This design comes from an exercise in tuning for small area on the open sky130 flow, not from production work. Function was checked by simulation only, so behaviour that the tests miss may differ from the original. Some runs may be left out. An edit can pass the tests and still lose a function that they never use.

File: flow/run.sh
#!/bin/bash
# synth_recipe.tcl (not shown) runs the flow's synth.tcl, then flattens the netlist and writes it again
# the make line also repeats each setting of config.mk as NAME=value (left out here)
make -C /OpenROAD-flow-scripts/flow DESIGN_CONFIG=/design/flow/config.mk WORK_HOME=/design/flow/orfs CLKGATE_MAP_FILE= SYNTH_SCRIPT=/design/flow/synth_recipe.tcl finish
File: flow/config.mk
export PLATFORM = sky130hd
export DESIGN_NAME = ES_top
export DESIGN_NICKNAME = ES_top
export VERILOG_FILES = /design/flow/design.v
export SDC_FILE = /design/flow/constraint.sdc
export NUM_CORES = 8
export LEC_CHECK = 0
export ABC_AREA = 1
export CAP_MARGIN = 20
export CORE_MARGIN = 2
export CORE_UTILIZATION = 40
export SLEW_MARGIN = 20
File: flow/constraint.sdc
create_clock -name core_clock -period 300.0 [get_ports {clk_t}]
set_input_delay 60.0000 -clock core_clock [delete_from_list [all_inputs] [get_ports {clk_t}]]
set_output_delay 60.0000 -clock core_clock [all_outputs]
set_load 0.01 [all_outputs]
File: flow/design.v
`timescale 1ns / 1ps
module ES_top(
    input wire clk_t,
    input wire clr_t,
    input wire [7:0] sw_t,
    input wire [1:0] dip_t,
    input wire [9:0] ad_data_t,
    output wire clk_1kHz_t,
    output wire [7:0] seg_left_t,
    output wire [7:0] seg_right_t,
    output wire [3:0] an_left_t,
    output wire [3:0] an_right_t,
    output wire [13:0] dac_sum_t,
    input wire btn_up_t,
    input wire btn_down_t,
    input wire [1:0] waveform_sel_t,
    input wire mode_sel_t
    );
    wire clk_1hz_t;
    wire en_1k_t;
    wire [31:0] frequency_t;
    wire freq_valid_t;
    wire [15:0] duty_cycle_t;
    wire duty_valid_t;
    wire [2:0] fine_step_t;
    wire [31:0] current_freq_t;
    wire [3:0] waveform_type_t;
    wire [13:0] dac_waveform_t;
    wire [13:0] dac_dds_t;
    freq_division u_freq_division(
        .clk(clk_t),
        .clr(clr_t),
        .clk_1kHz(clk_1kHz_t),
        .en_1k(en_1k_t),
        .clk_1hz(clk_1hz_t)
    );
    number u_number(
        .clk(clk_t),
        .en_1k(en_1k_t),
        .rst(clr_t),
        .sw(sw_t),
        .dip(dip_t),
        .seg_left(seg_left_t),
        .seg_right(seg_right_t),
        .an_left(an_left_t),
        .an_right(an_right_t),
        .freq_data(frequency_t),
        .freq_valid(freq_valid_t),
        .duty_data(duty_cycle_t),
        .duty_valid(duty_valid_t),
        .high_res_freq(current_freq_t),
        .fine_step(fine_step_t),
        .waveform_type(waveform_type_t),
        .mode_sel(mode_sel_t)
    );
    freq_meter u_freq_meter(
        .clk_10m(clk_t),
        .rst(clr_t),
        .adc_data(ad_data_t),
        .gate_clk(clk_1hz_t),
        .frequency(frequency_t),
        .freq_valid(freq_valid_t)
    );
    duty_cycle_meter u_duty_cycle_meter(
        .clk_10m(clk_t),
        .rst(clr_t),
        .adc_data(ad_data_t),
        .duty_cycle(duty_cycle_t),
        .duty_valid(duty_valid_t)
    );
    dds_high_res u_dds_high_res(
    .clk(clk_t),
    .rst_n(clr_t),
    .freq_word(sw_t),
    .btn_up(btn_up_t),
    .btn_down(btn_down_t),
    .dac_sum(dac_dds_t),
    .fine_step(fine_step_t),
    .current_freq(current_freq_t)
    );
    waveform_generator u_waveform_gen(
    .clk(clk_t),
    .rst_n(clr_t),
    .freq_word(sw_t),
    .waveform_sel(waveform_sel_t),
    .dac_out(dac_waveform_t),
    .waveform_type(waveform_type_t)
    );
    assign dac_sum_t = mode_sel_t ? dac_waveform_t : dac_dds_t;
endmodule
`timescale 1ns / 1ps
module freq_division(
    input wire clk,
    input wire clr,
    output reg clk_1kHz,
    output wire en_1k,
    output reg clk_1hz
    );
    parameter CNT_1kHz=8;
    parameter CNT_1Hz=2048;
    reg [16:0] cnt_1khz;
    always @(posedge clk or posedge clr) begin
        if (clr) begin
            cnt_1khz <= 17'd0;
            clk_1kHz <= 1'b0;
        end
        else begin
            if(cnt_1khz == CNT_1kHz-1) begin
                cnt_1khz <=17'd0;
                clk_1kHz <= ~clk_1kHz;
            end
            else begin
                cnt_1khz <= cnt_1khz + 1'b1;
            end
        end
    end
    assign en_1k = (cnt_1khz == CNT_1kHz-1) && !clk_1kHz;
    reg [26:0] cnt_1hz;
    always @(posedge clk or posedge clr) begin
        if (clr) begin
            cnt_1hz <= 27'd0;
            clk_1hz <= 1'b0;
        end else begin
            if (cnt_1hz == CNT_1Hz-1) begin
                cnt_1hz <= 27'd0;
                clk_1hz <= ~clk_1hz;
            end else begin
                cnt_1hz <= cnt_1hz + 1'b1;
            end
        end
    end
endmodule
`timescale 1ns / 1ps
module number(
    input clk,                  
    input en_1k,                
    input rst,
    input wire [7:0] sw,
    input wire [1:0] dip,
    input wire [31:0] freq_data,
    input wire freq_valid,
    input wire [15:0] duty_data,
    input wire duty_valid,
    input wire [31:0] high_res_freq,
    input wire [2:0] fine_step,
    input wire [3:0] waveform_type,
    input wire mode_sel,
    output reg [7:0] seg_left,
    output reg [7:0] seg_right,
    output reg [3:0] an_left,
    output reg [3:0] an_right
    );
    reg [1:0] scan_counter;
    reg [3:0] current_digit;
    reg current_dp;
    reg [6:0] seg_pattern;
    reg group_sel;
    always @(posedge clk or posedge rst) begin
        if (rst) begin
            scan_counter <= 2'd0;
            group_sel <=1'b0;
        end else if (en_1k) begin
            if (scan_counter == 2'd3)begin
                scan_counter <= 2'd0;
                group_sel <= ~group_sel;
            end
            else
                scan_counter <= scan_counter + 1'b1;
        end
    end
    reg [31:0] high_res_freq_hz;
    reg [3:0] high_res_digits[7:0];
    always @(*) begin
        high_res_freq_hz = high_res_freq;    
    end
    integer i;
    reg [31:0] temp_high_res;
    always @(*) begin
        temp_high_res = high_res_freq_hz;
        for (i = 0; i < 8; i = i + 1) begin
            high_res_digits[i] = temp_high_res % 10;
            temp_high_res = temp_high_res / 10;
        end
    end
    reg [3:0] bcd[7:0];
    reg [31:0] freq_display;
    always @(posedge clk or posedge rst) begin
        if (rst) begin
            freq_display <= 32'd0;
        end else if (en_1k && freq_valid) begin
            freq_display <= freq_data;
        end
    end
    integer j;
    reg [31:0] temp_meter;
    always @(*) begin
        temp_meter = freq_display;
        for (j = 0; j < 8; j = j + 1) begin
            bcd[j] = temp_meter % 10;
            temp_meter = temp_meter / 10;
        end
    end
    reg [3:0] duty_bcd[3:0];
    reg [15:0] duty_display;
    always @(posedge clk or posedge rst) begin
        if (rst) begin
            duty_display <= 16'd0;
        end else if (en_1k && duty_valid) begin
            duty_display <= duty_data;
        end
    end
    integer k;
    reg [15:0] temp_duty;
    always @(*) begin
        temp_duty = duty_display;
        for (k = 0; k < 4; k = k + 1) begin
            duty_bcd[k] = temp_duty % 10;
            temp_duty = temp_duty / 10;
        end
    end
    always @(*) begin
        case (current_digit)
            4'd0: seg_pattern = 7'b0111111;   
            4'd1: seg_pattern = 7'b0000110;   
            4'd2: seg_pattern = 7'b1011011;   
            4'd3: seg_pattern = 7'b1001111;   
            4'd4: seg_pattern = 7'b1100110;   
            4'd5: seg_pattern = 7'b1101101;   
            4'd6: seg_pattern = 7'b1111101;   
            4'd7: seg_pattern = 7'b0000111;   
            4'd8: seg_pattern = 7'b1111111;   
            4'd9: seg_pattern = 7'b1101111;   
            default: seg_pattern = 7'b0000000;
        endcase
    end
    always @(*) begin
        if (group_sel == 1'b0) begin
            case (scan_counter)
                2'd0: an_left = 4'b0001;
                2'd1: an_left = 4'b0010;
                2'd2: an_left = 4'b0100;
                2'd3: an_left = 4'b1000;
                default: an_left = 4'b0000;
            endcase
            an_right = 4'b0000;
        end else begin
            an_left = 4'b0000;
            case (scan_counter)
                2'd0: an_right = 4'b0001;
                2'd1: an_right = 4'b0010;
                2'd2: an_right = 4'b0100;
                2'd3: an_right = 4'b1000;
                default: an_right = 4'b0000;
            endcase
        end
    end
    reg [3:0] display_left [3:0];
    reg [3:0] display_right [3:0];
    reg [3:0] dp_left;
    reg [3:0] dp_right;
    always @(*) begin
        if (dip == 2'b00) begin
            display_left[3] = 4'd2;
            display_left[2] = 4'd0;   
            display_left[1] = 4'd2;   
            display_left[0] = 4'd5;
            display_right[3] = 4'd0;
            display_right[2] = 4'd2;  
            display_right[1] = 4'd1;  
            display_right[0] = 4'd1;
            dp_left = 4'b0001;
            dp_right = 4'b0000;
        end else if (dip == 2'b01) begin
            display_left[3] = high_res_digits[7];
            display_left[2] = high_res_digits[6];
            display_left[1] = high_res_digits[5];
            display_left[0] = high_res_digits[4];
            display_right[3] = high_res_digits[3];
            display_right[2] = high_res_digits[2];
            display_right[1] = high_res_digits[1];
            display_right[0] = high_res_digits[0];
            dp_left = 4'b0000;
            dp_right = 4'b1000;
        end else if (dip == 2'b10) begin
            display_left[3] = bcd[7];
            display_left[2] = bcd[6];
            display_left[1] = bcd[5];
            display_left[0] = bcd[4];
            display_right[3] = bcd[3];
            display_right[2] = bcd[2];
            display_right[1] = bcd[1];
            display_right[0] = bcd[0];
            dp_left = 4'b0000;
            dp_right = 4'b1000;
        end else begin  
            if (mode_sel == 1'b0) begin
                display_left[3] = 4'd0;
                display_left[2] = 4'd0;
                display_left[1] = 4'd0;
                display_left[0] = 4'd0;
                display_right[3] = 4'd0;
                display_right[2] = 4'd0;
                display_right[1] = duty_bcd[3];
                display_right[0] = duty_bcd[2];
                dp_left = 4'b0000;
                dp_right = 4'b0100;
            end else begin
                display_left[3] = 4'd0;
                display_left[2] = 4'd0;
                display_left[1] = 4'd0;
                display_left[0] = 4'd0;
                display_right[3] = waveform_type;
                display_right[2] = 4'd0;
                display_right[1] = 4'd0;
                display_right[0] = 4'd0;
                dp_left = 4'b0001;
                dp_right = 4'b0000;
            end
        end
    end
    always @(*) begin
        if (group_sel == 1'b0) begin
            current_digit = display_left[scan_counter];
            current_dp = dp_left[scan_counter];
        end else begin
            current_digit = display_right[scan_counter];
            current_dp = dp_right[scan_counter];
        end
    end
    always @(*) begin
        if (group_sel == 1'b0) begin
            seg_left = {current_dp, seg_pattern};   
            seg_right = 8'b00000000;
        end
        else begin
            seg_right = {current_dp, seg_pattern};
            seg_left = 8'b00000000;
        end
    end
endmodule
`timescale 1ns/1ps
module freq_meter(
    input wire clk_10m,            
    input wire rst,                
    input wire [9:0] adc_data,     
    input wire gate_clk,           
    output reg [31:0] frequency,   
    output reg freq_valid          
);
    parameter THRESHOLD_HIGH = 10'd522;
    parameter THRESHOLD_LOW = 10'd502;
    parameter VALID_WIDTH = 16'd32;       
    localparam IDLE = 2'd0;
    localparam COUNTING = 2'd1;
    localparam DONE = 2'd2;
    reg [9:0] adc_data_d1;
    reg signal_level;
    reg signal_level_d1;
    wire rising_edge;
    reg gate_clk_d1, gate_clk_d2;
    wire gate_posedge;
    reg [31:0] pulse_counter;
    reg [1:0] state;
    reg counting_enable;
    reg [31:0] frequency_internal;
    reg freq_valid_pulse;
    reg [15:0] valid_counter;
    reg data_locked;
    always @(posedge clk_10m or posedge rst) begin
        if (rst) begin
            adc_data_d1 <= 10'd512;
            signal_level <= 1'b0;
            signal_level_d1 <= 1'b0;
        end else begin
            adc_data_d1 <= adc_data;
            signal_level_d1 <= signal_level;
            if (adc_data_d1 >= THRESHOLD_HIGH) begin
                signal_level <= 1'b1;
            end else if (adc_data_d1 <= THRESHOLD_LOW) begin
                signal_level <= 1'b0;
            end
        end
    end
    assign rising_edge = signal_level && !signal_level_d1;
    always @(posedge clk_10m or posedge rst) begin
        if (rst) begin
            gate_clk_d1 <= 1'b0;
            gate_clk_d2 <= 1'b0;
        end else begin
            gate_clk_d1 <= gate_clk;
            gate_clk_d2 <= gate_clk_d1;
        end
    end
    assign gate_posedge = gate_clk_d1 && !gate_clk_d2;
    always @(posedge clk_10m or posedge rst) begin
        if (rst) begin
            state <= IDLE;
            pulse_counter <= 32'd0;
            frequency_internal <= 32'd0;
            freq_valid_pulse <= 1'b0;
            counting_enable <= 1'b0;
        end else begin
            freq_valid_pulse <= 1'b0;
            case (state)
                IDLE: begin
                    if (gate_posedge && !data_locked) begin
                        pulse_counter <= 32'd0;
                        counting_enable <= 1'b1;
                        state <= COUNTING;
                    end
                end
                COUNTING: begin
                    if (rising_edge && counting_enable) begin
                        pulse_counter <= pulse_counter + 1'b1;
                    end
                    if (gate_posedge) begin
                        frequency_internal <= pulse_counter;
                        freq_valid_pulse <= 1'b1;
                        counting_enable <= 1'b0;
                        state <= DONE;
                    end
                end
                DONE: begin
                    if (!data_locked) begin
                        state <= IDLE;
                    end
                end
                default: begin
                    state <= IDLE;
                end
            endcase
        end
    end
    always @(posedge clk_10m or posedge rst) begin
        if (rst) begin
            freq_valid <= 1'b0;
            frequency <= 32'd0;
            valid_counter <= 16'd0;
            data_locked <= 1'b0;
        end else begin
            if (freq_valid_pulse) begin
                freq_valid <= 1'b1;
                frequency <= frequency_internal;
                valid_counter <= VALID_WIDTH;
                data_locked <= 1'b1;
            end else if (valid_counter > 16'd0) begin
                valid_counter <= valid_counter - 1'b1;
                freq_valid <= 1'b1;
                data_locked <= 1'b1;
            end else begin
                freq_valid <= 1'b0;
                data_locked <= 1'b0;
            end
        end
    end
endmodule
`timescale 1ns / 1ps
module duty_cycle_meter(
    input wire clk_10m,
    input wire rst,
    input wire [9:0] adc_data,
    output reg [15:0] duty_cycle,
    output reg duty_valid
);
    parameter THRESHOLD_HIGH = 10'd520;
    parameter THRESHOLD_LOW  = 10'd504;
    localparam IDLE         = 3'd0;
    localparam WAIT_LOW     = 3'd1;
    localparam WAIT_RISING  = 3'd2;
    localparam COUNT_HIGH   = 3'd3;
    localparam COUNT_LOW    = 3'd4;
    localparam CALCULATE    = 3'd5;
    localparam DATA_LOCKED  = 3'd6;
    reg [2:0] state;
    reg [31:0] high_counter;
    reg [31:0] period_counter;
    reg [15:0] duty_cycle_internal;
    reg duty_valid_pulse;
    reg [15:0] valid_counter;
    parameter VALID_WIDTH = 16'd32;      
    reg data_locked;
    reg [9:0] adc_d1;
    wire is_high, is_low;
    assign is_high = (adc_d1 >= THRESHOLD_HIGH);
    assign is_low  = (adc_d1 <= THRESHOLD_LOW);
    reg prev_is_high;
    wire rising_edge, falling_edge;
    always @(posedge clk_10m or posedge rst) begin
        if (rst) begin
            adc_d1 <= 10'd512;
            prev_is_high <= 1'b0;
        end else begin
            adc_d1 <= adc_data;
            prev_is_high <= is_high;
        end
    end
    assign rising_edge  = is_high && !prev_is_high;
    assign falling_edge = !is_high && prev_is_high;
    reg [27:0] timeout_counter;
    parameter TIMEOUT_MAX = 28'd4000;    
    always @(posedge clk_10m or posedge rst) begin
        if (rst) begin
            state <= IDLE;
            high_counter <= 32'd0;
            period_counter <= 32'd0;
            duty_cycle_internal <= 16'd0;
            duty_valid_pulse <= 1'b0;
            timeout_counter <= 28'd0;
        end else begin
            duty_valid_pulse <= 1'b0;
            case (state)
                IDLE: begin
                    if (!data_locked) begin
                        high_counter <= 32'd0;
                        period_counter <= 32'd0;
                        timeout_counter <= 28'd0;
                        state <= WAIT_LOW;
                    end
                end
                WAIT_LOW: begin
                    timeout_counter <= timeout_counter + 1'b1;
                    if (is_low) begin
                        state <= WAIT_RISING;
                        timeout_counter <= 28'd0;
                    end else if (timeout_counter >= TIMEOUT_MAX) begin
                        state <= IDLE;
                    end
                end
                WAIT_RISING: begin
                    timeout_counter <= timeout_counter + 1'b1;
                    if (rising_edge) begin
                        high_counter <= 32'd0;
                        period_counter <= 32'd0;
                        state <= COUNT_HIGH;
                        timeout_counter <= 28'd0;
                    end else if (timeout_counter >= TIMEOUT_MAX) begin
                        state <= IDLE;
                    end
                end
                COUNT_HIGH: begin
                    timeout_counter <= timeout_counter + 1'b1;
                    high_counter <= high_counter + 1'b1;
                    period_counter <= period_counter + 1'b1;
                    if (falling_edge) begin
                        state <= COUNT_LOW;
                        timeout_counter <= 28'd0;
                    end else if (timeout_counter >= TIMEOUT_MAX) begin
                        state <= IDLE;
                    end
                end
                COUNT_LOW: begin
                    timeout_counter <= timeout_counter + 1'b1;
                    period_counter <= period_counter + 1'b1;
                    if (rising_edge) begin
                        state <= CALCULATE;
                        timeout_counter <= 28'd0;
                    end else if (timeout_counter >= TIMEOUT_MAX) begin
                        state <= IDLE;
                    end
                end
                CALCULATE: begin
                    if (period_counter > 32'd100) begin
                        duty_cycle_internal <= (high_counter * 64'd10000) / period_counter;
                        duty_valid_pulse <= 1'b1;
                    end else begin
                        duty_cycle_internal <= 16'd0;
                    end
                    state <= DATA_LOCKED;
                end
                DATA_LOCKED: begin
                    if (!data_locked) begin
                        state <= IDLE;
                    end
                end
                default: begin
                    state <= IDLE;
                end
            endcase
        end
    end
    always @(posedge clk_10m or posedge rst) begin
        if (rst) begin
            duty_valid <= 1'b0;
            duty_cycle <= 16'd0;
            valid_counter <= 16'd0;
            data_locked <= 1'b0;
        end else begin
            if (duty_valid_pulse) begin
                duty_valid <= 1'b1;
                duty_cycle <= duty_cycle_internal;
                valid_counter <= VALID_WIDTH;
                data_locked <= 1'b1;
            end else if (valid_counter > 16'd0) begin
                valid_counter <= valid_counter - 1'b1;
                duty_valid <= 1'b1;
                data_locked <= 1'b1;
            end else begin
                duty_valid <= 1'b0;
                data_locked <= 1'b0;
            end
        end
    end
endmodule
`timescale 1ns / 1ps
module dds_high_res(
    input wire clk,
    input wire rst_n,
    input wire [7:0] freq_word,
    input wire btn_up,
    input wire btn_down,
    output reg [13:0] dac_sum,
    output reg [2:0] fine_step,
    output reg [31:0] current_freq
    );
    reg [10:0] phase_acc;
    wire [10:0] freq_word_full;
    assign freq_word_full = {freq_word, fine_step};
    function [7:0] sine_rom;
        input [7:0] addr;
        begin
          case (addr)
            8'd0: sine_rom = 8'd128;
            8'd1: sine_rom = 8'd131;
            8'd2: sine_rom = 8'd134;
            8'd3: sine_rom = 8'd137;
            8'd4: sine_rom = 8'd140;
            8'd5: sine_rom = 8'd144;
            8'd6: sine_rom = 8'd147;
            8'd7: sine_rom = 8'd150;
            8'd8: sine_rom = 8'd153;
            8'd9: sine_rom = 8'd156;
            8'd10: sine_rom = 8'd159;
            8'd11: sine_rom = 8'd162;
            8'd12: sine_rom = 8'd165;
            8'd13: sine_rom = 8'd168;
            8'd14: sine_rom = 8'd171;
            8'd15: sine_rom = 8'd174;
            8'd16: sine_rom = 8'd177;
            8'd17: sine_rom = 8'd179;
            8'd18: sine_rom = 8'd182;
            8'd19: sine_rom = 8'd185;
            8'd20: sine_rom = 8'd188;
            8'd21: sine_rom = 8'd191;
            8'd22: sine_rom = 8'd193;
            8'd23: sine_rom = 8'd196;
            8'd24: sine_rom = 8'd199;
            8'd25: sine_rom = 8'd201;
            8'd26: sine_rom = 8'd204;
            8'd27: sine_rom = 8'd206;
            8'd28: sine_rom = 8'd209;
            8'd29: sine_rom = 8'd211;
            8'd30: sine_rom = 8'd213;
            8'd31: sine_rom = 8'd216;
            8'd32: sine_rom = 8'd218;
            8'd33: sine_rom = 8'd220;
            8'd34: sine_rom = 8'd222;
            8'd35: sine_rom = 8'd224;
            8'd36: sine_rom = 8'd226;
            8'd37: sine_rom = 8'd228;
            8'd38: sine_rom = 8'd230;
            8'd39: sine_rom = 8'd232;
            8'd40: sine_rom = 8'd234;
            8'd41: sine_rom = 8'd235;
            8'd42: sine_rom = 8'd237;
            8'd43: sine_rom = 8'd239;
            8'd44: sine_rom = 8'd240;
            8'd45: sine_rom = 8'd241;
            8'd46: sine_rom = 8'd243;
            8'd47: sine_rom = 8'd244;
            8'd48: sine_rom = 8'd245;
            8'd49: sine_rom = 8'd246;
            8'd50: sine_rom = 8'd248;
            8'd51: sine_rom = 8'd249;
            8'd52: sine_rom = 8'd250;
            8'd53: sine_rom = 8'd250;
            8'd54: sine_rom = 8'd251;
            8'd55: sine_rom = 8'd252;
            8'd56: sine_rom = 8'd253;
            8'd57: sine_rom = 8'd253;
            8'd58: sine_rom = 8'd254;
            8'd59: sine_rom = 8'd254;
            8'd60: sine_rom = 8'd254;
            8'd61: sine_rom = 8'd255;
            8'd62: sine_rom = 8'd255;
            8'd63: sine_rom = 8'd255;
            8'd64: sine_rom = 8'd255;
            8'd65: sine_rom = 8'd255;
            8'd66: sine_rom = 8'd255;
            8'd67: sine_rom = 8'd255;
            8'd68: sine_rom = 8'd254;
            8'd69: sine_rom = 8'd254;
            8'd70: sine_rom = 8'd254;
            8'd71: sine_rom = 8'd253;
            8'd72: sine_rom = 8'd253;
            8'd73: sine_rom = 8'd252;
            8'd74: sine_rom = 8'd251;
            8'd75: sine_rom = 8'd250;
            8'd76: sine_rom = 8'd250;
            8'd77: sine_rom = 8'd249;
            8'd78: sine_rom = 8'd248;
            8'd79: sine_rom = 8'd246;
            8'd80: sine_rom = 8'd245;
            8'd81: sine_rom = 8'd244;
            8'd82: sine_rom = 8'd243;
            8'd83: sine_rom = 8'd241;
            8'd84: sine_rom = 8'd240;
            8'd85: sine_rom = 8'd239;
            8'd86: sine_rom = 8'd237;
            8'd87: sine_rom = 8'd235;
            8'd88: sine_rom = 8'd234;
            8'd89: sine_rom = 8'd232;
            8'd90: sine_rom = 8'd230;
            8'd91: sine_rom = 8'd228;
            8'd92: sine_rom = 8'd226;
            8'd93: sine_rom = 8'd224;
            8'd94: sine_rom = 8'd222;
            8'd95: sine_rom = 8'd220;
            8'd96: sine_rom = 8'd218;
            8'd97: sine_rom = 8'd216;
            8'd98: sine_rom = 8'd213;
            8'd99: sine_rom = 8'd211;
            8'd100: sine_rom = 8'd209;
            8'd101: sine_rom = 8'd206;
            8'd102: sine_rom = 8'd204;
            8'd103: sine_rom = 8'd201;
            8'd104: sine_rom = 8'd199;
            8'd105: sine_rom = 8'd196;
            8'd106: sine_rom = 8'd193;
            8'd107: sine_rom = 8'd191;
            8'd108: sine_rom = 8'd188;
            8'd109: sine_rom = 8'd185;
            8'd110: sine_rom = 8'd182;
            8'd111: sine_rom = 8'd179;
            8'd112: sine_rom = 8'd177;
            8'd113: sine_rom = 8'd174;
            8'd114: sine_rom = 8'd171;
            8'd115: sine_rom = 8'd168;
            8'd116: sine_rom = 8'd165;
            8'd117: sine_rom = 8'd162;
            8'd118: sine_rom = 8'd159;
            8'd119: sine_rom = 8'd156;
            8'd120: sine_rom = 8'd153;
            8'd121: sine_rom = 8'd150;
            8'd122: sine_rom = 8'd147;
            8'd123: sine_rom = 8'd144;
            8'd124: sine_rom = 8'd140;
            8'd125: sine_rom = 8'd137;
            8'd126: sine_rom = 8'd134;
            8'd127: sine_rom = 8'd131;
            8'd128: sine_rom = 8'd128;
            8'd129: sine_rom = 8'd125;
            8'd130: sine_rom = 8'd122;
            8'd131: sine_rom = 8'd119;
            8'd132: sine_rom = 8'd116;
            8'd133: sine_rom = 8'd112;
            8'd134: sine_rom = 8'd109;
            8'd135: sine_rom = 8'd106;
            8'd136: sine_rom = 8'd103;
            8'd137: sine_rom = 8'd100;
            8'd138: sine_rom = 8'd97;
            8'd139: sine_rom = 8'd94;
            8'd140: sine_rom = 8'd91;
            8'd141: sine_rom = 8'd88;
            8'd142: sine_rom = 8'd85;
            8'd143: sine_rom = 8'd82;
            8'd144: sine_rom = 8'd79;
            8'd145: sine_rom = 8'd77;
            8'd146: sine_rom = 8'd74;
            8'd147: sine_rom = 8'd71;
            8'd148: sine_rom = 8'd68;
            8'd149: sine_rom = 8'd65;
            8'd150: sine_rom = 8'd63;
            8'd151: sine_rom = 8'd60;
            8'd152: sine_rom = 8'd57;
            8'd153: sine_rom = 8'd55;
            8'd154: sine_rom = 8'd52;
            8'd155: sine_rom = 8'd50;
            8'd156: sine_rom = 8'd47;
            8'd157: sine_rom = 8'd45;
            8'd158: sine_rom = 8'd43;
            8'd159: sine_rom = 8'd40;
            8'd160: sine_rom = 8'd38;
            8'd161: sine_rom = 8'd36;
            8'd162: sine_rom = 8'd34;
            8'd163: sine_rom = 8'd32;
            8'd164: sine_rom = 8'd30;
            8'd165: sine_rom = 8'd28;
            8'd166: sine_rom = 8'd26;
            8'd167: sine_rom = 8'd24;
            8'd168: sine_rom = 8'd22;
            8'd169: sine_rom = 8'd21;
            8'd170: sine_rom = 8'd19;
            8'd171: sine_rom = 8'd17;
            8'd172: sine_rom = 8'd16;
            8'd173: sine_rom = 8'd15;
            8'd174: sine_rom = 8'd13;
            8'd175: sine_rom = 8'd12;
            8'd176: sine_rom = 8'd11;
            8'd177: sine_rom = 8'd10;
            8'd178: sine_rom = 8'd8;
            8'd179: sine_rom = 8'd7;
            8'd180: sine_rom = 8'd6;
            8'd181: sine_rom = 8'd6;
            8'd182: sine_rom = 8'd5;
            8'd183: sine_rom = 8'd4;
            8'd184: sine_rom = 8'd3;
            8'd185: sine_rom = 8'd3;
            8'd186: sine_rom = 8'd2;
            8'd187: sine_rom = 8'd2;
            8'd188: sine_rom = 8'd2;
            8'd189: sine_rom = 8'd1;
            8'd190: sine_rom = 8'd1;
            8'd191: sine_rom = 8'd1;
            8'd192: sine_rom = 8'd1;
            8'd193: sine_rom = 8'd1;
            8'd194: sine_rom = 8'd1;
            8'd195: sine_rom = 8'd1;
            8'd196: sine_rom = 8'd2;
            8'd197: sine_rom = 8'd2;
            8'd198: sine_rom = 8'd2;
            8'd199: sine_rom = 8'd3;
            8'd200: sine_rom = 8'd3;
            8'd201: sine_rom = 8'd4;
            8'd202: sine_rom = 8'd5;
            8'd203: sine_rom = 8'd6;
            8'd204: sine_rom = 8'd6;
            8'd205: sine_rom = 8'd7;
            8'd206: sine_rom = 8'd8;
            8'd207: sine_rom = 8'd10;
            8'd208: sine_rom = 8'd11;
            8'd209: sine_rom = 8'd12;
            8'd210: sine_rom = 8'd13;
            8'd211: sine_rom = 8'd15;
            8'd212: sine_rom = 8'd16;
            8'd213: sine_rom = 8'd17;
            8'd214: sine_rom = 8'd19;
            8'd215: sine_rom = 8'd21;
            8'd216: sine_rom = 8'd22;
            8'd217: sine_rom = 8'd24;
            8'd218: sine_rom = 8'd26;
            8'd219: sine_rom = 8'd28;
            8'd220: sine_rom = 8'd30;
            8'd221: sine_rom = 8'd32;
            8'd222: sine_rom = 8'd34;
            8'd223: sine_rom = 8'd36;
            8'd224: sine_rom = 8'd38;
            8'd225: sine_rom = 8'd40;
            8'd226: sine_rom = 8'd43;
            8'd227: sine_rom = 8'd45;
            8'd228: sine_rom = 8'd47;
            8'd229: sine_rom = 8'd50;
            8'd230: sine_rom = 8'd52;
            8'd231: sine_rom = 8'd55;
            8'd232: sine_rom = 8'd57;
            8'd233: sine_rom = 8'd60;
            8'd234: sine_rom = 8'd63;
            8'd235: sine_rom = 8'd65;
            8'd236: sine_rom = 8'd68;
            8'd237: sine_rom = 8'd71;
            8'd238: sine_rom = 8'd74;
            8'd239: sine_rom = 8'd77;
            8'd240: sine_rom = 8'd79;
            8'd241: sine_rom = 8'd82;
            8'd242: sine_rom = 8'd85;
            8'd243: sine_rom = 8'd88;
            8'd244: sine_rom = 8'd91;
            8'd245: sine_rom = 8'd94;
            8'd246: sine_rom = 8'd97;
            8'd247: sine_rom = 8'd100;
            8'd248: sine_rom = 8'd103;
            8'd249: sine_rom = 8'd106;
            8'd250: sine_rom = 8'd109;
            8'd251: sine_rom = 8'd112;
            8'd252: sine_rom = 8'd116;
            8'd253: sine_rom = 8'd119;
            8'd254: sine_rom = 8'd122;
            8'd255: sine_rom = 8'd125;
            default: sine_rom = 8'd0;
          endcase
        end
    endfunction
    reg [7:0] dac_data;
    reg [19:0] btn_up_cnt;
    reg [19:0] btn_down_cnt;
    reg btn_up_stable;
    reg btn_down_stable;
    reg btn_up_prev;
    reg btn_down_prev;
    wire btn_up_posedge;
    wire btn_down_posedge;
    parameter DEBOUNCE_TIME = 20'd50;    
    always @(posedge clk or posedge rst_n) begin
        if (rst_n) begin
            btn_up_cnt <= 20'd0;
            btn_up_stable <= 1'b0;
        end else begin
            if (btn_up == btn_up_stable) begin
                btn_up_cnt <= 20'd0;
            end else begin
                btn_up_cnt <= btn_up_cnt + 1'b1;
                if (btn_up_cnt >= DEBOUNCE_TIME) begin
                    btn_up_stable <= btn_up;
                    btn_up_cnt <= 20'd0;
                end
            end
        end
    end
    always @(posedge clk or posedge rst_n) begin
        if (rst_n) begin
            btn_down_cnt <= 20'd0;
            btn_down_stable <= 1'b0;
        end else begin
            if (btn_down == btn_down_stable) begin
                btn_down_cnt <= 20'd0;
            end else begin
                btn_down_cnt <= btn_down_cnt + 1'b1;
                if (btn_down_cnt >= DEBOUNCE_TIME) begin
                    btn_down_stable <= btn_down;
                    btn_down_cnt <= 20'd0;
                end
            end
        end
    end
    always @(posedge clk or posedge rst_n) begin
        if (rst_n) begin
            btn_up_prev <= 1'b0;
            btn_down_prev <= 1'b0;
        end else begin
            btn_up_prev <= btn_up_stable;
            btn_down_prev <= btn_down_stable;
        end
    end
    assign btn_up_posedge = btn_up_stable && !btn_up_prev;
    assign btn_down_posedge = btn_down_stable && !btn_down_prev;
    always @(posedge clk or posedge rst_n) begin
        if (rst_n) begin
            fine_step <= 3'd0;
        end else begin
            if (btn_up_posedge) begin
                if (fine_step == 3'd7)
                    fine_step <= 3'd0;
                else
                    fine_step <= fine_step + 1'b1;
            end else if (btn_down_posedge) begin
                if (fine_step == 3'd0)
                    fine_step <= 3'd7;
                else
                    fine_step <= fine_step - 1'b1;
            end
        end
    end
    always @(*) begin
        current_freq = ({freq_word, fine_step} * 32'd4882813) / 32'd1000;
    end
    always @(posedge clk or posedge rst_n) begin
        if (rst_n) begin
            phase_acc <= 11'd0;
        end else begin
            phase_acc <= phase_acc + freq_word_full;
        end
    end
    always @(posedge clk or posedge rst_n) begin
        if (rst_n) begin
            dac_data <= 8'd128;
        end else begin
            dac_data <= sine_rom(phase_acc[10:3]);
        end
    end
    always @(posedge clk or posedge rst_n) begin
        if (rst_n) begin
            dac_sum <= 14'd0;
        end else begin
            dac_sum <= {dac_data, 6'b0};
        end
    end
endmodule
`timescale 1ns / 1ps
module waveform_generator(
    input wire clk,
    input wire rst_n,
    input wire [7:0] freq_word,
    input wire [1:0] waveform_sel,
    output reg [13:0] dac_out,
    output reg [3:0] waveform_type
    );
    reg [7:0] phase_acc;
    reg [7:0] waveform_data;
    parameter SQUARE_HIGH = 8'd255;
    parameter SQUARE_LOW = 8'd0;
    always @(posedge clk or posedge rst_n) begin
        if (rst_n) begin
            phase_acc <= 8'd0;
        end else begin
            phase_acc <= phase_acc + freq_word;
        end
    end
    always @(posedge clk or posedge rst_n) begin
        if (rst_n) begin
            waveform_data <= 8'd128;
            waveform_type <= 4'd0;
        end else begin
            case (waveform_sel)
                2'b00: begin
                    waveform_type <= 4'd0;
                    if (phase_acc < 8'd128)
                        waveform_data <= SQUARE_HIGH;
                    else
                        waveform_data <= SQUARE_LOW;
                end
                2'b01: begin
                    waveform_type <= 4'd1;
                    if (phase_acc < 8'd128)
                        waveform_data <= {phase_acc[6:0], 1'b0};
                    else
                        waveform_data <= {~phase_acc[6:0], 1'b0};
                end
                2'b10: begin
                    waveform_type <= 4'd2;
                    waveform_data <= phase_acc;
                end
                2'b11: begin
                    waveform_type <= 4'd3;
                    waveform_data <= ~phase_acc;
                end
                default: begin
                    waveform_type <= 4'd0;
                    waveform_data <= 8'd128;
                end
            endcase
        end
    end
    always @(posedge clk or posedge rst_n) begin
        if (rst_n) begin
            dac_out <= 14'd8192;
        end else begin
            dac_out <= {waveform_data, 6'b0};
        end
    end
endmodule
==> run_1/layers.png <==
(1 px per um)
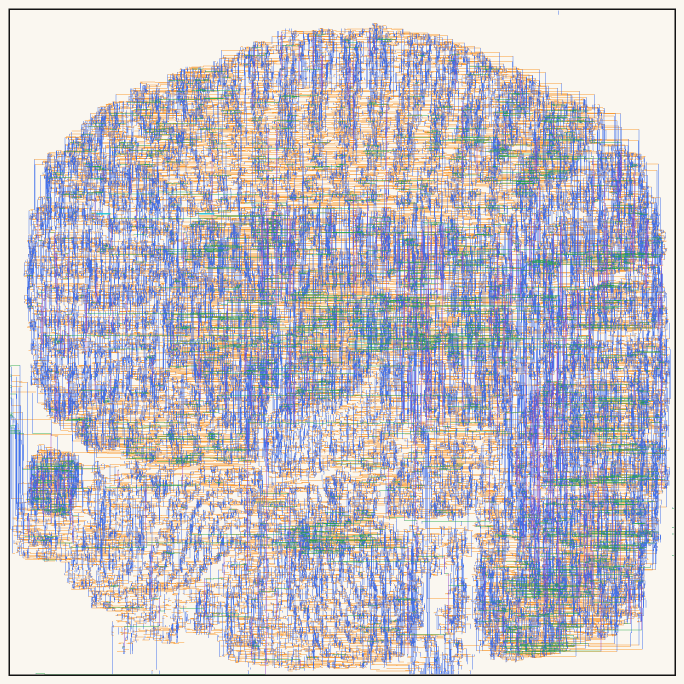
[green] M3 | wire length: 31.8 mm
[purple] M4 | wire length: 15700 um
[orange] M1 | wire length: 279 mm
[blue] M2 | wire length: 262 mm
[cyan] M5 | wire length: 26.7 um

==> run_1/congestion_map.png <==
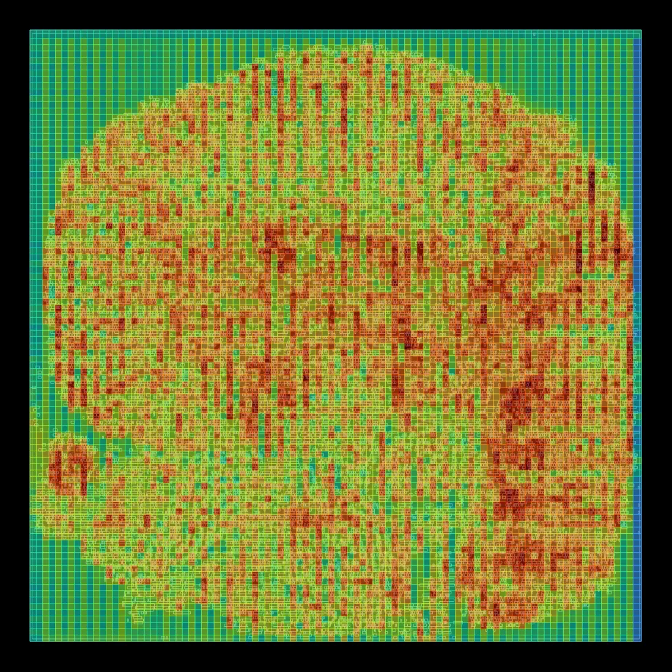
WL/cell: 17.0 um
met1 Usage GRT: 35.6%
routing usage on met2: 42.1%
Layout Utilization: 41.9%
GR Util met3: 2.34%

==> flow_summary.ini, run 1 <==
[logic_synthesis]
synth_xor_area_share_pct = 9.26
muxShareOfSynthArea_pct = 0.121
synth_compound_area_share_pct = 17.3
synth_top_family_by_area = simple AND/OR/NAND/NOR gates
syn-cell-area_um2 = 174000
synth_edf_count = 0
netlist_instances = 29000
synthFlopType = dfrtp_1
yosysTopAreaCellShare_pct = 14.2
synth_most_common_cell = nand2_1

[layout]
seq_cell_count = 474
finalNetCount = 31000
areaGrowthSynthToFinish_pct = 4.43
comb.multi_input.count = 23300
fin_area_um2 = 182000

[die]
tap_cells = 5734
fp.coreArea_um2 = 435000
die-area_um2 = 442000
io_pins = 66

[clock_tree]
cts_tree = built
cts_buffers = 60
cts-root-buf = clkbuf_16

[critical_path]
worst-r2r-cell-count = 1590
slowest_stage = clkinv_1
path_buf_inv = 114
crit_path_start_kind = register

[grt]
grt_max_degree = 141

[sta]
final.period_utilization_pct = 87.0

[flow_run]
maxCapViolCount = 0

[status]
status = finished clean
==> run_1/critical_path.png <==
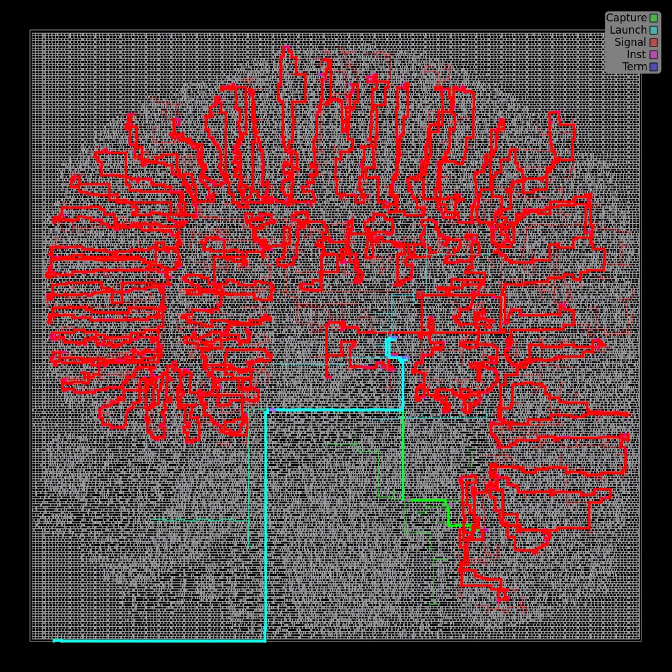
min cycle time layout: 260890 ps
Layout Cells excl Fill: 34.7k
Worst Setup Slack, final: 39110 ps
setup tns final: 0 ps

==> run_1/class_map.png <==
(1 px per um) Fill, decap, tap and diode cells in grey.
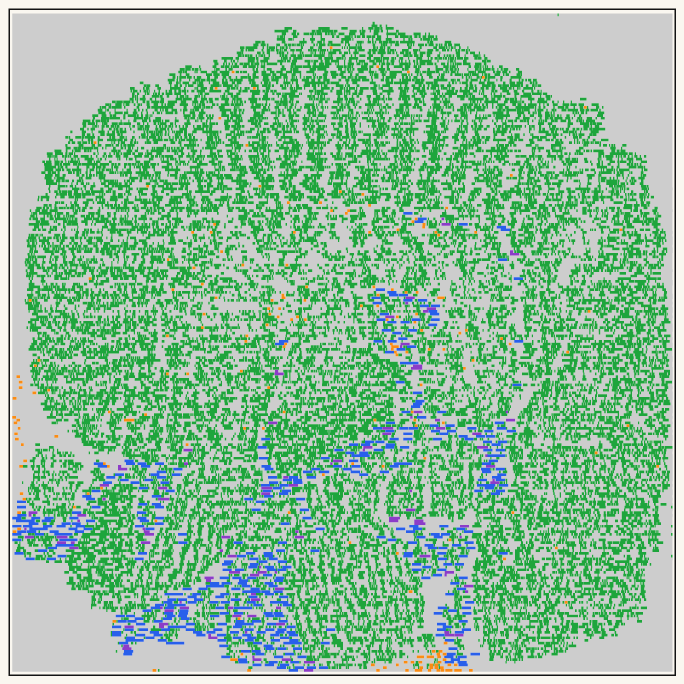

--- run 2 (changed files replaced; the others as in run 1) ---
==> flow/design.v <==
module ES_top(
    input wire clk_t,
    input wire clr_t,
    input wire [7:0] sw_t,
    input wire [1:0] dip_t,
    input wire [9:0] ad_data_t,
    output wire clk_1kHz_t,
    output wire [7:0] seg_left_t,
    output wire [7:0] seg_right_t,
    output wire [3:0] an_left_t,
    output wire [3:0] an_right_t,
    output wire [13:0] dac_sum_t,
    input wire btn_up_t,
    input wire btn_down_t,
    input wire [1:0] waveform_sel_t,
    input wire mode_sel_t
    );
    wire [12:0] e;
    wire [13:0] freq_bcd;
    wire [6:0] qn;
    wire duty_valid;
    wire [2:0] fine_step;
    wire [1:0] waveform_type;
    wire [7:0] dac_dds, dac_wave;
    freq_division u_freq_division(.clk(clk_t), .clr(clr_t), .e(e));
    assign clk_1kHz_t = ~e[3];
    freq_meter u_freq_meter(.clk(clk_t), .rst(clr_t), .adc_data(ad_data_t),
        .e(e), .freq_bcd(freq_bcd));
    duty_cycle_meter u_duty_cycle_meter(.clk(clk_t), .rst(clr_t),
        .adc_data(ad_data_t), .qn(qn), .duty_valid(duty_valid));
    dds_high_res u_dds_high_res(.clk(clk_t), .rst(clr_t), .freq_word(sw_t),
        .btn_up(btn_up_t), .btn_down(btn_down_t), .dac_hi(dac_dds),
        .fine_step(fine_step));
    waveform_generator u_waveform_gen(.clk(clk_t), .rst(clr_t),
        .freq_word(sw_t), .waveform_sel(waveform_sel_t), .dac_hi(dac_wave),
        .waveform_type(waveform_type));
    number u_number(.clk(clk_t), .rst(clr_t), .e(e), .sw(sw_t), .dip(dip_t),
        .fine_step(fine_step), .freq_bcd(freq_bcd), .qn(qn),
        .duty_valid(duty_valid), .waveform_type(waveform_type),
        .mode_sel(mode_sel_t), .seg_left(seg_left_t), .seg_right(seg_right_t),
        .an_left(an_left_t), .an_right(an_right_t));
    assign dac_sum_t = {mode_sel_t ? dac_wave : dac_dds, 6'b000000};
endmodule
module freq_division(
    input wire clk,
    input wire clr,
    output reg [12:0] e
    );
    always @(posedge clk or posedge clr) begin
        if (clr) e <= 13'd8;
        else     e <= e + 1'b1;
    end
endmodule
module hr_digits(
    input wire [10:0] x,
    output wire [27:0] dig           
    );
    wire k1 = (x >= 11'd880) && (x < 11'd1760);
    wire k2 = (x >= 11'd1760);
    wire [10:0] m = x - (k2 ? 11'd1760 : k1 ? 11'd880 : 11'd0);
    wire [13:0] t1 = m * 3'd5;
    wire [9:0]  f1 = t1[9:0];
    wire [12:0] t2 = f1 * 3'd5;
    wire [8:0]  f2 = t2[8:0];
    wire [11:0] t3 = f2 * 3'd5;
    wire [7:0]  f3 = t3[7:0];
    wire [10:0] t4 = f3 * 3'd5;
    wire [6:0]  f4 = t4[6:0];
    wire [9:0]  t5 = f4 * 3'd5;
    wire [5:0]  f5 = t5[5:0];
    wire [8:0]  t6 = f5 * 3'd5;
    wire [4:0]  f6 = t6[4:0];
    wire [7:0]  t7 = f6 * 3'd5;
    wire [3:0]  f7 = t7[3:0];
    wire [3:0] i6 = t1[13:10], i5 = t2[12:9], i4 = t3[11:8], i3 = t4[10:7],
               i2 = t5[9:6], i1 = t6[8:5], i0 = t7[7:4];
    wire [14:0] fsum = f7 * 10'd1000 + {x, 3'b000};
    wire c = k2 ? (fsum >= 15'd25472) : k1 ? (fsum >= 15'd20736) : (fsum >= 15'd16000);
    wire [3:0] a0 = k2 ? 4'd6 : k1 ? 4'd8 : 4'd0;
    wire [3:0] a1 = k2 ? 4'd1 : 4'd0;
    wire [3:0] a2 = k2 ? 4'd8 : k1 ? 4'd9 : 4'd0;
    wire [3:0] a3 = k2 ? 4'd3 : k1 ? 4'd1 : 4'd0;
    wire [4:0] s0 = i0 + a0 + c;
    wire c0 = (s0 >= 5'd10);
    wire [3:0] o0 = c0 ? s0 - 5'd10 : s0[3:0];
    wire [4:0] s1 = i1 + a1 + c0;
    wire c1 = (s1 >= 5'd10);
    wire [3:0] o1 = c1 ? s1 - 5'd10 : s1[3:0];
    wire [4:0] s2 = i2 + a2 + c1;
    wire c2 = (s2 >= 5'd10);
    wire [3:0] o2 = c2 ? s2 - 5'd10 : s2[3:0];
    wire [4:0] s3 = i3 + a3 + c2;
    wire c3 = (s3 >= 5'd10);
    wire [3:0] o3 = c3 ? s3 - 5'd10 : s3[3:0];
    wire [4:0] s4 = i4 + c3;
    wire c4 = (s4 >= 5'd10);
    wire [3:0] o4 = c4 ? s4 - 5'd10 : s4[3:0];
    wire [4:0] s5 = i5 + c4;
    wire c5 = (s5 >= 5'd10);
    wire [3:0] o5 = c5 ? s5 - 5'd10 : s5[3:0];
    wire [3:0] o6 = i6 + c5;
    assign dig = {o6, o5, o4, o3, o2, o1, o0};
endmodule
module number(
    input wire clk,
    input wire rst,
    input wire [12:0] e,
    input wire [7:0] sw,
    input wire [1:0] dip,
    input wire [2:0] fine_step,
    input wire [13:0] freq_bcd,
    input wire [6:0] qn,                
    input wire duty_valid,
    input wire [1:0] waveform_type,
    input wire mode_sel,
    output wire [7:0] seg_left,
    output wire [7:0] seg_right,
    output wire [3:0] an_left,
    output wire [3:0] an_right
    );
    wire en_1k = (e[3:0] == 4'hf);
    wire [1:0] scan = e[5:4];
    wire group_sel = e[6];
    wire [2:0] j = {~e[6], e[5:4]};    
    reg [6:0] duty_display;            
    always @(posedge clk or posedge rst) begin
        if (rst) duty_display <= 7'd99;
        else if (en_1k && duty_valid) duty_display <= qn;
    end
    wire [3:0] duty_tens = 4'd9 - duty_display / 7'd10;
    wire [3:0] duty_ones = 4'd9 - duty_display % 7'd10;
    wire [27:0] hr;
    hr_digits u_hr(.x({sw, fine_step}), .dig(hr));
    reg [3:0] digit;
    reg dp;
    always @(*) begin
        digit = 4'd0;
        dp = 1'b0;
        case (dip)
            2'b00: begin
                case (j)
                    3'd7: digit = 4'd2;
                    3'd5: digit = 4'd2;
                    3'd4: digit = 4'd5;
                    3'd2: digit = 4'd2;
                    3'd1: digit = 4'd1;
                    3'd0: digit = 4'd1;
                    default: digit = 4'd0;
                endcase
                dp = (j == 3'd4);
            end
            2'b01: begin
                case (j)
                    3'd0: digit = hr[3:0];
                    3'd1: digit = hr[7:4];
                    3'd2: digit = hr[11:8];
                    3'd3: digit = hr[15:12];
                    3'd4: digit = hr[19:16];
                    3'd5: digit = hr[23:20];
                    3'd6: digit = hr[27:24];
                    default: digit = 4'd0;
                endcase
                dp = (j == 3'd3);
            end
            2'b10: begin
                case (j)
                    3'd0: digit = freq_bcd[3:0];
                    3'd1: digit = freq_bcd[7:4];
                    3'd2: digit = freq_bcd[11:8];
                    3'd3: digit = {2'b00, freq_bcd[13:12]};
                    default: digit = 4'd0;
                endcase
                dp = (j == 3'd3);
            end
            default: begin
                if (!mode_sel) begin
                    case (j)
                        3'd0: digit = duty_ones;
                        3'd1: digit = duty_tens;
                        default: digit = 4'd0;
                    endcase
                    dp = (j == 3'd2);
                end else begin
                    digit = (j == 3'd3) ? {2'b00, waveform_type} : 4'd0;
                    dp = (j == 3'd4);
                end
            end
        endcase
    end
    reg [6:0] seg;
    always @(*) begin
        case (digit)
            4'd0: seg = 7'b0111111;
            4'd1: seg = 7'b0000110;
            4'd2: seg = 7'b1011011;
            4'd3: seg = 7'b1001111;
            4'd4: seg = 7'b1100110;
            4'd5: seg = 7'b1101101;
            4'd6: seg = 7'b1111101;
            4'd7: seg = 7'b0000111;
            4'd8: seg = 7'b1111111;
            4'd9: seg = 7'b1101111;
            default: seg = 7'b0000000;
        endcase
    end
    wire [3:0] an = 4'b0001 << scan;
    assign seg_left  = group_sel ? 8'd0 : {dp, seg};
    assign seg_right = group_sel ? {dp, seg} : 8'd0;
    assign an_left   = group_sel ? 4'd0 : an;
    assign an_right  = group_sel ? an : 4'd0;
endmodule
module freq_meter(
    input wire clk,
    input wire rst,
    input wire [9:0] adc_data,
    input wire [12:0] e,
    output reg [13:0] freq_bcd      
);
    reg sl_n;     
    reg sl, sl_d1;
    always @(posedge clk or posedge rst) begin
        if (rst) sl_n <= 1'b0;
        else if (adc_data >= 10'd522) sl_n <= 1'b1;
        else if (adc_data <= 10'd502) sl_n <= 1'b0;
    end
    always @(posedge clk) begin
        sl <= sl_n;
        sl_d1 <= sl;
    end
    wire rising = sl & ~sl_d1;
    wire win = (e >= 13'd2058) && (e <= 13'd6152);
    wire clear = (e[12:11] == 2'b00);
    wire load = (e == 13'd6159);
    reg [3:0] d0, d1, d2;
    reg [1:0] d3;
    always @(posedge clk) begin
        if (clear) begin
            d0 <= 4'd0; d1 <= 4'd0; d2 <= 4'd0; d3 <= 2'd0;
        end else if (win && rising) begin
            if (d0 == 4'd9) begin
                d0 <= 4'd0;
                if (d1 == 4'd9) begin
                    d1 <= 4'd0;
                    if (d2 == 4'd9) begin
                        d2 <= 4'd0;
                        d3 <= d3 + 1'b1;
                    end else d2 <= d2 + 1'b1;
                end else d1 <= d1 + 1'b1;
            end else d0 <= d0 + 1'b1;
        end
    end
    always @(posedge clk or posedge rst) begin
        if (rst) freq_bcd <= 14'd0;
        else if (load) freq_bcd <= {d3, d2, d1, d0};
    end
endmodule
module duty_cycle_meter(
    input wire clk,
    input wire rst,
    input wire [9:0] adc_data,
    output wire [6:0] qn,           
    output wire duty_valid
);
    localparam IDLE = 3'd0, WAIT_LOW = 3'd1, WAIT_RISING = 3'd2,
               COUNT_HIGH = 3'd3, COUNT_LOW = 3'd4, DIV1 = 3'd5,
               DIV2 = 3'd6, WIN = 3'd7;
    reg is_high, is_low, prev_is_high;
    always @(posedge clk) begin
        is_high <= (adc_data >= 10'd520);
        is_low  <= (adc_data <= 10'd504);
        prev_is_high <= is_high;
    end
    wire rising_edge  = is_high & ~prev_is_high;
    wire falling_edge = ~is_high & prev_is_high;
    reg [2:0] state;
    reg [19:0] x;        
    reg [12:0] p;        
    wire [16:0] tq = x[18:2];
    wire tmo = (tq >= 17'd100024);             
    function [20:0] dstep;       
        input [19:0] xi;
        input [12:0] d;
        reg [13:0] r2, diff;
        reg ge, c;
        integer i;
        begin
            r2 = {xi[19:7], xi[6]};
            c = 1'b1;                        
            for (i = 0; i < 14; i = i + 1) begin
                diff[i] = r2[i] ^ ~(i < 13 ? d[i] : 1'b0) ^ c;
                c = (r2[i] & ~(i < 13 ? d[i] : 1'b0)) | (r2[i] & c) | (~(i < 13 ? d[i] : 1'b0) & c);
            end
            ge = ~diff[13];
            dstep = {ge, (ge ? diff[12:0] : r2[12:0]), xi[5:0], ge};
        end
    endfunction
    function [16:0] add25;       
        input [16:0] v;
        reg [16:0] k;
        reg c;
        integer i;
        begin
            k = 17'd25;
            c = 1'b0;
            for (i = 0; i < 17; i = i + 1) begin
                add25[i] = v[i] ^ k[i] ^ c;
                c = (v[i] & k[i]) | (v[i] & c) | (k[i] & c);
            end
        end
    endfunction
    function [12:0] inc13;
        input [12:0] v;
        reg c;
        integer i;
        begin
            c = 1'b1;
            for (i = 0; i < 13; i = i + 1) begin
                inc13[i] = v[i] ^ c;
                c = c & v[i];
            end
        end
    endfunction
    wire in_div = (state == COUNT_LOW) || (state == DIV1) || (state == DIV2);
    wire [19:0] xsrc = (state == COUNT_LOW) ? {1'b0, tq, 2'b11} : x;
    wire [20:0] s1 = dstep(xsrc, p);
    wire [20:0] s2 = dstep(s1[19:0], p);
    wire ge_last = s1[20];
    wire first = (p[12:6] != 7'd0);
    assign duty_valid = (state == WIN);
    assign qn = {x[5:0], first ? ge_last : x[6]};
    always @(posedge clk or posedge rst) begin
        if (rst) state <= IDLE;
        else case (state)
            IDLE: state <= WAIT_LOW;
            WAIT_LOW: begin
                if (is_low) state <= WAIT_RISING;
                else if (tmo) state <= IDLE;
            end
            WAIT_RISING: begin
                if (rising_edge) state <= COUNT_HIGH;
                else if (tmo) state <= IDLE;
            end
            COUNT_HIGH: begin
                if (falling_edge) state <= COUNT_LOW;
                else if (tmo) state <= IDLE;
            end
            COUNT_LOW: begin
                if (rising_edge) state <= DIV1;
                else if (tmo) state <= IDLE;
            end
            DIV1: state <= DIV2;
            DIV2: state <= (p > 13'd100) ? WIN : IDLE;
            default: if (!first && p[5]) state <= IDLE;
        endcase
    end
    wire restart = (state == IDLE) ||
                   (state == WAIT_LOW && is_low) ||
                   (state == WAIT_RISING && rising_edge) ||
                   (state == COUNT_HIGH && falling_edge);
    wire div_now = (state == DIV1) || (state == DIV2) ||
                   (state == COUNT_LOW && rising_edge);
    always @(posedge clk) begin
        if (div_now) x <= s2[19:0];
        else if (state == WIN) begin
            if (first) x[6] <= ge_last;
        end else if (restart) x[18:2] <= 17'd24;
        else x[18:2] <= add25(tq);
    end
    always @(posedge clk) begin
        if (state == WAIT_RISING || (state == WIN && first)) p <= 13'd1;
        else if (!div_now) p <= inc13(p);
    end
endmodule
module dds_high_res(
    input wire clk,
    input wire rst,
    input wire [7:0] freq_word,
    input wire btn_up,
    input wire btn_down,
    output wire [7:0] dac_hi,        
    output reg [2:0] fine_step
    );
    function [6:0] half_sine;
        input [6:0] a;
        reg [6:0] q;
        begin
          case (a)
            7'd0: q = 7'd0;
            7'd1: q = 7'd3;
            7'd2: q = 7'd6;
            7'd3: q = 7'd9;
            7'd4: q = 7'd12;
            7'd5: q = 7'd16;
            7'd6: q = 7'd19;
            7'd7: q = 7'd22;
            7'd8: q = 7'd25;
            7'd9: q = 7'd28;
            7'd10: q = 7'd31;
            7'd11: q = 7'd34;
            7'd12: q = 7'd37;
            7'd13: q = 7'd40;
            7'd14: q = 7'd43;
            7'd15: q = 7'd46;
            7'd16: q = 7'd49;
            7'd17: q = 7'd51;
            7'd18: q = 7'd54;
            7'd19: q = 7'd57;
            7'd20: q = 7'd60;
            7'd21: q = 7'd63;
            7'd22: q = 7'd65;
            7'd23: q = 7'd68;
            7'd24: q = 7'd71;
            7'd25: q = 7'd73;
            7'd26: q = 7'd76;
            7'd27: q = 7'd78;
            7'd28: q = 7'd81;
            7'd29: q = 7'd83;
            7'd30: q = 7'd85;
            7'd31: q = 7'd88;
            7'd32: q = 7'd90;
            7'd33: q = 7'd92;
            7'd34: q = 7'd94;
            7'd35: q = 7'd96;
            7'd36: q = 7'd98;
            7'd37: q = 7'd100;
            7'd38: q = 7'd102;
            7'd39: q = 7'd104;
            7'd40: q = 7'd106;
            7'd41: q = 7'd107;
            7'd42: q = 7'd109;
            7'd43: q = 7'd111;
            7'd44: q = 7'd112;
            7'd45: q = 7'd113;
            7'd46: q = 7'd115;
            7'd47: q = 7'd116;
            7'd48: q = 7'd117;
            7'd49: q = 7'd118;
            7'd50: q = 7'd120;
            7'd51: q = 7'd121;
            7'd52: q = 7'd122;
            7'd53: q = 7'd122;
            7'd54: q = 7'd123;
            7'd55: q = 7'd124;
            7'd56: q = 7'd125;
            7'd57: q = 7'd125;
            7'd58: q = 7'd126;
            7'd59: q = 7'd126;
            7'd60: q = 7'd126;
            7'd61: q = 7'd127;
            7'd62: q = 7'd127;
            7'd63: q = 7'd127;
            7'd64: q = 7'd127;
            7'd65: q = 7'd127;
            7'd66: q = 7'd127;
            7'd67: q = 7'd127;
            7'd68: q = 7'd126;
            7'd69: q = 7'd126;
            7'd70: q = 7'd126;
            7'd71: q = 7'd125;
            7'd72: q = 7'd125;
            7'd73: q = 7'd124;
            7'd74: q = 7'd123;
            7'd75: q = 7'd122;
            7'd76: q = 7'd122;
            7'd77: q = 7'd121;
            7'd78: q = 7'd120;
            7'd79: q = 7'd118;
            7'd80: q = 7'd117;
            7'd81: q = 7'd116;
            7'd82: q = 7'd115;
            7'd83: q = 7'd113;
            7'd84: q = 7'd112;
            7'd85: q = 7'd111;
            7'd86: q = 7'd109;
            7'd87: q = 7'd107;
            7'd88: q = 7'd106;
            7'd89: q = 7'd104;
            7'd90: q = 7'd102;
            7'd91: q = 7'd100;
            7'd92: q = 7'd98;
            7'd93: q = 7'd96;
            7'd94: q = 7'd94;
            7'd95: q = 7'd92;
            7'd96: q = 7'd90;
            7'd97: q = 7'd88;
            7'd98: q = 7'd85;
            7'd99: q = 7'd83;
            7'd100: q = 7'd81;
            7'd101: q = 7'd78;
            7'd102: q = 7'd76;
            7'd103: q = 7'd73;
            7'd104: q = 7'd71;
            7'd105: q = 7'd68;
            7'd106: q = 7'd65;
            7'd107: q = 7'd63;
            7'd108: q = 7'd60;
            7'd109: q = 7'd57;
            7'd110: q = 7'd54;
            7'd111: q = 7'd51;
            7'd112: q = 7'd49;
            7'd113: q = 7'd46;
            7'd114: q = 7'd43;
            7'd115: q = 7'd40;
            7'd116: q = 7'd37;
            7'd117: q = 7'd34;
            7'd118: q = 7'd31;
            7'd119: q = 7'd28;
            7'd120: q = 7'd25;
            7'd121: q = 7'd22;
            7'd122: q = 7'd19;
            7'd123: q = 7'd16;
            7'd124: q = 7'd12;
            7'd125: q = 7'd9;
            7'd126: q = 7'd6;
            7'd127: q = 7'd3;
            default: q = 7'd0;
          endcase
          half_sine = q;
        end
    endfunction
    reg [10:0] phase_acc;
    reg [7:0] dac_data;
    reg [7:0] dac_sum;
    assign dac_hi = dac_sum;
    reg [5:0] up_cnt, dn_cnt;
    reg up_stable, dn_stable, up_prev, dn_prev;
    always @(posedge clk or posedge rst) begin
        if (rst) begin
            up_cnt <= 6'd0;
            up_stable <= 1'b0;
        end else if (btn_up == up_stable) begin
            up_cnt <= 6'd0;
        end else if (up_cnt >= 6'd50) begin
            up_stable <= btn_up;
            up_cnt <= 6'd0;
        end else begin
            up_cnt <= up_cnt + 1'b1;
        end
    end
    always @(posedge clk or posedge rst) begin
        if (rst) begin
            dn_cnt <= 6'd0;
            dn_stable <= 1'b0;
        end else if (btn_down == dn_stable) begin
            dn_cnt <= 6'd0;
        end else if (dn_cnt >= 6'd50) begin
            dn_stable <= btn_down;
            dn_cnt <= 6'd0;
        end else begin
            dn_cnt <= dn_cnt + 1'b1;
        end
    end
    always @(posedge clk or posedge rst) begin
        if (rst) begin
            up_prev <= 1'b0;
            dn_prev <= 1'b0;
        end else begin
            up_prev <= up_stable;
            dn_prev <= dn_stable;
        end
    end
    always @(posedge clk or posedge rst) begin
        if (rst) fine_step <= 3'd0;
        else if (up_stable && !up_prev) fine_step <= fine_step + 1'b1;
        else if (dn_stable && !dn_prev) fine_step <= fine_step - 1'b1;
    end
    wire [6:0] hq = half_sine(phase_acc[9:3]);
    wire [7:0] sine = phase_acc[10] ? (8'd128 - {1'b0, hq}) : {1'b1, hq};
    always @(posedge clk or posedge rst) begin
        if (rst) begin
            phase_acc <= 11'd0;
            dac_data <= 8'd128;
            dac_sum <= 8'd0;
        end else begin
            phase_acc <= phase_acc + {freq_word, fine_step};
            dac_data <= sine;
            dac_sum <= dac_data;
        end
    end
endmodule
module waveform_generator(
    input wire clk,
    input wire rst,
    input wire [7:0] freq_word,
    input wire [1:0] waveform_sel,
    output reg [7:0] dac_hi,         
    output reg [1:0] waveform_type
    );
    reg [7:0] phase_acc;
    reg [7:0] wdata;
    always @(posedge clk or posedge rst) begin
        if (rst) begin
            phase_acc <= 8'd0;
            wdata <= 8'd128;
            waveform_type <= 2'd0;
            dac_hi <= 8'd128;
        end else begin
            phase_acc <= phase_acc + freq_word;
            waveform_type <= waveform_sel;
            case (waveform_sel)
                2'b00: wdata <= phase_acc[7] ? 8'd0 : 8'd255;
                2'b01: wdata <= phase_acc[7] ? {~phase_acc[6:0], 1'b0} : {phase_acc[6:0], 1'b0};
                2'b10: wdata <= phase_acc;
                default: wdata <= ~phase_acc;
            endcase
            dac_hi <= wdata;
        end
    end
endmodule
==> run_2/class_map.png <==
(2 px per um) Fill, decap, tap and diode cells in grey.
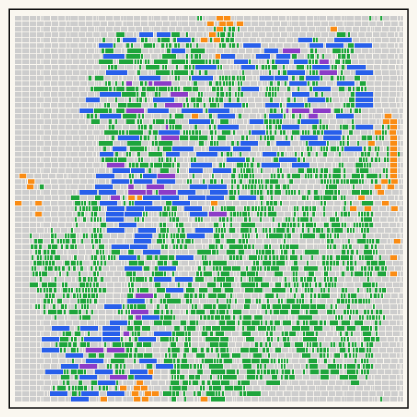
[green] remaining logic cells | cells: 1845 | share of their area: 68%
[purple] clock drivers and dummy loads | cells: 32 | share of their area: 3.8%
[orange] remaining buffers and delay cells | cells: 62 | share of their area: 3.8%
[blue] sequential cells | cells: 162 | share of their area: 25%
final instance area: 16900 um^2
fraction of area in registers: 23.6%
# rows: 71

==> run_2/congestion_map.png <==
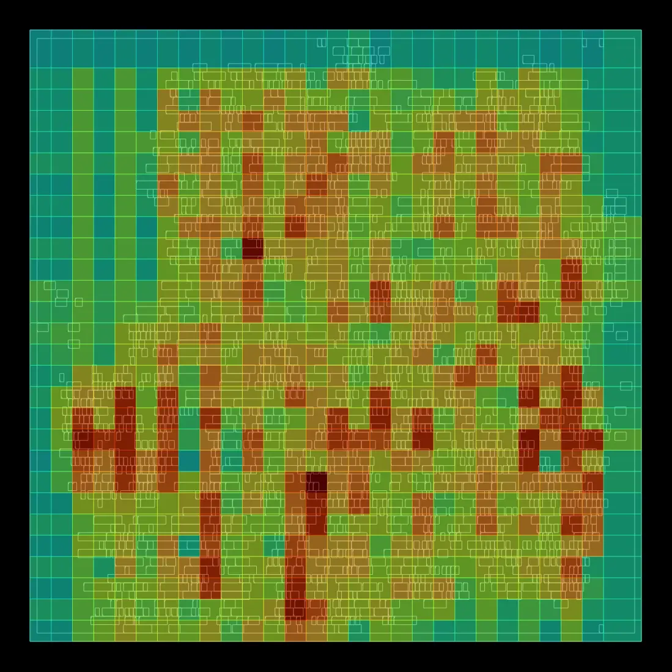
GRT Total Usage: 19.2%
WL/cell: 13.8 um
met1 Usage GRT: 25.6%
routing usage on met2: 32.0%
GR Util met3: 2.88%

==> run_2/layers.png <==
(2 px per um)
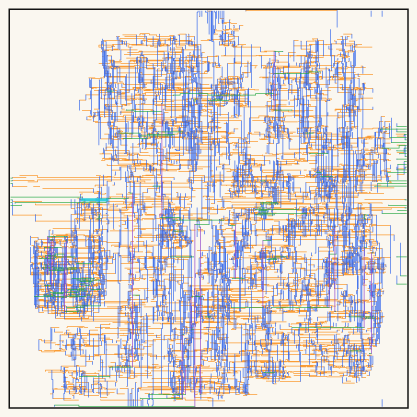
[cyan] M5 | wire length: 12.0 um
[green] M3 | wire length: 1180 um
[orange] M1 | wire length: 17500 um
[blue] M2 | wire length: 16600 um
[purple] M4 | wire length: 745 um

==> run 2 against run 1 <==
Effect of this change:
- sequential cell count shrank 312
- wire length shrank 94%
- final cell count decreased by 92%
- register-to-register slack better by 250000 ps
- non-clock buffer count fell by 140
- still clean on timing, DRC and antenna
- global-route usage decreased by 6.4 points
- hold slack got worse by 8.6 ps
- first-iteration DRC count is 96% lower
- sequential share of layout area grew 17 points
==> flow_summary.ini, run 2 <==
[status]
status = finished clean

[layout]
finalNetCount = 2361
comb.multi_input.count = 1513
final_util_pct = 45.1
regMostFlops = u_duty_cycle_meter.x
seq_cell_count = 162
areaGrowthSynthToFinish_pct = 11.5
n_antenna_cell = 0
instances_no_fill = 2612

[clock_tree]
cts-root-buf = clkbuf_16
cts_buffers = 17
clockBufferDepth = 2
cts_tree = built

[flow_run]
maxCapViolCount = 0

[logic_synthesis]
netlist_instances = 2040
synth_edf_count = 19
synthFlopType = dfrtp_1
synth_compound_area_share_pct = 12.6
synth_most_common_cell = nand2_1
muxShareOfSynthArea_pct = 0.149
synth_xor_area_share_pct = 4.97
syn-cell-area_um2 = 15100
yosysTopAreaCellShare_pct = 16.8

[sta]
layout_setup_ws_ps = 160720
rsz0062_at_grt = false
period_minus_slack_ps = 139280

[critical_path]
worst-r2r-cell-count = 38
r2r_setup_slack_ps = 287380
worstSetupPathType = input pin to primary output

[grt]
grt_max_degree = 63

[die]
die_height_um = 199
fp.coreArea_um2 = 37500
io_pins = 66
==> run_2/blocks.png <==
(2 px per um)
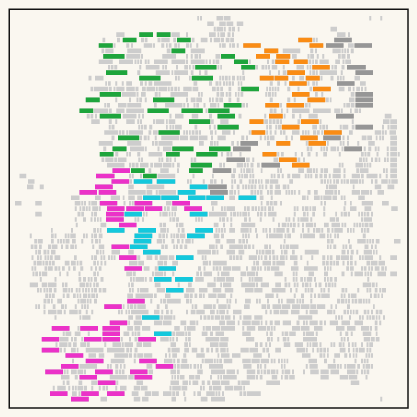

==> run 3: a larger rewrite; changed files in full <==
==> flow/design.v <==
module ES_top(
    input wire clk_t,
    input wire clr_t,
    input wire [7:0] sw_t,
    input wire [1:0] dip_t,
    input wire [9:0] ad_data_t,
    output wire clk_1kHz_t,
    output wire [7:0] seg_left_t,
    output wire [7:0] seg_right_t,
    output wire [3:0] an_left_t,
    output wire [3:0] an_right_t,
    output wire [13:0] dac_sum_t,
    input wire btn_up_t,
    input wire btn_down_t,
    input wire [1:0] waveform_sel_t,
    input wire mode_sel_t
    );
    wire [12:0] e;
    wire [13:0] freq_bcd;
    wire [6:0] qn;
    wire duty_valid;
    wire [2:0] fine_step;
    wire [1:0] waveform_type;
    wire [7:0] dac_dds, dac_wave;
    freq_division u_freq_division(.clk(clk_t), .clr(clr_t), .e(e));
    assign clk_1kHz_t = ~e[3];
    freq_meter u_freq_meter(.clk(clk_t), .rst(clr_t), .adc_data(ad_data_t),
        .e(e), .freq_bcd(freq_bcd));
    duty_cycle_meter u_duty_cycle_meter(.clk(clk_t), .rst(clr_t),
        .adc_data(ad_data_t), .qn(qn), .duty_valid(duty_valid));
    dds_high_res u_dds_high_res(.clk(clk_t), .rst(clr_t), .freq_word(sw_t),
        .btn_up(btn_up_t), .btn_down(btn_down_t), .dac_hi(dac_dds),
        .fine_step(fine_step));
    waveform_generator u_waveform_gen(.clk(clk_t), .rst(clr_t),
        .freq_word(sw_t), .waveform_sel(waveform_sel_t), .dac_hi(dac_wave),
        .waveform_type(waveform_type));
    number u_number(.clk(clk_t), .rst(clr_t), .e(e), .sw(sw_t), .dip(dip_t),
        .fine_step(fine_step), .freq_bcd(freq_bcd), .qn(qn),
        .duty_valid(duty_valid), .waveform_type(waveform_type),
        .mode_sel(mode_sel_t), .seg_left(seg_left_t), .seg_right(seg_right_t),
        .an_left(an_left_t), .an_right(an_right_t));
    assign dac_sum_t = {mode_sel_t ? dac_wave : dac_dds, 6'b000000};
endmodule
module freq_division(
    input wire clk,
    input wire clr,
    output wire [12:0] e
    );
    reg [12:0] r;
    assign e = r ^ 13'h0008;
    function [12:0] inc13;
        input [12:0] v;
        reg c;
        integer i;
        begin
            c = 1'b1;
            for (i = 0; i < 13; i = i + 1) begin
                inc13[i] = v[i] ^ c;
                c = c & v[i];
            end
        end
    endfunction
    always @(posedge clk or posedge clr) begin
        if (clr) r <= 13'd0;
        else     r <= inc13(e) ^ 13'h0008;
    end
endmodule
module number(
    input wire clk,
    input wire rst,
    input wire [12:0] e,
    input wire [7:0] sw,
    input wire [1:0] dip,
    input wire [2:0] fine_step,
    input wire [13:0] freq_bcd,
    input wire [6:0] qn,                
    input wire duty_valid,
    input wire [1:0] waveform_type,
    input wire mode_sel,
    output wire [7:0] seg_left,
    output wire [7:0] seg_right,
    output wire [3:0] an_left,
    output wire [3:0] an_right
    );
    function [12:0] x5;          
        input [9:0] f;
        reg [12:0] a, b;
        reg c;
        integer i;
        begin
            a = {3'b000, f};
            b = {1'b0, f, 2'b00};
            c = 1'b0;
            for (i = 0; i < 13; i = i + 1) begin
                x5[i] = a[i] ^ b[i] ^ c;
                c = (a[i] & b[i]) | (a[i] & c) | (b[i] & c);
            end
        end
    endfunction
    function [6:0] add7;
        input [6:0] a;
        input [6:0] b;
        reg c;
        integer i;
        begin
            c = 1'b0;
            for (i = 0; i < 7; i = i + 1) begin
                add7[i] = a[i] ^ b[i] ^ c;
                c = (a[i] & b[i]) | (a[i] & c) | (b[i] & c);
            end
        end
    endfunction
    function [4:0] add4;         
        input [3:0] a;
        input [3:0] b;
        input ci;
        reg c;
        integer i;
        begin
            c = ci;
            for (i = 0; i < 4; i = i + 1) begin
                add4[i] = a[i] ^ b[i] ^ c;
                c = (a[i] & b[i]) | (a[i] & c) | (b[i] & c);
            end
            add4[4] = c;
        end
    endfunction
    function bcdc;               
        input [3:0] d;
        input [3:0] a;
        input ci;
        reg [4:0] s;
        begin
            s = add4(d, a, ci);
            bcdc = s[4] | (s[3] & (s[2] | s[1]));
        end
    endfunction
    wire en_1k = (e[3:0] == 4'hf);
    wire [1:0] scan = e[5:4];
    wire group_sel = e[6];
    wire [2:0] j = {~e[6], e[5:4]};
    reg [6:0] duty_display;            
    always @(posedge clk or posedge rst) begin
        if (rst) duty_display <= 7'd99;
        else if (en_1k && duty_valid) duty_display <= qn;
    end
    wire [3:0] duty_tens = 4'd9 - duty_display / 7'd10;
    wire [3:0] duty_ones = 4'd9 - duty_display % 7'd10;
    wire [6:0] xh = sw[7:1];
    wire [3:0] ml = {sw[0], fine_step};
    wire k2 = (xh >= 7'd110);
    wire k1 = (xh >= 7'd55) & ~k2;
    wire [6:0] msum = add7(xh, {k1, 1'b0, k2, k1, 1'b0, k2, k1});    
    wire [5:0] mh = msum[5:0];
    wire [12:0] t1 = x5({mh, ml});
    wire [12:0] t2 = x5(t1[9:0]);
    wire [12:0] t3 = x5({1'b0, t2[8:0]});
    wire [12:0] t4 = x5({2'b0, t3[7:0]});
    wire [12:0] t5 = x5({3'b0, t4[6:0]});
    wire [12:0] t6 = x5({4'b0, t5[5:0]});
    wire [12:0] t7 = x5({5'b0, t6[4:0]});
    wire [3:0] i6 = {1'b0, t1[12:10]}, i5 = t2[12:9], i4 = t3[11:8],
               i3 = t4[10:7], i2 = t5[9:6], i1 = t6[8:5], i0 = t7[7:4];
    reg b;
    always @(*) begin
        case (ml)
            4'd1:  b = (xh >= 7'd24 && xh < 7'd55) || xh >= 7'd61;
            4'd2:  b = (xh >= 7'd47 && xh < 7'd55) || (xh >= 7'd84 && xh < 7'd110) || xh >= 7'd121;
            4'd3:  b = (xh >= 7'd108 && xh < 7'd110);
            4'd6:  b = xh >= 7'd16;
            4'd7:  b = (xh >= 7'd39 && xh < 7'd55) || (xh >= 7'd76 && xh < 7'd110) || xh >= 7'd113;
            4'd8:  b = (xh >= 7'd99 && xh < 7'd110);
            4'd11: b = xh >= 7'd8;
            4'd12: b = (xh >= 7'd31 && xh < 7'd55) || xh >= 7'd68;
            4'd13: b = (xh == 7'd54) || (xh >= 7'd91 && xh < 7'd110);
            default: b = 1'b0;
        endcase
    end
    wire [3:0] a0 = k2 ? 4'd6 : k1 ? 4'd8 : 4'd0;
    wire [3:0] a1 = k2 ? 4'd1 : 4'd0;
    wire [3:0] a2 = k2 ? 4'd8 : k1 ? 4'd9 : 4'd0;
    wire [3:0] a3 = k2 ? 4'd3 : k1 ? 4'd1 : 4'd0;
    wire c1 = bcdc(i0, a0, b);
    wire c2 = bcdc(i1, a1, c1);
    wire c3 = bcdc(i2, a2, c2);
    wire c4 = bcdc(i3, a3, c3);
    wire c5 = c4 & i4[3] & i4[0];
    wire c6 = c5 & i5[3] & i5[0];
    reg [3:0] hi, ha;
    reg hc;
    always @(*) begin
        case (j)
            3'd0: begin hi = i0; ha = a0; hc = b;  end
            3'd1: begin hi = i1; ha = a1; hc = c1; end
            3'd2: begin hi = i2; ha = a2; hc = c2; end
            3'd3: begin hi = i3; ha = a3; hc = c3; end
            3'd4: begin hi = i4; ha = 4'd0; hc = c4; end
            3'd5: begin hi = i5; ha = 4'd0; hc = c5; end
            3'd6: begin hi = i6; ha = 4'd0; hc = c6; end
            default: begin hi = 4'd0; ha = 4'd0; hc = 1'b0; end
        endcase
    end
    wire [4:0] hs = add4(hi, ha, hc);
    wire hco = hs[4] | (hs[3] & (hs[2] | hs[1]));
    wire [4:0] hs6 = add4(hs[3:0], 4'd6, 1'b0);
    wire [3:0] hr_digit = hco ? hs6[3:0] : hs[3:0];
    reg [3:0] digit;
    reg dp;
    always @(*) begin
        digit = 4'd0;
        dp = 1'b0;
        case (dip)
            2'b00: begin
                case (j)
                    3'd7: digit = 4'd2;
                    3'd5: digit = 4'd2;
                    3'd4: digit = 4'd5;
                    3'd2: digit = 4'd2;
                    3'd1: digit = 4'd1;
                    3'd0: digit = 4'd1;
                    default: digit = 4'd0;
                endcase
                dp = (j == 3'd4);
            end
            2'b01: begin
                digit = hr_digit;
                dp = (j == 3'd3);
            end
            2'b10: begin
                case (j)
                    3'd0: digit = freq_bcd[3:0];
                    3'd1: digit = freq_bcd[7:4];
                    3'd2: digit = freq_bcd[11:8];
                    3'd3: digit = {2'b00, freq_bcd[13:12]};
                    default: digit = 4'd0;
                endcase
                dp = (j == 3'd3);
            end
            default: begin
                if (!mode_sel) begin
                    case (j)
                        3'd0: digit = duty_ones;
                        3'd1: digit = duty_tens;
                        default: digit = 4'd0;
                    endcase
                    dp = (j == 3'd2);
                end else begin
                    digit = (j == 3'd3) ? {2'b00, waveform_type} : 4'd0;
                    dp = (j == 3'd4);
                end
            end
        endcase
    end
    reg [6:0] seg;
    always @(*) begin
        case (digit)
            4'd0: seg = 7'b0111111;
            4'd1: seg = 7'b0000110;
            4'd2: seg = 7'b1011011;
            4'd3: seg = 7'b1001111;
            4'd4: seg = 7'b1100110;
            4'd5: seg = 7'b1101101;
            4'd6: seg = 7'b1111101;
            4'd7: seg = 7'b0000111;
            4'd8: seg = 7'b1111111;
            4'd9: seg = 7'b1101111;
            default: seg = 7'b0000000;
        endcase
    end
    wire [3:0] an = {scan == 2'd3, scan == 2'd2, scan == 2'd1, scan == 2'd0};
    assign seg_left  = group_sel ? 8'd0 : {dp, seg};
    assign seg_right = group_sel ? {dp, seg} : 8'd0;
    assign an_left   = group_sel ? 4'd0 : an;
    assign an_right  = group_sel ? an : 4'd0;
endmodule
module freq_meter(
    input wire clk,
    input wire rst,
    input wire [9:0] adc_data,
    input wire [12:0] e,
    output reg [13:0] freq_bcd      
);
    reg sl_n;     
    reg sl, sl_d1;
    always @(posedge clk or posedge rst) begin
        if (rst) sl_n <= 1'b0;
        else if (adc_data >= 10'd522) sl_n <= 1'b1;
        else if (adc_data <= 10'd502) sl_n <= 1'b0;
    end
    always @(posedge clk) begin
        sl <= sl_n;
        sl_d1 <= sl;
    end
    wire win = (e >= 13'd2058) && (e <= 13'd6152);
    wire clear = (e[12:11] == 2'b00);
    wire load = (e == 13'd6159);
    wire cnt = win & sl & ~sl_d1;
    function [4:0] dinc;         
        input [3:0] d;
        input c;
        reg co;
        begin
            co = c & d[3] & d[0];
            dinc[0] = d[0] ^ c;
            dinc[1] = (d[1] ^ (c & d[0])) & ~co;
            dinc[2] = d[2] ^ (c & d[0] & d[1]);
            dinc[3] = (d[3] ^ (c & d[0] & d[1] & d[2])) & ~co;
            dinc[4] = co;
        end
    endfunction
    reg [3:0] d0, d1, d2;
    reg [1:0] d3;
    wire [4:0] n0 = dinc(d0, cnt);
    wire [4:0] n1 = dinc(d1, n0[4]);
    wire [4:0] n2 = dinc(d2, n1[4]);
    wire [1:0] n3 = {d3[1] ^ (n2[4] & d3[0]), d3[0] ^ n2[4]};
    always @(posedge clk) begin
        if (clear) begin
            d0 <= 4'd0; d1 <= 4'd0; d2 <= 4'd0; d3 <= 2'd0;
        end else begin
            d0 <= n0[3:0]; d1 <= n1[3:0]; d2 <= n2[3:0]; d3 <= n3;
        end
    end
    always @(posedge clk or posedge rst) begin
        if (rst) freq_bcd <= 14'd0;
        else if (load) freq_bcd <= {d3, d2, d1, d0};
    end
endmodule
module duty_cycle_meter(
    input wire clk,
    input wire rst,
    input wire [9:0] adc_data,
    output wire [6:0] qn,           
    output wire duty_valid
);
    localparam IDLE = 3'd0, WAIT_LOW = 3'd1, WAIT_RISING = 3'd2,
               COUNT_HIGH = 3'd3, COUNT_LOW = 3'd4, DIV1 = 3'd5,
               DIV2 = 3'd6, WIN = 3'd7;
    reg is_high, is_low, prev_is_high;
    always @(posedge clk) begin
        is_high <= (adc_data >= 10'd520);
        is_low  <= (adc_data <= 10'd504);
        prev_is_high <= is_high;
    end
    wire rising_edge  = is_high & ~prev_is_high;
    wire falling_edge = ~is_high & prev_is_high;
    reg [2:0] state;
    reg [19:0] x;        
    reg [12:0] p;        
    wire [16:0] tq = x[18:2];
    wire tmo = (tq >= 17'd100024);             
    function [20:0] dstep;       
        input [19:0] xi;
        input [12:0] d;
        reg [13:0] r2, diff;
        reg ge, c;
        integer i;
        begin
            r2 = {xi[19:7], xi[6]};
            c = 1'b1;                        
            for (i = 0; i < 14; i = i + 1) begin
                diff[i] = r2[i] ^ ~(i < 13 ? d[i] : 1'b0) ^ c;
                c = (r2[i] & ~(i < 13 ? d[i] : 1'b0)) | (r2[i] & c) | (~(i < 13 ? d[i] : 1'b0) & c);
            end
            ge = ~diff[13];
            dstep = {ge, (ge ? diff[12:0] : r2[12:0]), xi[5:0], ge};
        end
    endfunction
    function [16:0] add25;       
        input [16:0] v;
        reg [16:0] k;
        reg c;
        integer i;
        begin
            k = 17'd25;
            c = 1'b0;
            for (i = 0; i < 17; i = i + 1) begin
                add25[i] = v[i] ^ k[i] ^ c;
                c = (v[i] & k[i]) | (v[i] & c) | (k[i] & c);
            end
        end
    endfunction
    function [12:0] inc13;
        input [12:0] v;
        reg c;
        integer i;
        begin
            c = 1'b1;
            for (i = 0; i < 13; i = i + 1) begin
                inc13[i] = v[i] ^ c;
                c = c & v[i];
            end
        end
    endfunction
    wire in_div = (state == COUNT_LOW) || (state == DIV1) || (state == DIV2);
    wire [19:0] xsrc = (state == COUNT_LOW) ? {1'b0, tq, 2'b11} : x;
    wire [20:0] s1 = dstep(xsrc, p);
    wire [20:0] s2 = dstep(s1[19:0], p);
    wire ge_last = s1[20];
    wire first = (p[12:6] != 7'd0);
    assign duty_valid = (state == WIN);
    assign qn = {x[5:0], first ? ge_last : x[6]};
    always @(posedge clk or posedge rst) begin
        if (rst) state <= IDLE;
        else case (state)
            IDLE: state <= WAIT_LOW;
            WAIT_LOW: begin
                if (is_low) state <= WAIT_RISING;
                else if (tmo) state <= IDLE;
            end
            WAIT_RISING: begin
                if (rising_edge) state <= COUNT_HIGH;
                else if (tmo) state <= IDLE;
            end
            COUNT_HIGH: begin
                if (falling_edge) state <= COUNT_LOW;
                else if (tmo) state <= IDLE;
            end
            COUNT_LOW: begin
                if (rising_edge) state <= DIV1;
                else if (tmo) state <= IDLE;
            end
            DIV1: state <= DIV2;
            DIV2: state <= (p > 13'd100) ? WIN : IDLE;
            default: if (!first && p[5]) state <= IDLE;
        endcase
    end
    wire restart = (state == IDLE) ||
                   (state == WAIT_LOW && is_low) ||
                   (state == WAIT_RISING && rising_edge) ||
                   (state == COUNT_HIGH && falling_edge);
    wire div_now = (state == DIV1) || (state == DIV2) ||
                   (state == COUNT_LOW && rising_edge);
    always @(posedge clk) begin
        if (div_now) x <= s2[19:0];
        else if (state == WIN) begin
            if (first) x[6] <= ge_last;
        end else if (restart) x[18:2] <= 17'd24;
        else x[18:2] <= add25(tq);
    end
    always @(posedge clk) begin
        if (state == WAIT_RISING || (state == WIN && first)) p <= 13'd1;
        else if (!div_now) p <= inc13(p);
    end
endmodule
module dds_high_res(
    input wire clk,
    input wire rst,
    input wire [7:0] freq_word,
    input wire btn_up,
    input wire btn_down,
    output wire [7:0] dac_hi,        
    output reg [2:0] fine_step
    );
    function [6:0] qsine;
        input [6:0] a;
        reg [6:0] q;
        begin
          case (a)
            7'd0: q = 7'd0;
            7'd1: q = 7'd3;
            7'd2: q = 7'd6;
            7'd3: q = 7'd9;
            7'd4: q = 7'd12;
            7'd5: q = 7'd16;
            7'd6: q = 7'd19;
            7'd7: q = 7'd22;
            7'd8: q = 7'd25;
            7'd9: q = 7'd28;
            7'd10: q = 7'd31;
            7'd11: q = 7'd34;
            7'd12: q = 7'd37;
            7'd13: q = 7'd40;
            7'd14: q = 7'd43;
            7'd15: q = 7'd46;
            7'd16: q = 7'd49;
            7'd17: q = 7'd51;
            7'd18: q = 7'd54;
            7'd19: q = 7'd57;
            7'd20: q = 7'd60;
            7'd21: q = 7'd63;
            7'd22: q = 7'd65;
            7'd23: q = 7'd68;
            7'd24: q = 7'd71;
            7'd25: q = 7'd73;
            7'd26: q = 7'd76;
            7'd27: q = 7'd78;
            7'd28: q = 7'd81;
            7'd29: q = 7'd83;
            7'd30: q = 7'd85;
            7'd31: q = 7'd88;
            7'd32: q = 7'd90;
            7'd33: q = 7'd92;
            7'd34: q = 7'd94;
            7'd35: q = 7'd96;
            7'd36: q = 7'd98;
            7'd37: q = 7'd100;
            7'd38: q = 7'd102;
            7'd39: q = 7'd104;
            7'd40: q = 7'd106;
            7'd41: q = 7'd107;
            7'd42: q = 7'd109;
            7'd43: q = 7'd111;
            7'd44: q = 7'd112;
            7'd45: q = 7'd113;
            7'd46: q = 7'd115;
            7'd47: q = 7'd116;
            7'd48: q = 7'd117;
            7'd49: q = 7'd118;
            7'd50: q = 7'd120;
            7'd51: q = 7'd121;
            7'd52: q = 7'd122;
            7'd53: q = 7'd122;
            7'd54: q = 7'd123;
            7'd55: q = 7'd124;
            7'd56: q = 7'd125;
            7'd57: q = 7'd125;
            7'd58: q = 7'd126;
            7'd59: q = 7'd126;
            7'd60: q = 7'd126;
            7'd61: q = 7'd127;
            7'd62: q = 7'd127;
            7'd63: q = 7'd127;
            7'd64: q = 7'd127;
            default: q = 7'd0;
          endcase
          qsine = q;
        end
    endfunction
    function [10:0] add11;
        input [10:0] a;
        input [10:0] b;
        reg c;
        integer i;
        begin
            c = 1'b0;
            for (i = 0; i < 11; i = i + 1) begin
                add11[i] = a[i] ^ b[i] ^ c;
                c = (a[i] & b[i]) | (a[i] & c) | (b[i] & c);
            end
        end
    endfunction
    function [6:0] neg7;         
        input [6:0] v;
        reg c;
        integer i;
        begin
            c = 1'b1;
            for (i = 0; i < 7; i = i + 1) begin
                neg7[i] = ~v[i] ^ c;
                c = c & ~v[i];
            end
        end
    endfunction
    function [5:0] inc6;
        input [5:0] v;
        reg c;
        integer i;
        begin
            c = 1'b1;
            for (i = 0; i < 6; i = i + 1) begin
                inc6[i] = v[i] ^ c;
                c = c & v[i];
            end
        end
    endfunction
    reg [10:0] phase_acc;
    reg [7:0] dac_data;
    reg [7:0] dac_sum;
    assign dac_hi = dac_sum;
    reg [5:0] up_cnt, dn_cnt;
    reg up_stable, dn_stable, up_prev, dn_prev;
    wire up_full = up_cnt[5] & up_cnt[4] & up_cnt[1];
    wire dn_full = dn_cnt[5] & dn_cnt[4] & dn_cnt[1];
    always @(posedge clk or posedge rst) begin
        if (rst) begin
            up_cnt <= 6'd0;
            up_stable <= 1'b0;
        end else if (btn_up == up_stable) begin
            up_cnt <= 6'd0;
        end else if (up_full) begin
            up_stable <= btn_up;
            up_cnt <= 6'd0;
        end else begin
            up_cnt <= inc6(up_cnt);
        end
    end
    always @(posedge clk or posedge rst) begin
        if (rst) begin
            dn_cnt <= 6'd0;
            dn_stable <= 1'b0;
        end else if (btn_down == dn_stable) begin
            dn_cnt <= 6'd0;
        end else if (dn_full) begin
            dn_stable <= btn_down;
            dn_cnt <= 6'd0;
        end else begin
            dn_cnt <= inc6(dn_cnt);
        end
    end
    always @(posedge clk or posedge rst) begin
        if (rst) begin
            up_prev <= 1'b0;
            dn_prev <= 1'b0;
        end else begin
            up_prev <= up_stable;
            dn_prev <= dn_stable;
        end
    end
    wire up_ev = up_stable & ~up_prev;
    wire dn_ev = dn_stable & ~dn_prev;
    always @(posedge clk or posedge rst) begin
        if (rst) fine_step <= 3'd0;
        else if (up_ev) fine_step <= fine_step + 1'b1;
        else if (dn_ev) fine_step <= fine_step - 1'b1;
    end
    wire [7:0] a = phase_acc[10:3];
    wire [6:0] idx = a[6] ? (neg7({1'b0, a[5:0]}) ^ 7'h40) : {1'b0, a[5:0]};    
    wire [6:0] hq = qsine(idx);
    wire [7:0] sine = a[7] ? {hq == 7'd0, neg7(hq)} : {1'b1, hq};
    always @(posedge clk or posedge rst) begin
        if (rst) begin
            phase_acc <= 11'd0;
            dac_data <= 8'd128;
            dac_sum <= 8'd0;
        end else begin
            phase_acc <= add11(phase_acc, {freq_word, fine_step});
            dac_data <= sine;
            dac_sum <= dac_data;
        end
    end
endmodule
module waveform_generator(
    input wire clk,
    input wire rst,
    input wire [7:0] freq_word,
    input wire [1:0] waveform_sel,
    output reg [7:0] dac_hi,         
    output reg [1:0] waveform_type
    );
    function [7:0] add8;
        input [7:0] a;
        input [7:0] b;
        reg c;
        integer i;
        begin
            c = 1'b0;
            for (i = 0; i < 8; i = i + 1) begin
                add8[i] = a[i] ^ b[i] ^ c;
                c = (a[i] & b[i]) | (a[i] & c) | (b[i] & c);
            end
        end
    endfunction
    reg [7:0] phase_acc;
    reg [7:0] wdata;
    always @(posedge clk or posedge rst) begin
        if (rst) begin
            phase_acc <= 8'd0;
            wdata <= 8'd128;
            waveform_type <= 2'd0;
            dac_hi <= 8'd128;
        end else begin
            phase_acc <= add8(phase_acc, freq_word);
            waveform_type <= waveform_sel;
            case (waveform_sel)
                2'b00: wdata <= phase_acc[7] ? 8'd0 : 8'd255;
                2'b01: wdata <= {phase_acc[6:0] ^ {7{phase_acc[7]}}, 1'b0};
                2'b10: wdata <= phase_acc;
                default: wdata <= ~phase_acc;
            endcase
            dac_hi <= wdata;
        end
    end
endmodule
==> flow/config.mk <==
export PLATFORM = sky130hd
export DESIGN_NAME = ES_top
export DESIGN_NICKNAME = ES_top
export VERILOG_FILES = /design/flow/design.v
export SDC_FILE = /design/flow/constraint.sdc
export NUM_CORES = 8
export LEC_CHECK = 0
export ABC_AREA = 1
export CAP_MARGIN = 20
export CORE_MARGIN = 2
export CORE_UTILIZATION = 60
export CTS_BUF_LIST = sky130_fd_sc_hd__clkbuf_8
export SLEW_MARGIN = 20
==> run_3/blocks.png <==
(3 px per um)
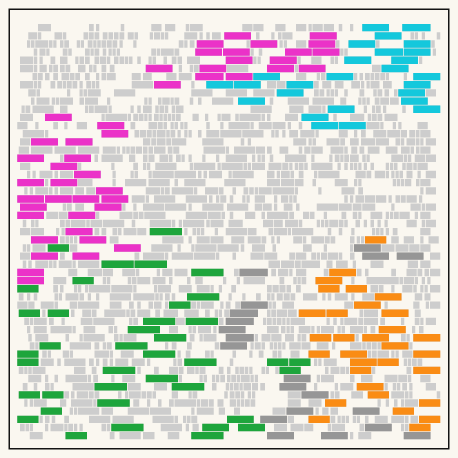
[orange] u_freq_meter | sequential cells: 31 | where: bottom right
[green] u_duty_cycle_meter | sequential cells: 39
[cyan] u_waveform_gen | sequential cells: 26 | where: top right
[magenta] u_dds_high_res | sequential cells: 46
not coloured: 20

==> run_3/critical_path.png <==
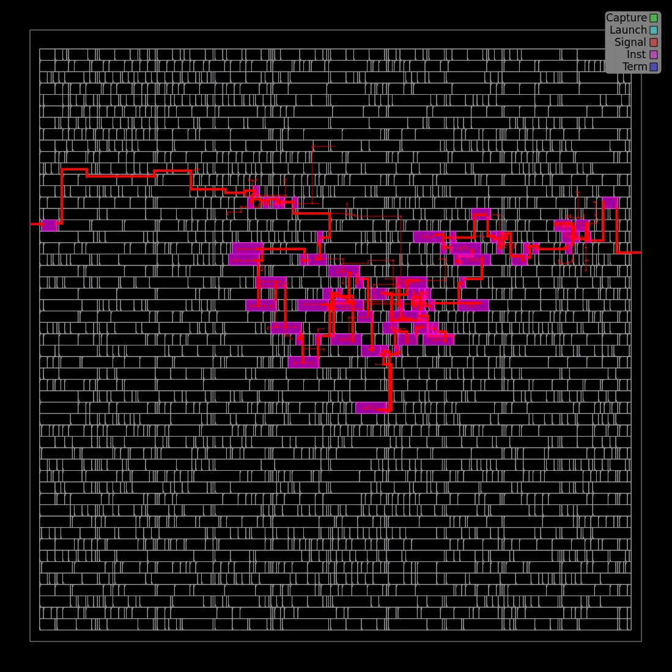
Layout Utilization: 67.8%
Worst Setup Slack, final: 164120 ps
Layout Cells excl Fill: 1706

==> run 3 against run 2 <==
Effect of this change:
- non-clock buffer count grew 2
- sequential share of layout area grew 6.4 points
- maximum frequency grew 2.5%
- clock skew grew 6.4 ps
- synthesized area shrank 20%
- highest routed layer is now met4
==> flow_summary.ini, run 3 <==
[layout]
largestRegisters = u_duty_cycle_meter.x (20), u_freq_meter.freq_bcd (14)
finalNetCount = 1659
seq_cell_count = 162
regMostFlops = u_duty_cycle_meter.x
seqAreaFraction_pct = 30.1
n_antenna_cell = 0
areaGrowthSynthToFinish_pct = 9.80

[drt]
wire_per_inst_um = 15.2

[logic_synthesis]
synth_compound_area_share_pct = 11.1
muxShareOfSynthArea_pct = 1.76
synth_top_family_by_area = adder cells
synth_xor_area_share_pct = 1.58
syn-cell-area_um2 = 12100
netlist_instances = 1378
yosysTopAreaCellShare_pct = 21.3
synthFlopType = dfrtp_1

[critical_path]
worst-r2r-cell-count = 36
r2r_setup_slack_ps = 287850
slowest_stage = clkdlybuf4s50_1
crit_path_start_kind = input pin

[sta]
rsz0062_at_grt = false
period_minus_slack_ps = 135880

[grt]
grt_max_degree = 66
grt.met1_usage_pct = 38.0
use_met3_pct = 4.48
grtUsageTotal_pct = 25.9

[clock_tree]
cts-root-buf = clkbuf_8
clockBufferDepth = 2

[die]
fp.coreArea_um2 = 19600
die-area_um2 = 21300
num_rows = 51
tap_cells = 265
io_pins = 66

[status]
status = finished clean

[flow_run]
maxCapViolCount = 0
==> run_3/layers.png <==
(2 px per um)
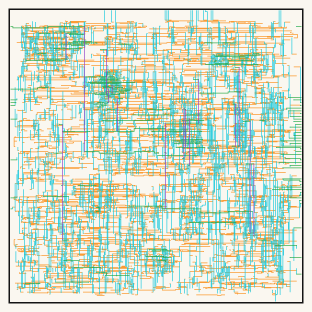
[orange] M1 | wire length: 12600 um
[purple] M4 | wire length: 467 um
[green] M3 | wire length: 1270 um
[cyan] M2 | wire length: 11600 um

==> inputs of run 4 (changes only) <==
--- a/flow/config.mk
+++ b/flow/config.mk
@@ -10,4 +10,3 @@
 export CORE_MARGIN = 2
-export CORE_UTILIZATION = 60
-export CTS_BUF_LIST = sky130_fd_sc_hd__clkbuf_8
+export CORE_UTILIZATION = 40
 export SLEW_MARGIN = 20
==> run_4/critical_path.png <==
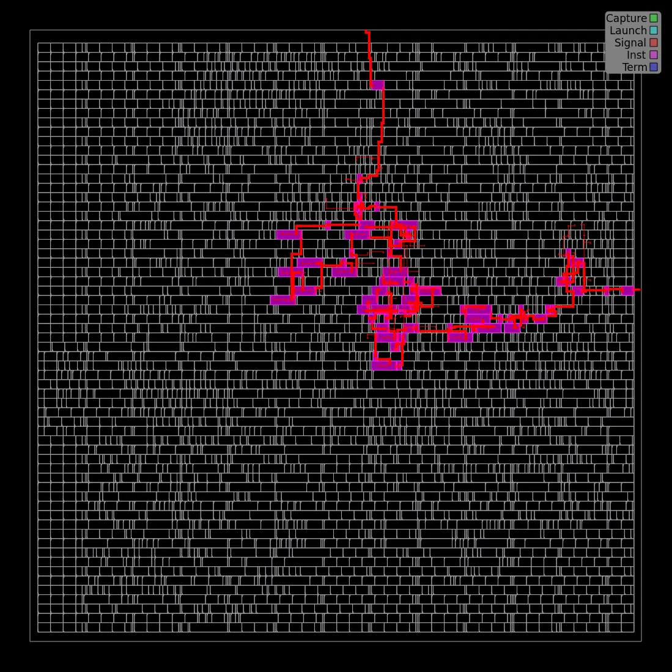
Layout Utilization: 46.0%
min cycle time layout: 135700 ps
Worst Setup Slack, final: 164300 ps
Layout Cells excl Fill: 1831

==> run_4/layers.png <==
(2 px per um)
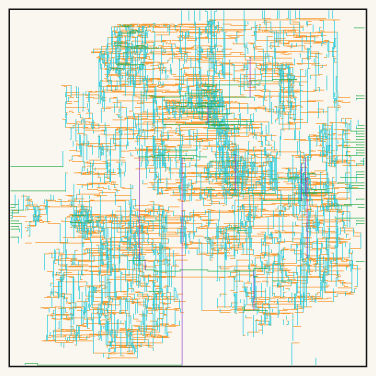
[purple] M4 | wire length: 302 um
[green] M3 | wire length: 1110 um
[cyan] M2 | wire length: 11200 um
[orange] M1 | wire length: 12800 um
WL final: 25.4 mm
via count: 9100
GRT Total Usage: 17.1%

==> run 4 against run 3 <==
Effect of this change:
- synthesized area did not move
- first-iteration DRC count rose by 4.0%
- clock skew fell by 4.4 ps
- register-to-register slack improved by 310 ps
- via count fell by 1.7%
- utilization fell by 22 points
- hold slack got worse by 16 ps
- highest routed layer unchanged
- maximum frequency rose by 0.13%
- sequential cell count did not move
- still clean
==> flow_summary.ini, run 4 <==
[die]
fp.coreArea_um2 = 29700
die-area_um2 = 31600
tap_cells = 390
io_pins = 66

[layout]
fin_area_um2 = 13700
finalNetCount = 1659
seq_cell_count = 162
comb.multi_input.count = 947
regMostFlops = u_duty_cycle_meter.x
n_antenna_cell = 0
largestRegisters = u_duty_cycle_meter.x (20), u_freq_meter.freq_bcd (14)

[grt]
gr-usage-met2_pct = 26.2
grt_max_degree = 71

[critical_path]
r2r_setup_slack_ps = 288160
slowest_stage = clkdlybuf4s50_1

[logic_synthesis]
synth_most_common_cell = inv_1
synth_xor_area_share_pct = 1.58
synth_top_family_by_area = adder cells

[clock_tree]
cts-root-buf = clkbuf_16
cts_tree = built
cts_buffers = 17
clockBufferDepth = 2

[sta]
fin_tns_setup_ps = 0
final.period_utilization_pct = 45.2

[status]
status = finished clean
==> run_4/blocks.png <==
(3 px per um)
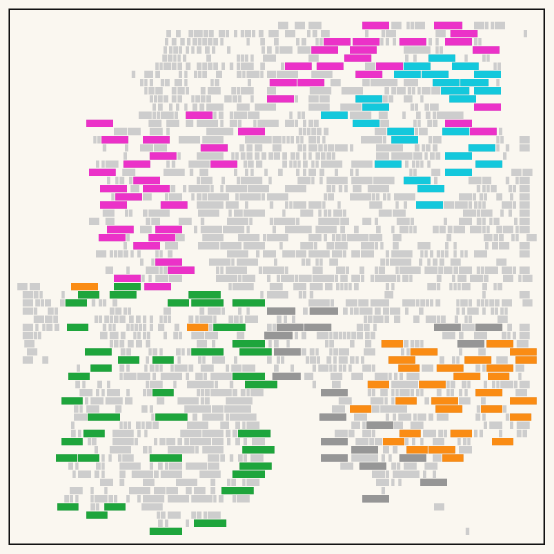
[orange] u_freq_meter | sequential cells: 31
[magenta] u_dds_high_res | sequential cells: 46
[cyan] u_waveform_gen | sequential cells: 26 | where: top right
[green] u_duty_cycle_meter | sequential cells: 39
not coloured: 20

==> run_4/congestion_map.png <==
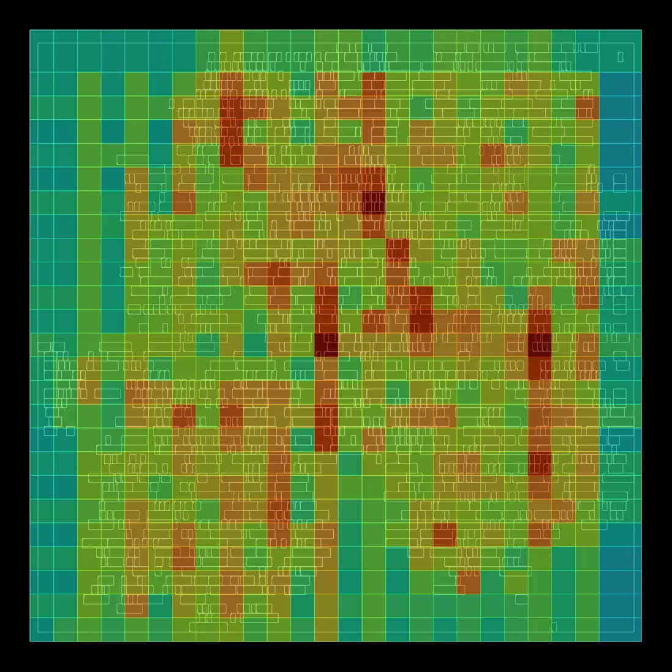

--- run 5: outline of the changes from run 4 ---
flow/design.v: 674 -> 704 lines; modules unchanged: 2
  ES_top: edited, 43 -> 45 lines
  number: edited, 208 -> 32 lines
  hr_wrap: new, 27 lines
  hr_chain: new, 28 lines
  display: new, 145 lines
  freq_meter: edited, 53 -> 50 lines
  dds_high_res: edited, 187 -> 101 lines
  sine_rom: new, 90 lines
  waveform_generator: edited, 42 -> 45 lines
==> module dds_high_res as of run 5 <==
module dds_high_res(
    input wire clk,
    input wire rst,
    input wire [7:0] freq_word,
    input wire btn_up,
    input wire btn_down,
    output wire [7:0] dac_hi,        
    output reg [2:0] fine_step,
    output reg [7:0] sw_d2,          
    output reg [1:0] start           
    );
    function [10:0] add11;
        input [10:0] a;
        input [10:0] b;
        reg c;
        integer i;
        begin
            c = 1'b0;
            for (i = 0; i < 11; i = i + 1) begin
                add11[i] = a[i] ^ b[i] ^ c;
                c = (a[i] & b[i]) | (a[i] & c) | (b[i] & c);
            end
        end
    endfunction
    function [5:0] inc6;
        input [5:0] v;
        reg c;
        integer i;
        begin
            c = 1'b1;
            for (i = 0; i < 6; i = i + 1) begin
                inc6[i] = v[i] ^ c;
                c = c & v[i];
            end
        end
    endfunction
    reg [10:0] phase_acc;            
    reg [7:0] sw_d1;
    reg [2:0] fs_d1, fs_d2;
    reg [5:0] up_cnt, dn_cnt;
    reg up_stable, dn_stable;
    wire up_mark = &up_cnt;
    wire dn_mark = &dn_cnt;
    wire up_full = up_cnt[5] & up_cnt[4] & up_cnt[1] & ~up_cnt[0];      
    wire dn_full = dn_cnt[5] & dn_cnt[4] & dn_cnt[1] & ~dn_cnt[0];
    wire [5:0] up_inc = inc6(up_cnt) | {5'd0, up_mark};                
    wire [5:0] dn_inc = inc6(dn_cnt) | {5'd0, dn_mark};
    always @(posedge clk or posedge rst) begin
        if (rst) begin
            up_cnt <= 6'd0;
            up_stable <= 1'b0;
        end else if (btn_up == up_stable) begin
            up_cnt <= 6'd0;
        end else if (up_full) begin
            up_stable <= btn_up;
            up_cnt <= 6'd63;
        end else begin
            up_cnt <= up_inc;
        end
    end
    always @(posedge clk or posedge rst) begin
        if (rst) begin
            dn_cnt <= 6'd0;
            dn_stable <= 1'b0;
        end else if (btn_down == dn_stable) begin
            dn_cnt <= 6'd0;
        end else if (dn_full) begin
            dn_stable <= btn_down;
            dn_cnt <= 6'd63;
        end else begin
            dn_cnt <= dn_inc;
        end
    end
    wire up_ev = up_stable & up_mark;       
    wire dn_ev = dn_stable & dn_mark;
    always @(posedge clk or posedge rst) begin
        if (rst) fine_step <= 3'd0;
        else if (up_ev) fine_step <= fine_step + 1'b1;
        else if (dn_ev) fine_step <= fine_step - 1'b1;
    end
    wire [7:0] sine;
    sine_rom u_sine(.a(phase_acc[10:3]), .s(sine));
    assign dac_hi = sine & {8{start[0]}};
    always @(posedge clk or posedge rst) begin
        if (rst) begin
            phase_acc <= 11'd0;
            sw_d1 <= 8'd0;
            sw_d2 <= 8'd0;
            fs_d1 <= 3'd0;
            fs_d2 <= 3'd0;
            start <= 2'b00;
        end else begin
            phase_acc <= add11(phase_acc, {sw_d2, fs_d2});
            sw_d1 <= freq_word;
            sw_d2 <= sw_d1;
            fs_d1 <= fine_step;
            fs_d2 <= fs_d1;
            start <= {start[0], 1'b1};
        end
    end
endmodule
==> module waveform_generator as of run 5 <==
module waveform_generator(
    input wire clk,
    input wire rst,
    input wire [7:0] sw_d2,          
    input wire [1:0] start,          
    input wire [1:0] waveform_sel,
    output wire [7:0] dac_hi,        
    output reg [1:0] waveform_type
    );
    function [7:0] add8;
        input [7:0] a;
        input [7:0] b;
        reg c;
        integer i;
        begin
            c = 1'b0;
            for (i = 0; i < 8; i = i + 1) begin
                add8[i] = a[i] ^ b[i] ^ c;
                c = (a[i] & b[i]) | (a[i] & c) | (b[i] & c);
            end
        end
    endfunction
    reg [7:0] phase_acc;             
    reg [1:0] sel_d2;
    always @(posedge clk or posedge rst) begin
        if (rst) begin
            phase_acc <= 8'd0;
            waveform_type <= 2'd0;
        end else begin
            phase_acc <= add8(phase_acc, sw_d2);
            waveform_type <= waveform_sel;
        end
    end
    always @(posedge clk) sel_d2 <= waveform_type;
    reg [7:0] wdata;
    always @(*) begin
        case (sel_d2)
            2'b00: wdata = phase_acc[7] ? 8'd0 : 8'd255;
            2'b01: wdata = {phase_acc[6:0] ^ {7{phase_acc[7]}}, 1'b0};
            2'b10: wdata = phase_acc;
            default: wdata = ~phase_acc;
        endcase
    end
    assign dac_hi = start[1] ? wdata : 8'd128;
endmodule
==> module ES_top as of run 5 <==
module ES_top(
    input wire clk_t,
    input wire clr_t,
    input wire [7:0] sw_t,
    input wire [1:0] dip_t,
    input wire [9:0] ad_data_t,
    output wire clk_1kHz_t,
    output wire [7:0] seg_left_t,
    output wire [7:0] seg_right_t,
    output wire [3:0] an_left_t,
    output wire [3:0] an_right_t,
    output wire [13:0] dac_sum_t,
    input wire btn_up_t,
    input wire btn_down_t,
    input wire [1:0] waveform_sel_t,
    input wire mode_sel_t
    );
    wire [12:0] e;
    wire [13:0] freq_bcd;
    wire [6:0] qn;
    wire duty_valid;
    wire [2:0] fine_step;
    wire [1:0] waveform_type;
    wire [7:0] dac_dds, dac_wave;
    wire [7:0] sw_d2;
    wire [1:0] start;
    freq_division u_freq_division(.clk(clk_t), .clr(clr_t), .e(e));
    assign clk_1kHz_t = ~e[3];
    freq_meter u_freq_meter(.clk(clk_t), .rst(clr_t), .adc_data(ad_data_t),
        .e(e), .freq_bcd(freq_bcd));
    duty_cycle_meter u_duty_cycle_meter(.clk(clk_t), .rst(clr_t),
        .adc_data(ad_data_t), .qn(qn), .duty_valid(duty_valid));
    dds_high_res u_dds_high_res(.clk(clk_t), .rst(clr_t), .freq_word(sw_t),
        .btn_up(btn_up_t), .btn_down(btn_down_t), .dac_hi(dac_dds),
        .fine_step(fine_step), .sw_d2(sw_d2), .start(start));
    waveform_generator u_waveform_gen(.clk(clk_t), .rst(clr_t),
        .sw_d2(sw_d2), .start(start), .waveform_sel(waveform_sel_t), .dac_hi(dac_wave),
        .waveform_type(waveform_type));
    number u_number(.clk(clk_t), .rst(clr_t), .e(e), .sw(sw_t), .dip(dip_t),
        .fine_step(fine_step), .freq_bcd(freq_bcd), .qn(qn),
        .duty_valid(duty_valid), .waveform_type(waveform_type),
        .mode_sel(mode_sel_t), .seg_left(seg_left_t), .seg_right(seg_right_t),
        .an_left(an_left_t), .an_right(an_right_t));
    assign dac_sum_t = {mode_sel_t ? dac_wave : dac_dds, 6'b000000};
endmodule
==> module number as of run 5 <==
module number(
    input wire clk,
    input wire rst,
    input wire [12:0] e,
    input wire [7:0] sw,
    input wire [1:0] dip,
    input wire [2:0] fine_step,
    input wire [13:0] freq_bcd,
    input wire [6:0] qn,                
    input wire duty_valid,
    input wire [1:0] waveform_type,
    input wire mode_sel,
    output wire [7:0] seg_left,
    output wire [7:0] seg_right,
    output wire [3:0] an_left,
    output wire [3:0] an_right
    );
    reg [6:0] duty_display;            
    always @(posedge clk or posedge rst) begin
        if (rst) duty_display <= 7'd99;
        else if ((e[3:0] == 4'hf) && duty_valid) duty_display <= qn;
    end
    wire k1, k2, b;
    wire [5:0] mh;
    hr_wrap u_wrap(.xh(sw[7:1]), .ml({sw[0], fine_step}), .k1(k1), .k2(k2), .b(b), .mh(mh));
    wire [27:0] i;
    hr_chain u_chain(.m({mh, sw[0], fine_step}), .i(i));
    display u_display(.e(e[6:4]), .dip(dip), .mode_sel(mode_sel), .i(i), .k1(k1), .k2(k2),
        .b(b), .freq_bcd(freq_bcd), .duty_display(duty_display),
        .waveform_type(waveform_type), .seg_left(seg_left), .seg_right(seg_right),
        .an_left(an_left), .an_right(an_right));
endmodule
==> module hr_chain as of run 5 <==
module hr_chain(
    input wire [9:0] m,
    output wire [27:0] i
    );
    function [12:0] x5;          
        input [9:0] f;
        reg [12:0] a, b;
        reg c;
        integer n;
        begin
            a = {3'b000, f};
            b = {1'b0, f, 2'b00};
            c = 1'b0;
            for (n = 0; n < 13; n = n + 1) begin
                x5[n] = a[n] ^ b[n] ^ c;
                c = (a[n] & b[n]) | (a[n] & c) | (b[n] & c);
            end
        end
    endfunction
    wire [12:0] t1 = x5(m);
    wire [12:0] t2 = x5(t1[9:0]);
    wire [12:0] t3 = x5({1'b0, t2[8:0]});
    wire [12:0] t4 = x5({2'b0, t3[7:0]});
    wire [12:0] t5 = x5({3'b0, t4[6:0]});
    wire [12:0] t6 = x5({4'b0, t5[5:0]});
    wire [12:0] t7 = x5({5'b0, t6[4:0]});
    assign i = {1'b0, t1[12:10], t2[12:9], t3[11:8], t4[10:7], t5[9:6], t6[8:5], t7[7:4]};
endmodule
--- a/flow/config.mk
+++ b/flow/config.mk
@@ -9,4 +9,5 @@
 export CAP_MARGIN = 20
 export CORE_MARGIN = 2
-export CORE_UTILIZATION = 40
+export CORE_UTILIZATION = 60
+export CTS_BUF_LIST = sky130_fd_sc_hd__clkbuf_8
 export SLEW_MARGIN = 20
==> run_5/congestion_map.png <==
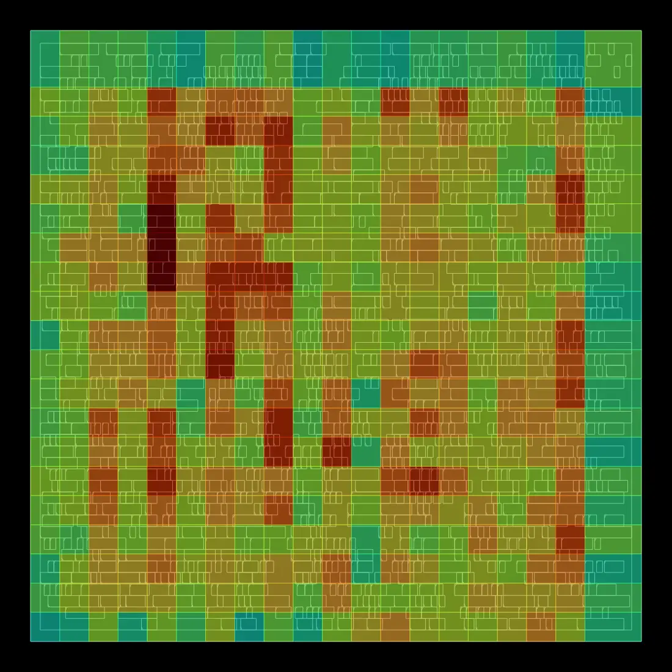
WL/cell: 14.5 um
GRT busiest layer: met2

==> run_5/util_map.png <==
(2 px per um) The die is cut into 14 by 14 equal tiles; black is low, pale yellow is high, 0 to 100% covered.
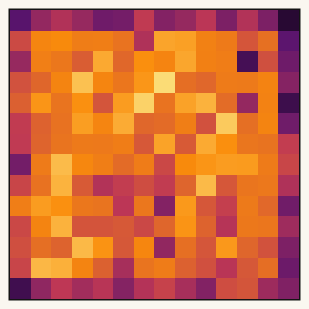
tiles over 75% full: 18%
fullest tile: 92%
mean over tiles: 61%

==> run_5/blocks.png <==
(3 px per um)
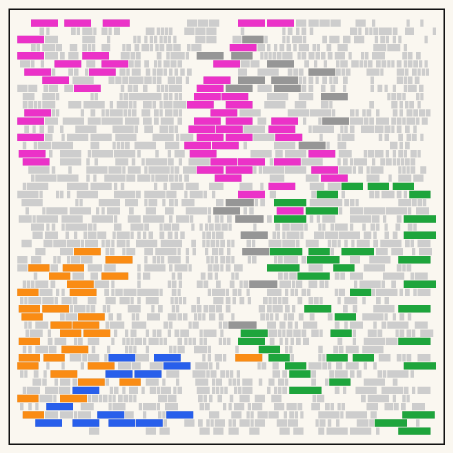
[green] u_duty_cycle_meter | sequential cells: 39
[blue] u_freq_division | sequential cells: 13 | where: bottom left
[magenta] u_dds_high_res | sequential cells: 52
[orange] u_freq_meter | sequential cells: 30 | where: bottom left
Layout Cells excl Fill: 1709
DIE AREA: 20900 um^2

==> run 5 against run 4 <==
Effect of this change:
- die area is 34% lower
- synthesized area is 2.1% lower
- hold slack better by 7.7 ps
- setup slack better by 320 ps
- via count is 1.4% higher
- final area is 4.3% lower
- first-iteration DRC count is 26% lower
- critical path type unchanged
- critical endpoint is now seg_right_t[3]
==> flow_summary.ini, run 5 <==
[logic_synthesis]
muxShareOfSynthArea_pct = 1.70
synth_xor_area_share_pct = 1.63
yosysTopAreaCellShare_pct = 20.3
synth_edf_count = 19
synth_top_family_by_area = adder cells

[layout]
final_util_pct = 67.4
areaGrowthSynthToFinish_pct = 10.4
comb.multi_input.count = 947
fin_area_um2 = 13100
seq_cell_count = 153

[die]
die_height_um = 144
io_pins = 66
fp.coreArea_um2 = 19400
tap_cells = 265

[sta]
rsz0062_at_grt = false
final.period_utilization_pct = 45.1

[clock_tree]
cts_buffers = 17
cts_tree = built
clockBufferDepth = 2

[grt]
use_met3_pct = 4.11
grt.met1_usage_pct = 33.7
gr-usage-met2_pct = 42.9
grt_max_degree = 77

[flow_run]
maxCapViolCount = 0

[critical_path]
path_buf_inv = 18
r2r_setup_slack_ps = 286870
slowest_stage = clkdlybuf4s50_1
worst-r2r-cell-count = 36

[status]
status = finished clean
==> inputs of run 6 (changes only) <==
==> flow/flow/run.sh (new file) <==
#!/bin/bash
# Own layout flow: the standard layout (standard.sh, all steps) with
# these changes:
#  - synthesis: the standard flow's synthesis script, but ABC runs an area-oriented
#    script (flow/synth.tcl, flow/abc.script: &deepsyn, then amap) with no
#    delay target, and Yosys's full-adder extraction is off (ADDER_MAP_FILE
#    empty); the registers are the same as the standard synthesis's;
#  - every input and output port is buffered with buf_1;
#  - clock tree: clkbuf_8 buffers, no dummy loads.
# Each tool writes its log under orfs/logs/; make's own output goes to
# flow_make.log in the work folder.
set -euo pipefail
W=$(pwd)
bash "$W/standard.sh" \
  "SYNTH_SCRIPT=$W/flow/synth.tcl" \
  "ADDER_MAP_FILE=" \
  "BUFFER_PORTS_ARGS=-buffer_cell sky130_fd_sc_hd__buf_1" \
  "CTS_ARGS=-sink_clustering_enable -repair_clock_nets -buf_list sky130_fd_sc_hd__clkbuf_8 -dont_use_dummy_load" \
  finish > "$W/flow_make.log" 2>&1
==> flow/flow/abc.script (new file) <==
strash
dch
amap -F 4 -A 8
topo
==> flow/flow/synth.tcl (new file) <==
# The standard flow's synthesis script (synth_recipe.tcl) with one change: ABC runs the
# area script abc.script (beside this file) and gets no delay target.
proc synth {args} { yosys synth -nofsm -noshare {*}$args }
proc abc {args} {
  set i [lsearch -exact $args -script]
  if {$i >= 0} { set args [lreplace $args $i [expr {$i + 1}] -script $::own_abc_script] }
  set j [lsearch -exact $args -D]
  if {$j >= 0} { set args [lreplace $args $j [expr {$j + 1}]] }
  yosys abc {*}$args
}
set ::own_abc_script [file join [file dirname [file normalize [info script]]] abc.script]
source $::env(SCRIPTS_DIR)/synth.tcl
# left out here: clear keep_hierarchy, flatten, clean up, hide names made inside functions, write 1_2_yosys.v
==> flow/standard.sh (new file) <==
#!/bin/bash
# synth_recipe.tcl (not shown) runs the flow's synth.tcl, then flattens the netlist and writes it again
# the make line also repeats each setting of config.mk as NAME=value (left out here)
make -C /OpenROAD-flow-scripts/flow DESIGN_CONFIG=/design/flow/config.mk WORK_HOME=/design/flow/orfs CLKGATE_MAP_FILE= SYNTH_SCRIPT=/design/flow/synth_recipe.tcl "${@:-finish}"
--- a/flow/config.mk
+++ b/flow/config.mk
@@ -11,3 +11,2 @@
 export CORE_UTILIZATION = 60
-export CTS_BUF_LIST = sky130_fd_sc_hd__clkbuf_8
 export SLEW_MARGIN = 20
removed: flow/run.sh
==> run 6 against run 5 <==
Effect of this change:
- clock skew increased by 18 ps
- final cell count increased by 7.7%
- non-clock buffer count increased by 6
- count of clock-buffer cells in the layout unchanged
- synthesized area decreased by 11%
- global-route usage increased by 4.7 points
- synthesized cell count increased by 11%
- sequential cell count unchanged
- hold slack got worse by 33 ps
- final area decreased by 13%
- sequential share of layout area increased by 4.3 points
==> flow_summary.ini, run 6 <==
[clock_tree]
cts-root-buf = clkbuf_8
clockBufferDepth = 2
cts_tree = built

[layout]
fin_area_um2 = 11400
areaGrowthSynthToFinish_pct = 7.53
seq_cell_count = 153

[critical_path]
r2r_setup_slack_ps = 289620
worstSetupPathType = input pin to primary output
path_buf_inv = 12

[status]
status = finished clean

[grt]
grtUsageTotal_pct = 29.9
grt_max_degree = 57
grt.met1_usage_pct = 40.7

[logic_synthesis]
muxShareOfSynthArea_pct = 0
syn-cell-area_um2 = 10600
yosysTopAreaCellShare_pct = 22.7

[die]
tap_cells = 225

[flow_run]
maxCapViolCount = 0

[drt]
wire_per_inst_um = 14.7
wl_mm = 27.0

[sta]
rsz0062_at_grt = false
==> run_6/critical_path.png <==
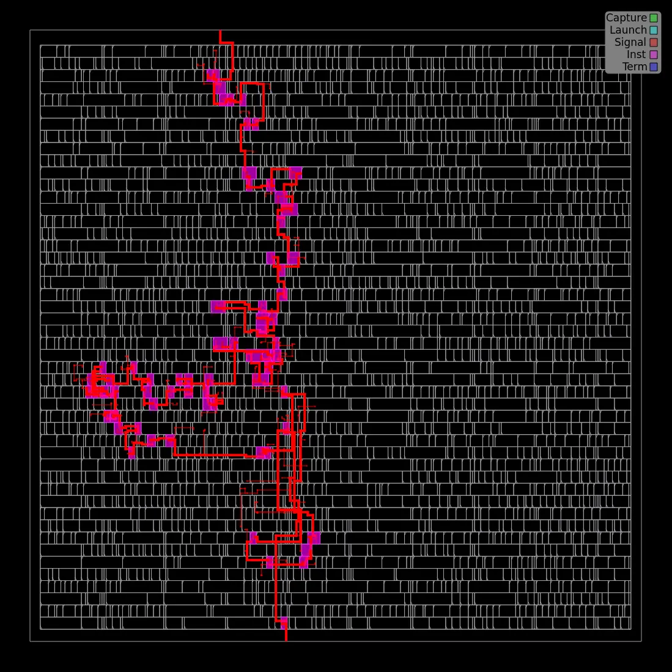
min cycle time layout: 133010 ps
Worst Setup Slack, final: 166990 ps
Layout Cells excl Fill: 1841

==> run_6/layers.png <==
(3 px per um)
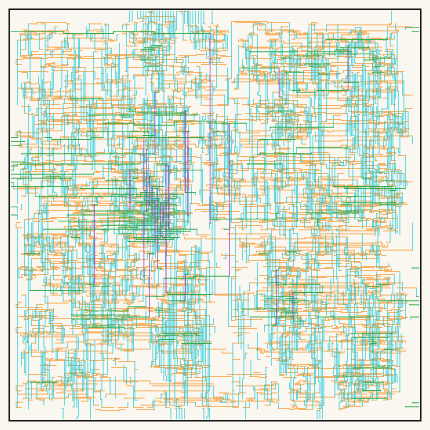
[purple] M4 | wire length: 509 um
[green] M3 | wire length: 1800 um
[cyan] M2 | wire length: 12400 um
[orange] M1 | wire length: 12300 um

==> run_6/util_map.png <==
(3 px per um) The die is cut into 14 by 14 equal tiles; black is low, pale yellow is high, 0 to 100% covered.
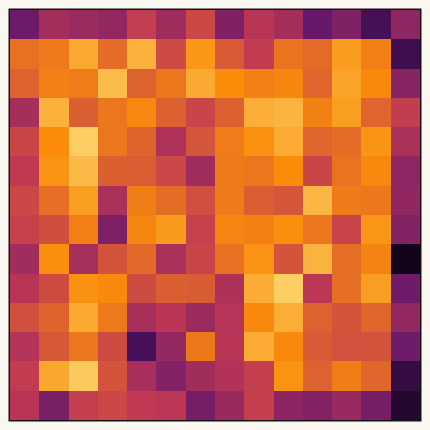
tiles over 75% full: 18%
mean over tiles: 59%
fullest tile: 90%

==> inputs of run 7 (changes only) <==
--- a/flow/flow/run.sh
+++ b/flow/flow/run.sh
@@ -16,2 +16,3 @@
   "ADDER_MAP_FILE=" \
+  "SYNTH_INSBUF=0" \
   "BUFFER_PORTS_ARGS=-buffer_cell sky130_fd_sc_hd__buf_1" \
--- a/flow/config.mk
+++ b/flow/config.mk
@@ -11,2 +11,3 @@
 export CORE_UTILIZATION = 60
+export GPL_TIMING_DRIVEN = 0
 export SLEW_MARGIN = 20
==> run_7/critical_path.png <==
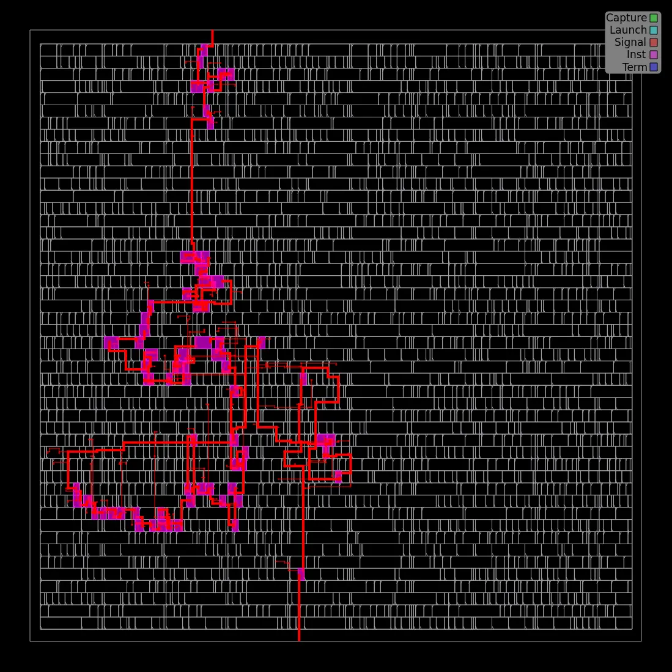
Layout Cells excl Fill: 1833
min cycle time layout: 133830 ps

==> run_7/class_map.png <==
(3 px per um) Fill, decap, tap and diode cells in grey.
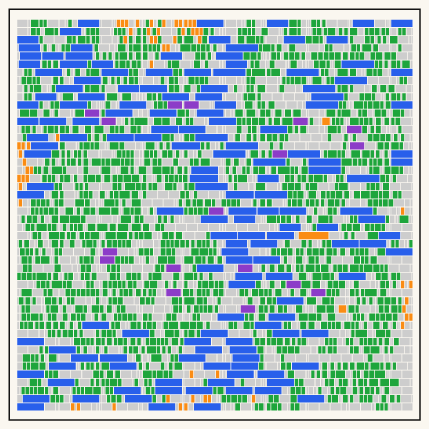
[purple] clock-net drivers | cells: 17 | share of their area: 2.1%
[green] remaining logic cells | cells: 1376 | share of their area: 62%
[orange] remaining buffers and delay cells | cells: 62 | share of their area: 2.4%
[blue] sequential cells | cells: 153 | share of their area: 34%
final instance area: 11300 um^2
total core area: 17200 um^2
# rows: 48
Layout Utilization: 65.8%
fraction of area in registers: 33.1%

==> run_7/congestion_map.png <==
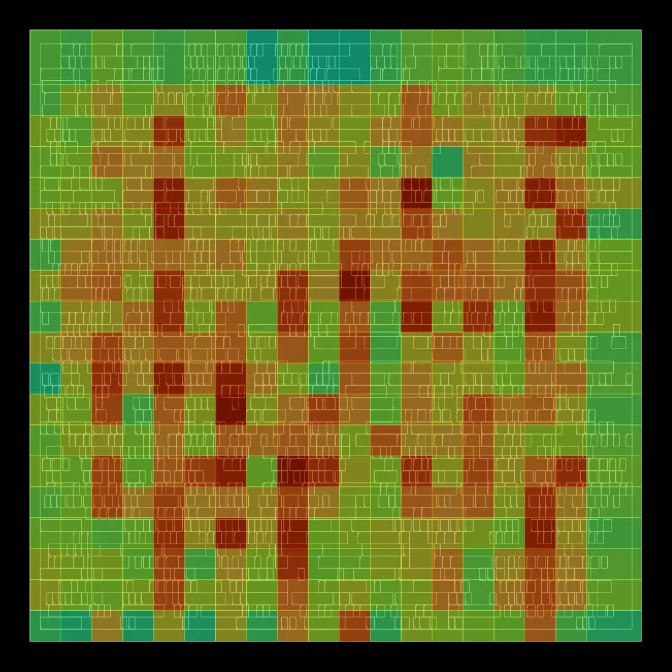
routing usage on met2: 47.1%
GRT Total Usage: 29.0%

==> run 7 against run 6 <==
Effect of this change:
- first-iteration DRC count fell by 13%
- register-to-register slack got worse by 970 ps
- via count fell by 0.87%
- utilization fell by 0.051 points
==> flow_summary.ini, run 7 <==
[layout]
n_antenna_cell = 0
regMostFlops = u_duty_cycle_meter.x
comb.multi_input.count = 1160
seq_cell_count = 153
inv_count = 216
largestRegisters = u_duty_cycle_meter.x (20), u_freq_meter.freq_bcd (14)
finalNetCount = 1637
areaGrowthSynthToFinish_pct = 7.91

[sta]
fin_tns_setup_ps = 0
layout_setup_ws_ps = 166170
setup_violations = 0
rsz0062_at_grt = false
final.period_utilization_pct = 44.6

[drt]
wire_per_inst_um = 14.5
num_vias = 11000
wl_mm = 26.6
first_iter_violations = 955

[grt]
grt_max_degree = 81
busiest_layer = met2
grt.met1_usage_pct = 39.6
use_met3_pct = 5.67

[die]
die-area_um2 = 18600
die_height_um = 136
tap_cells = 225
io_pins = 66

[logic_synthesis]
synth_edf_count = 19
netlist_instances = 1524
syn-cell-area_um2 = 10500
synth_compound_area_share_pct = 35.4
yosysTopAreaCellShare_pct = 22.8
muxShareOfSynthArea_pct = 0
synth_most_common_cell = nor2_1
synth_xor_area_share_pct = 0.250
synthFlopType = dfrtp_1
synth_top_family_by_area = compound AO/OA/AOI/OAI gates

[critical_path]
crit_path_start_kind = input pin
r2r_setup_slack_ps = 288650
path_buf_inv = 11
worst-r2r-cell-count = 53
cpMostUsedCell = o21ai_0
worstSetupPathDepth = 67
crit_path_start = sw_t[5]
slowest_stage = nor2_1

[flow_run]
maxCapViolCount = 0

[clock_tree]
cts_buffers = 17
cts-root-buf = clkbuf_8
clockBufferDepth = 2
cts_tree = built

[status]
status = finished clean
==> inputs of run 8 (changes only) <==
--- a/flow/flow/run.sh
+++ b/flow/flow/run.sh
@@ -16,3 +16,2 @@
   "ADDER_MAP_FILE=" \
-  "SYNTH_INSBUF=0" \
   "BUFFER_PORTS_ARGS=-buffer_cell sky130_fd_sc_hd__buf_1" \
==> flow/flow/abc.script (replaced) <==
strash
&get -n
&deepsyn -S 1 -T 120
&put
dch
amap -F 4 -A 8
strash
&get -n
&deepsyn -T 60 -S 3
&put
dch
amap -F 4 -A 8
topo
--- a/flow/config.mk
+++ b/flow/config.mk
@@ -11,3 +11,2 @@
 export CORE_UTILIZATION = 60
-export GPL_TIMING_DRIVEN = 0
 export SLEW_MARGIN = 20
==> run_8/congestion_map.png <==
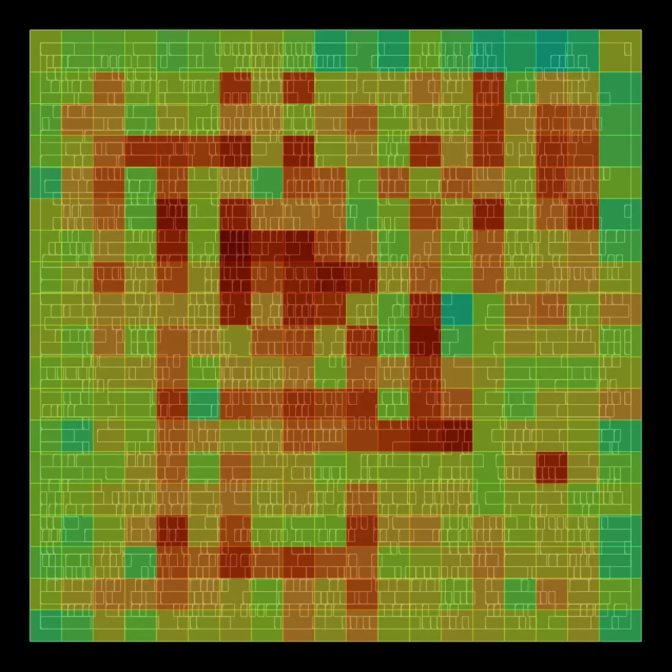
routing usage on met2: 47.4%
Layout Utilization: 65.7%

==> run_8/class_map.png <==
(4 px per um) Fill, decap, tap and diode cells in grey.
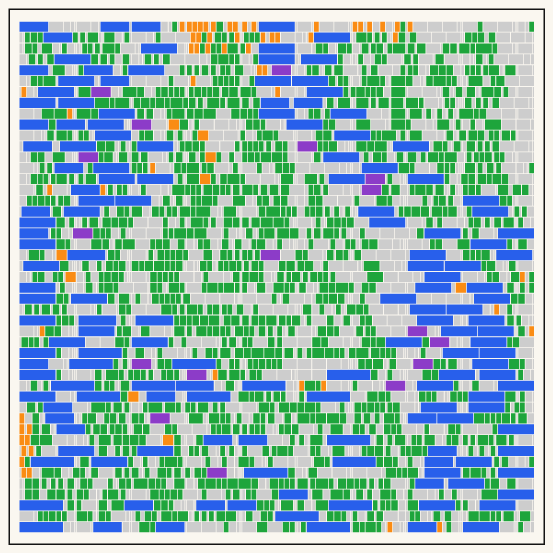
[orange] remaining buffers and delay cells | cells: 68 | share of their area: 2.7%
[purple] clock-net drivers | cells: 17 | share of their area: 2.2%
[blue] sequential cells | cells: 153 | share of their area: 36%
[green] remaining logic cells | cells: 1263 | share of their area: 59%

==> run_8/layers.png <==
(3 px per um)
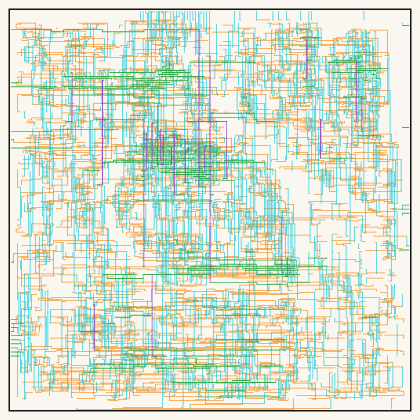
[cyan] M2 | wire length: 11500 um
[green] M3 | wire length: 1860 um
[orange] M1 | wire length: 11700 um
[purple] M4 | wire length: 490 um

==> run 8 against run 7 <==
Effect of this change:
- setup slack improved by 4100 ps
- count of clock-buffer cells in the layout stayed put
- final area down 4.7%
- hold slack worse by 2.5 ps
- critical endpoint is now seg_left_t[4]
- largest cell class unchanged
- highest routed layer unchanged
==> flow_summary.ini, run 8 <==
[status]
status = finished clean

[die]
fp.coreArea_um2 = 16500
die_height_um = 133
die-area_um2 = 17800
io_pins = 66
num_rows = 47

[critical_path]
worstSetupPathDepth = 57
path_buf_inv = 8
slowest_stage = or3b_1

[sta]
final.period_utilization_pct = 43.2
period_minus_slack_ps = 129740

[logic_synthesis]
syn-cell-area_um2 = 10000
synth_edf_count = 19
synthFlopType = dfrtp_1
synth_most_common_cell = nor2_1
muxShareOfSynthArea_pct = 0
netlist_instances = 1417
yosysTopAreaCellShare_pct = 23.9

[grt]
use_met3_pct = 6.13
grt_max_degree = 72

[layout]
areaGrowthSynthToFinish_pct = 7.71
largestRegisters = u_duty_cycle_meter.x (20), u_freq_meter.freq_bcd (14)
regMostFlops = u_duty_cycle_meter.x
seqAreaFraction_pct = 34.7
n_antenna_cell = 0
seq_cell_count = 153

[drt]
wl_mm = 25.6
first_iter_violations = 769

[clock_tree]
cts_buffers = 17

==> re-timing with driven ports <==
The flow's constraints put no driver on any port. The routed layouts listed below were extracted and timed again, unchanged, in two steps. Step 1: set_driving_cell puts a clkbuf_16 on clk_t and a buf_2 on each other input, an assumption about the parent block. Step 2 times the ports against the registers' clock, not the clock port: input delays grow and output delays shrink by t, the midpoint of the rising clock arrivals with the driver on. a / b / c = ideal ports / drivers / drivers and shift; a / b = the first two.
run | shift t [ns] | slack for setup (ns) | clock arrival spread, ns
run 1 | 0.792 | 39.112 / 39.112 / 39.112 | 0.047 / 0.047
run 2 | 0.487 | 160.717 / 160.691 / 160.691 | 0.014 / 0.014
run 3 | 0.510 | 164.122 / 164.096 / 164.096 | 0.018 / 0.018
run 4 | 0.479 | 164.300 / 164.268 / 164.268 | 0.014 / 0.014
run 5 | 0.500 | 164.623 / 164.601 / 164.601 | 0.017 / 0.017
run 6 | 0.476 | 166.994 / 166.971 / 166.971 | 0.038 / 0.038
run 7 | 0.482 | 166.172 / 166.140 / 166.140 | 0.040 / 0.040
run 8 | 0.483 | 170.260 / 170.198 / 170.198 | 0.031 / 0.031
After both steps setup and hold are still met in every run listed. For run 8, which loses most, drivers alone change the setup slack by -0.062 ns; drivers and shift together by -0.062 ns.
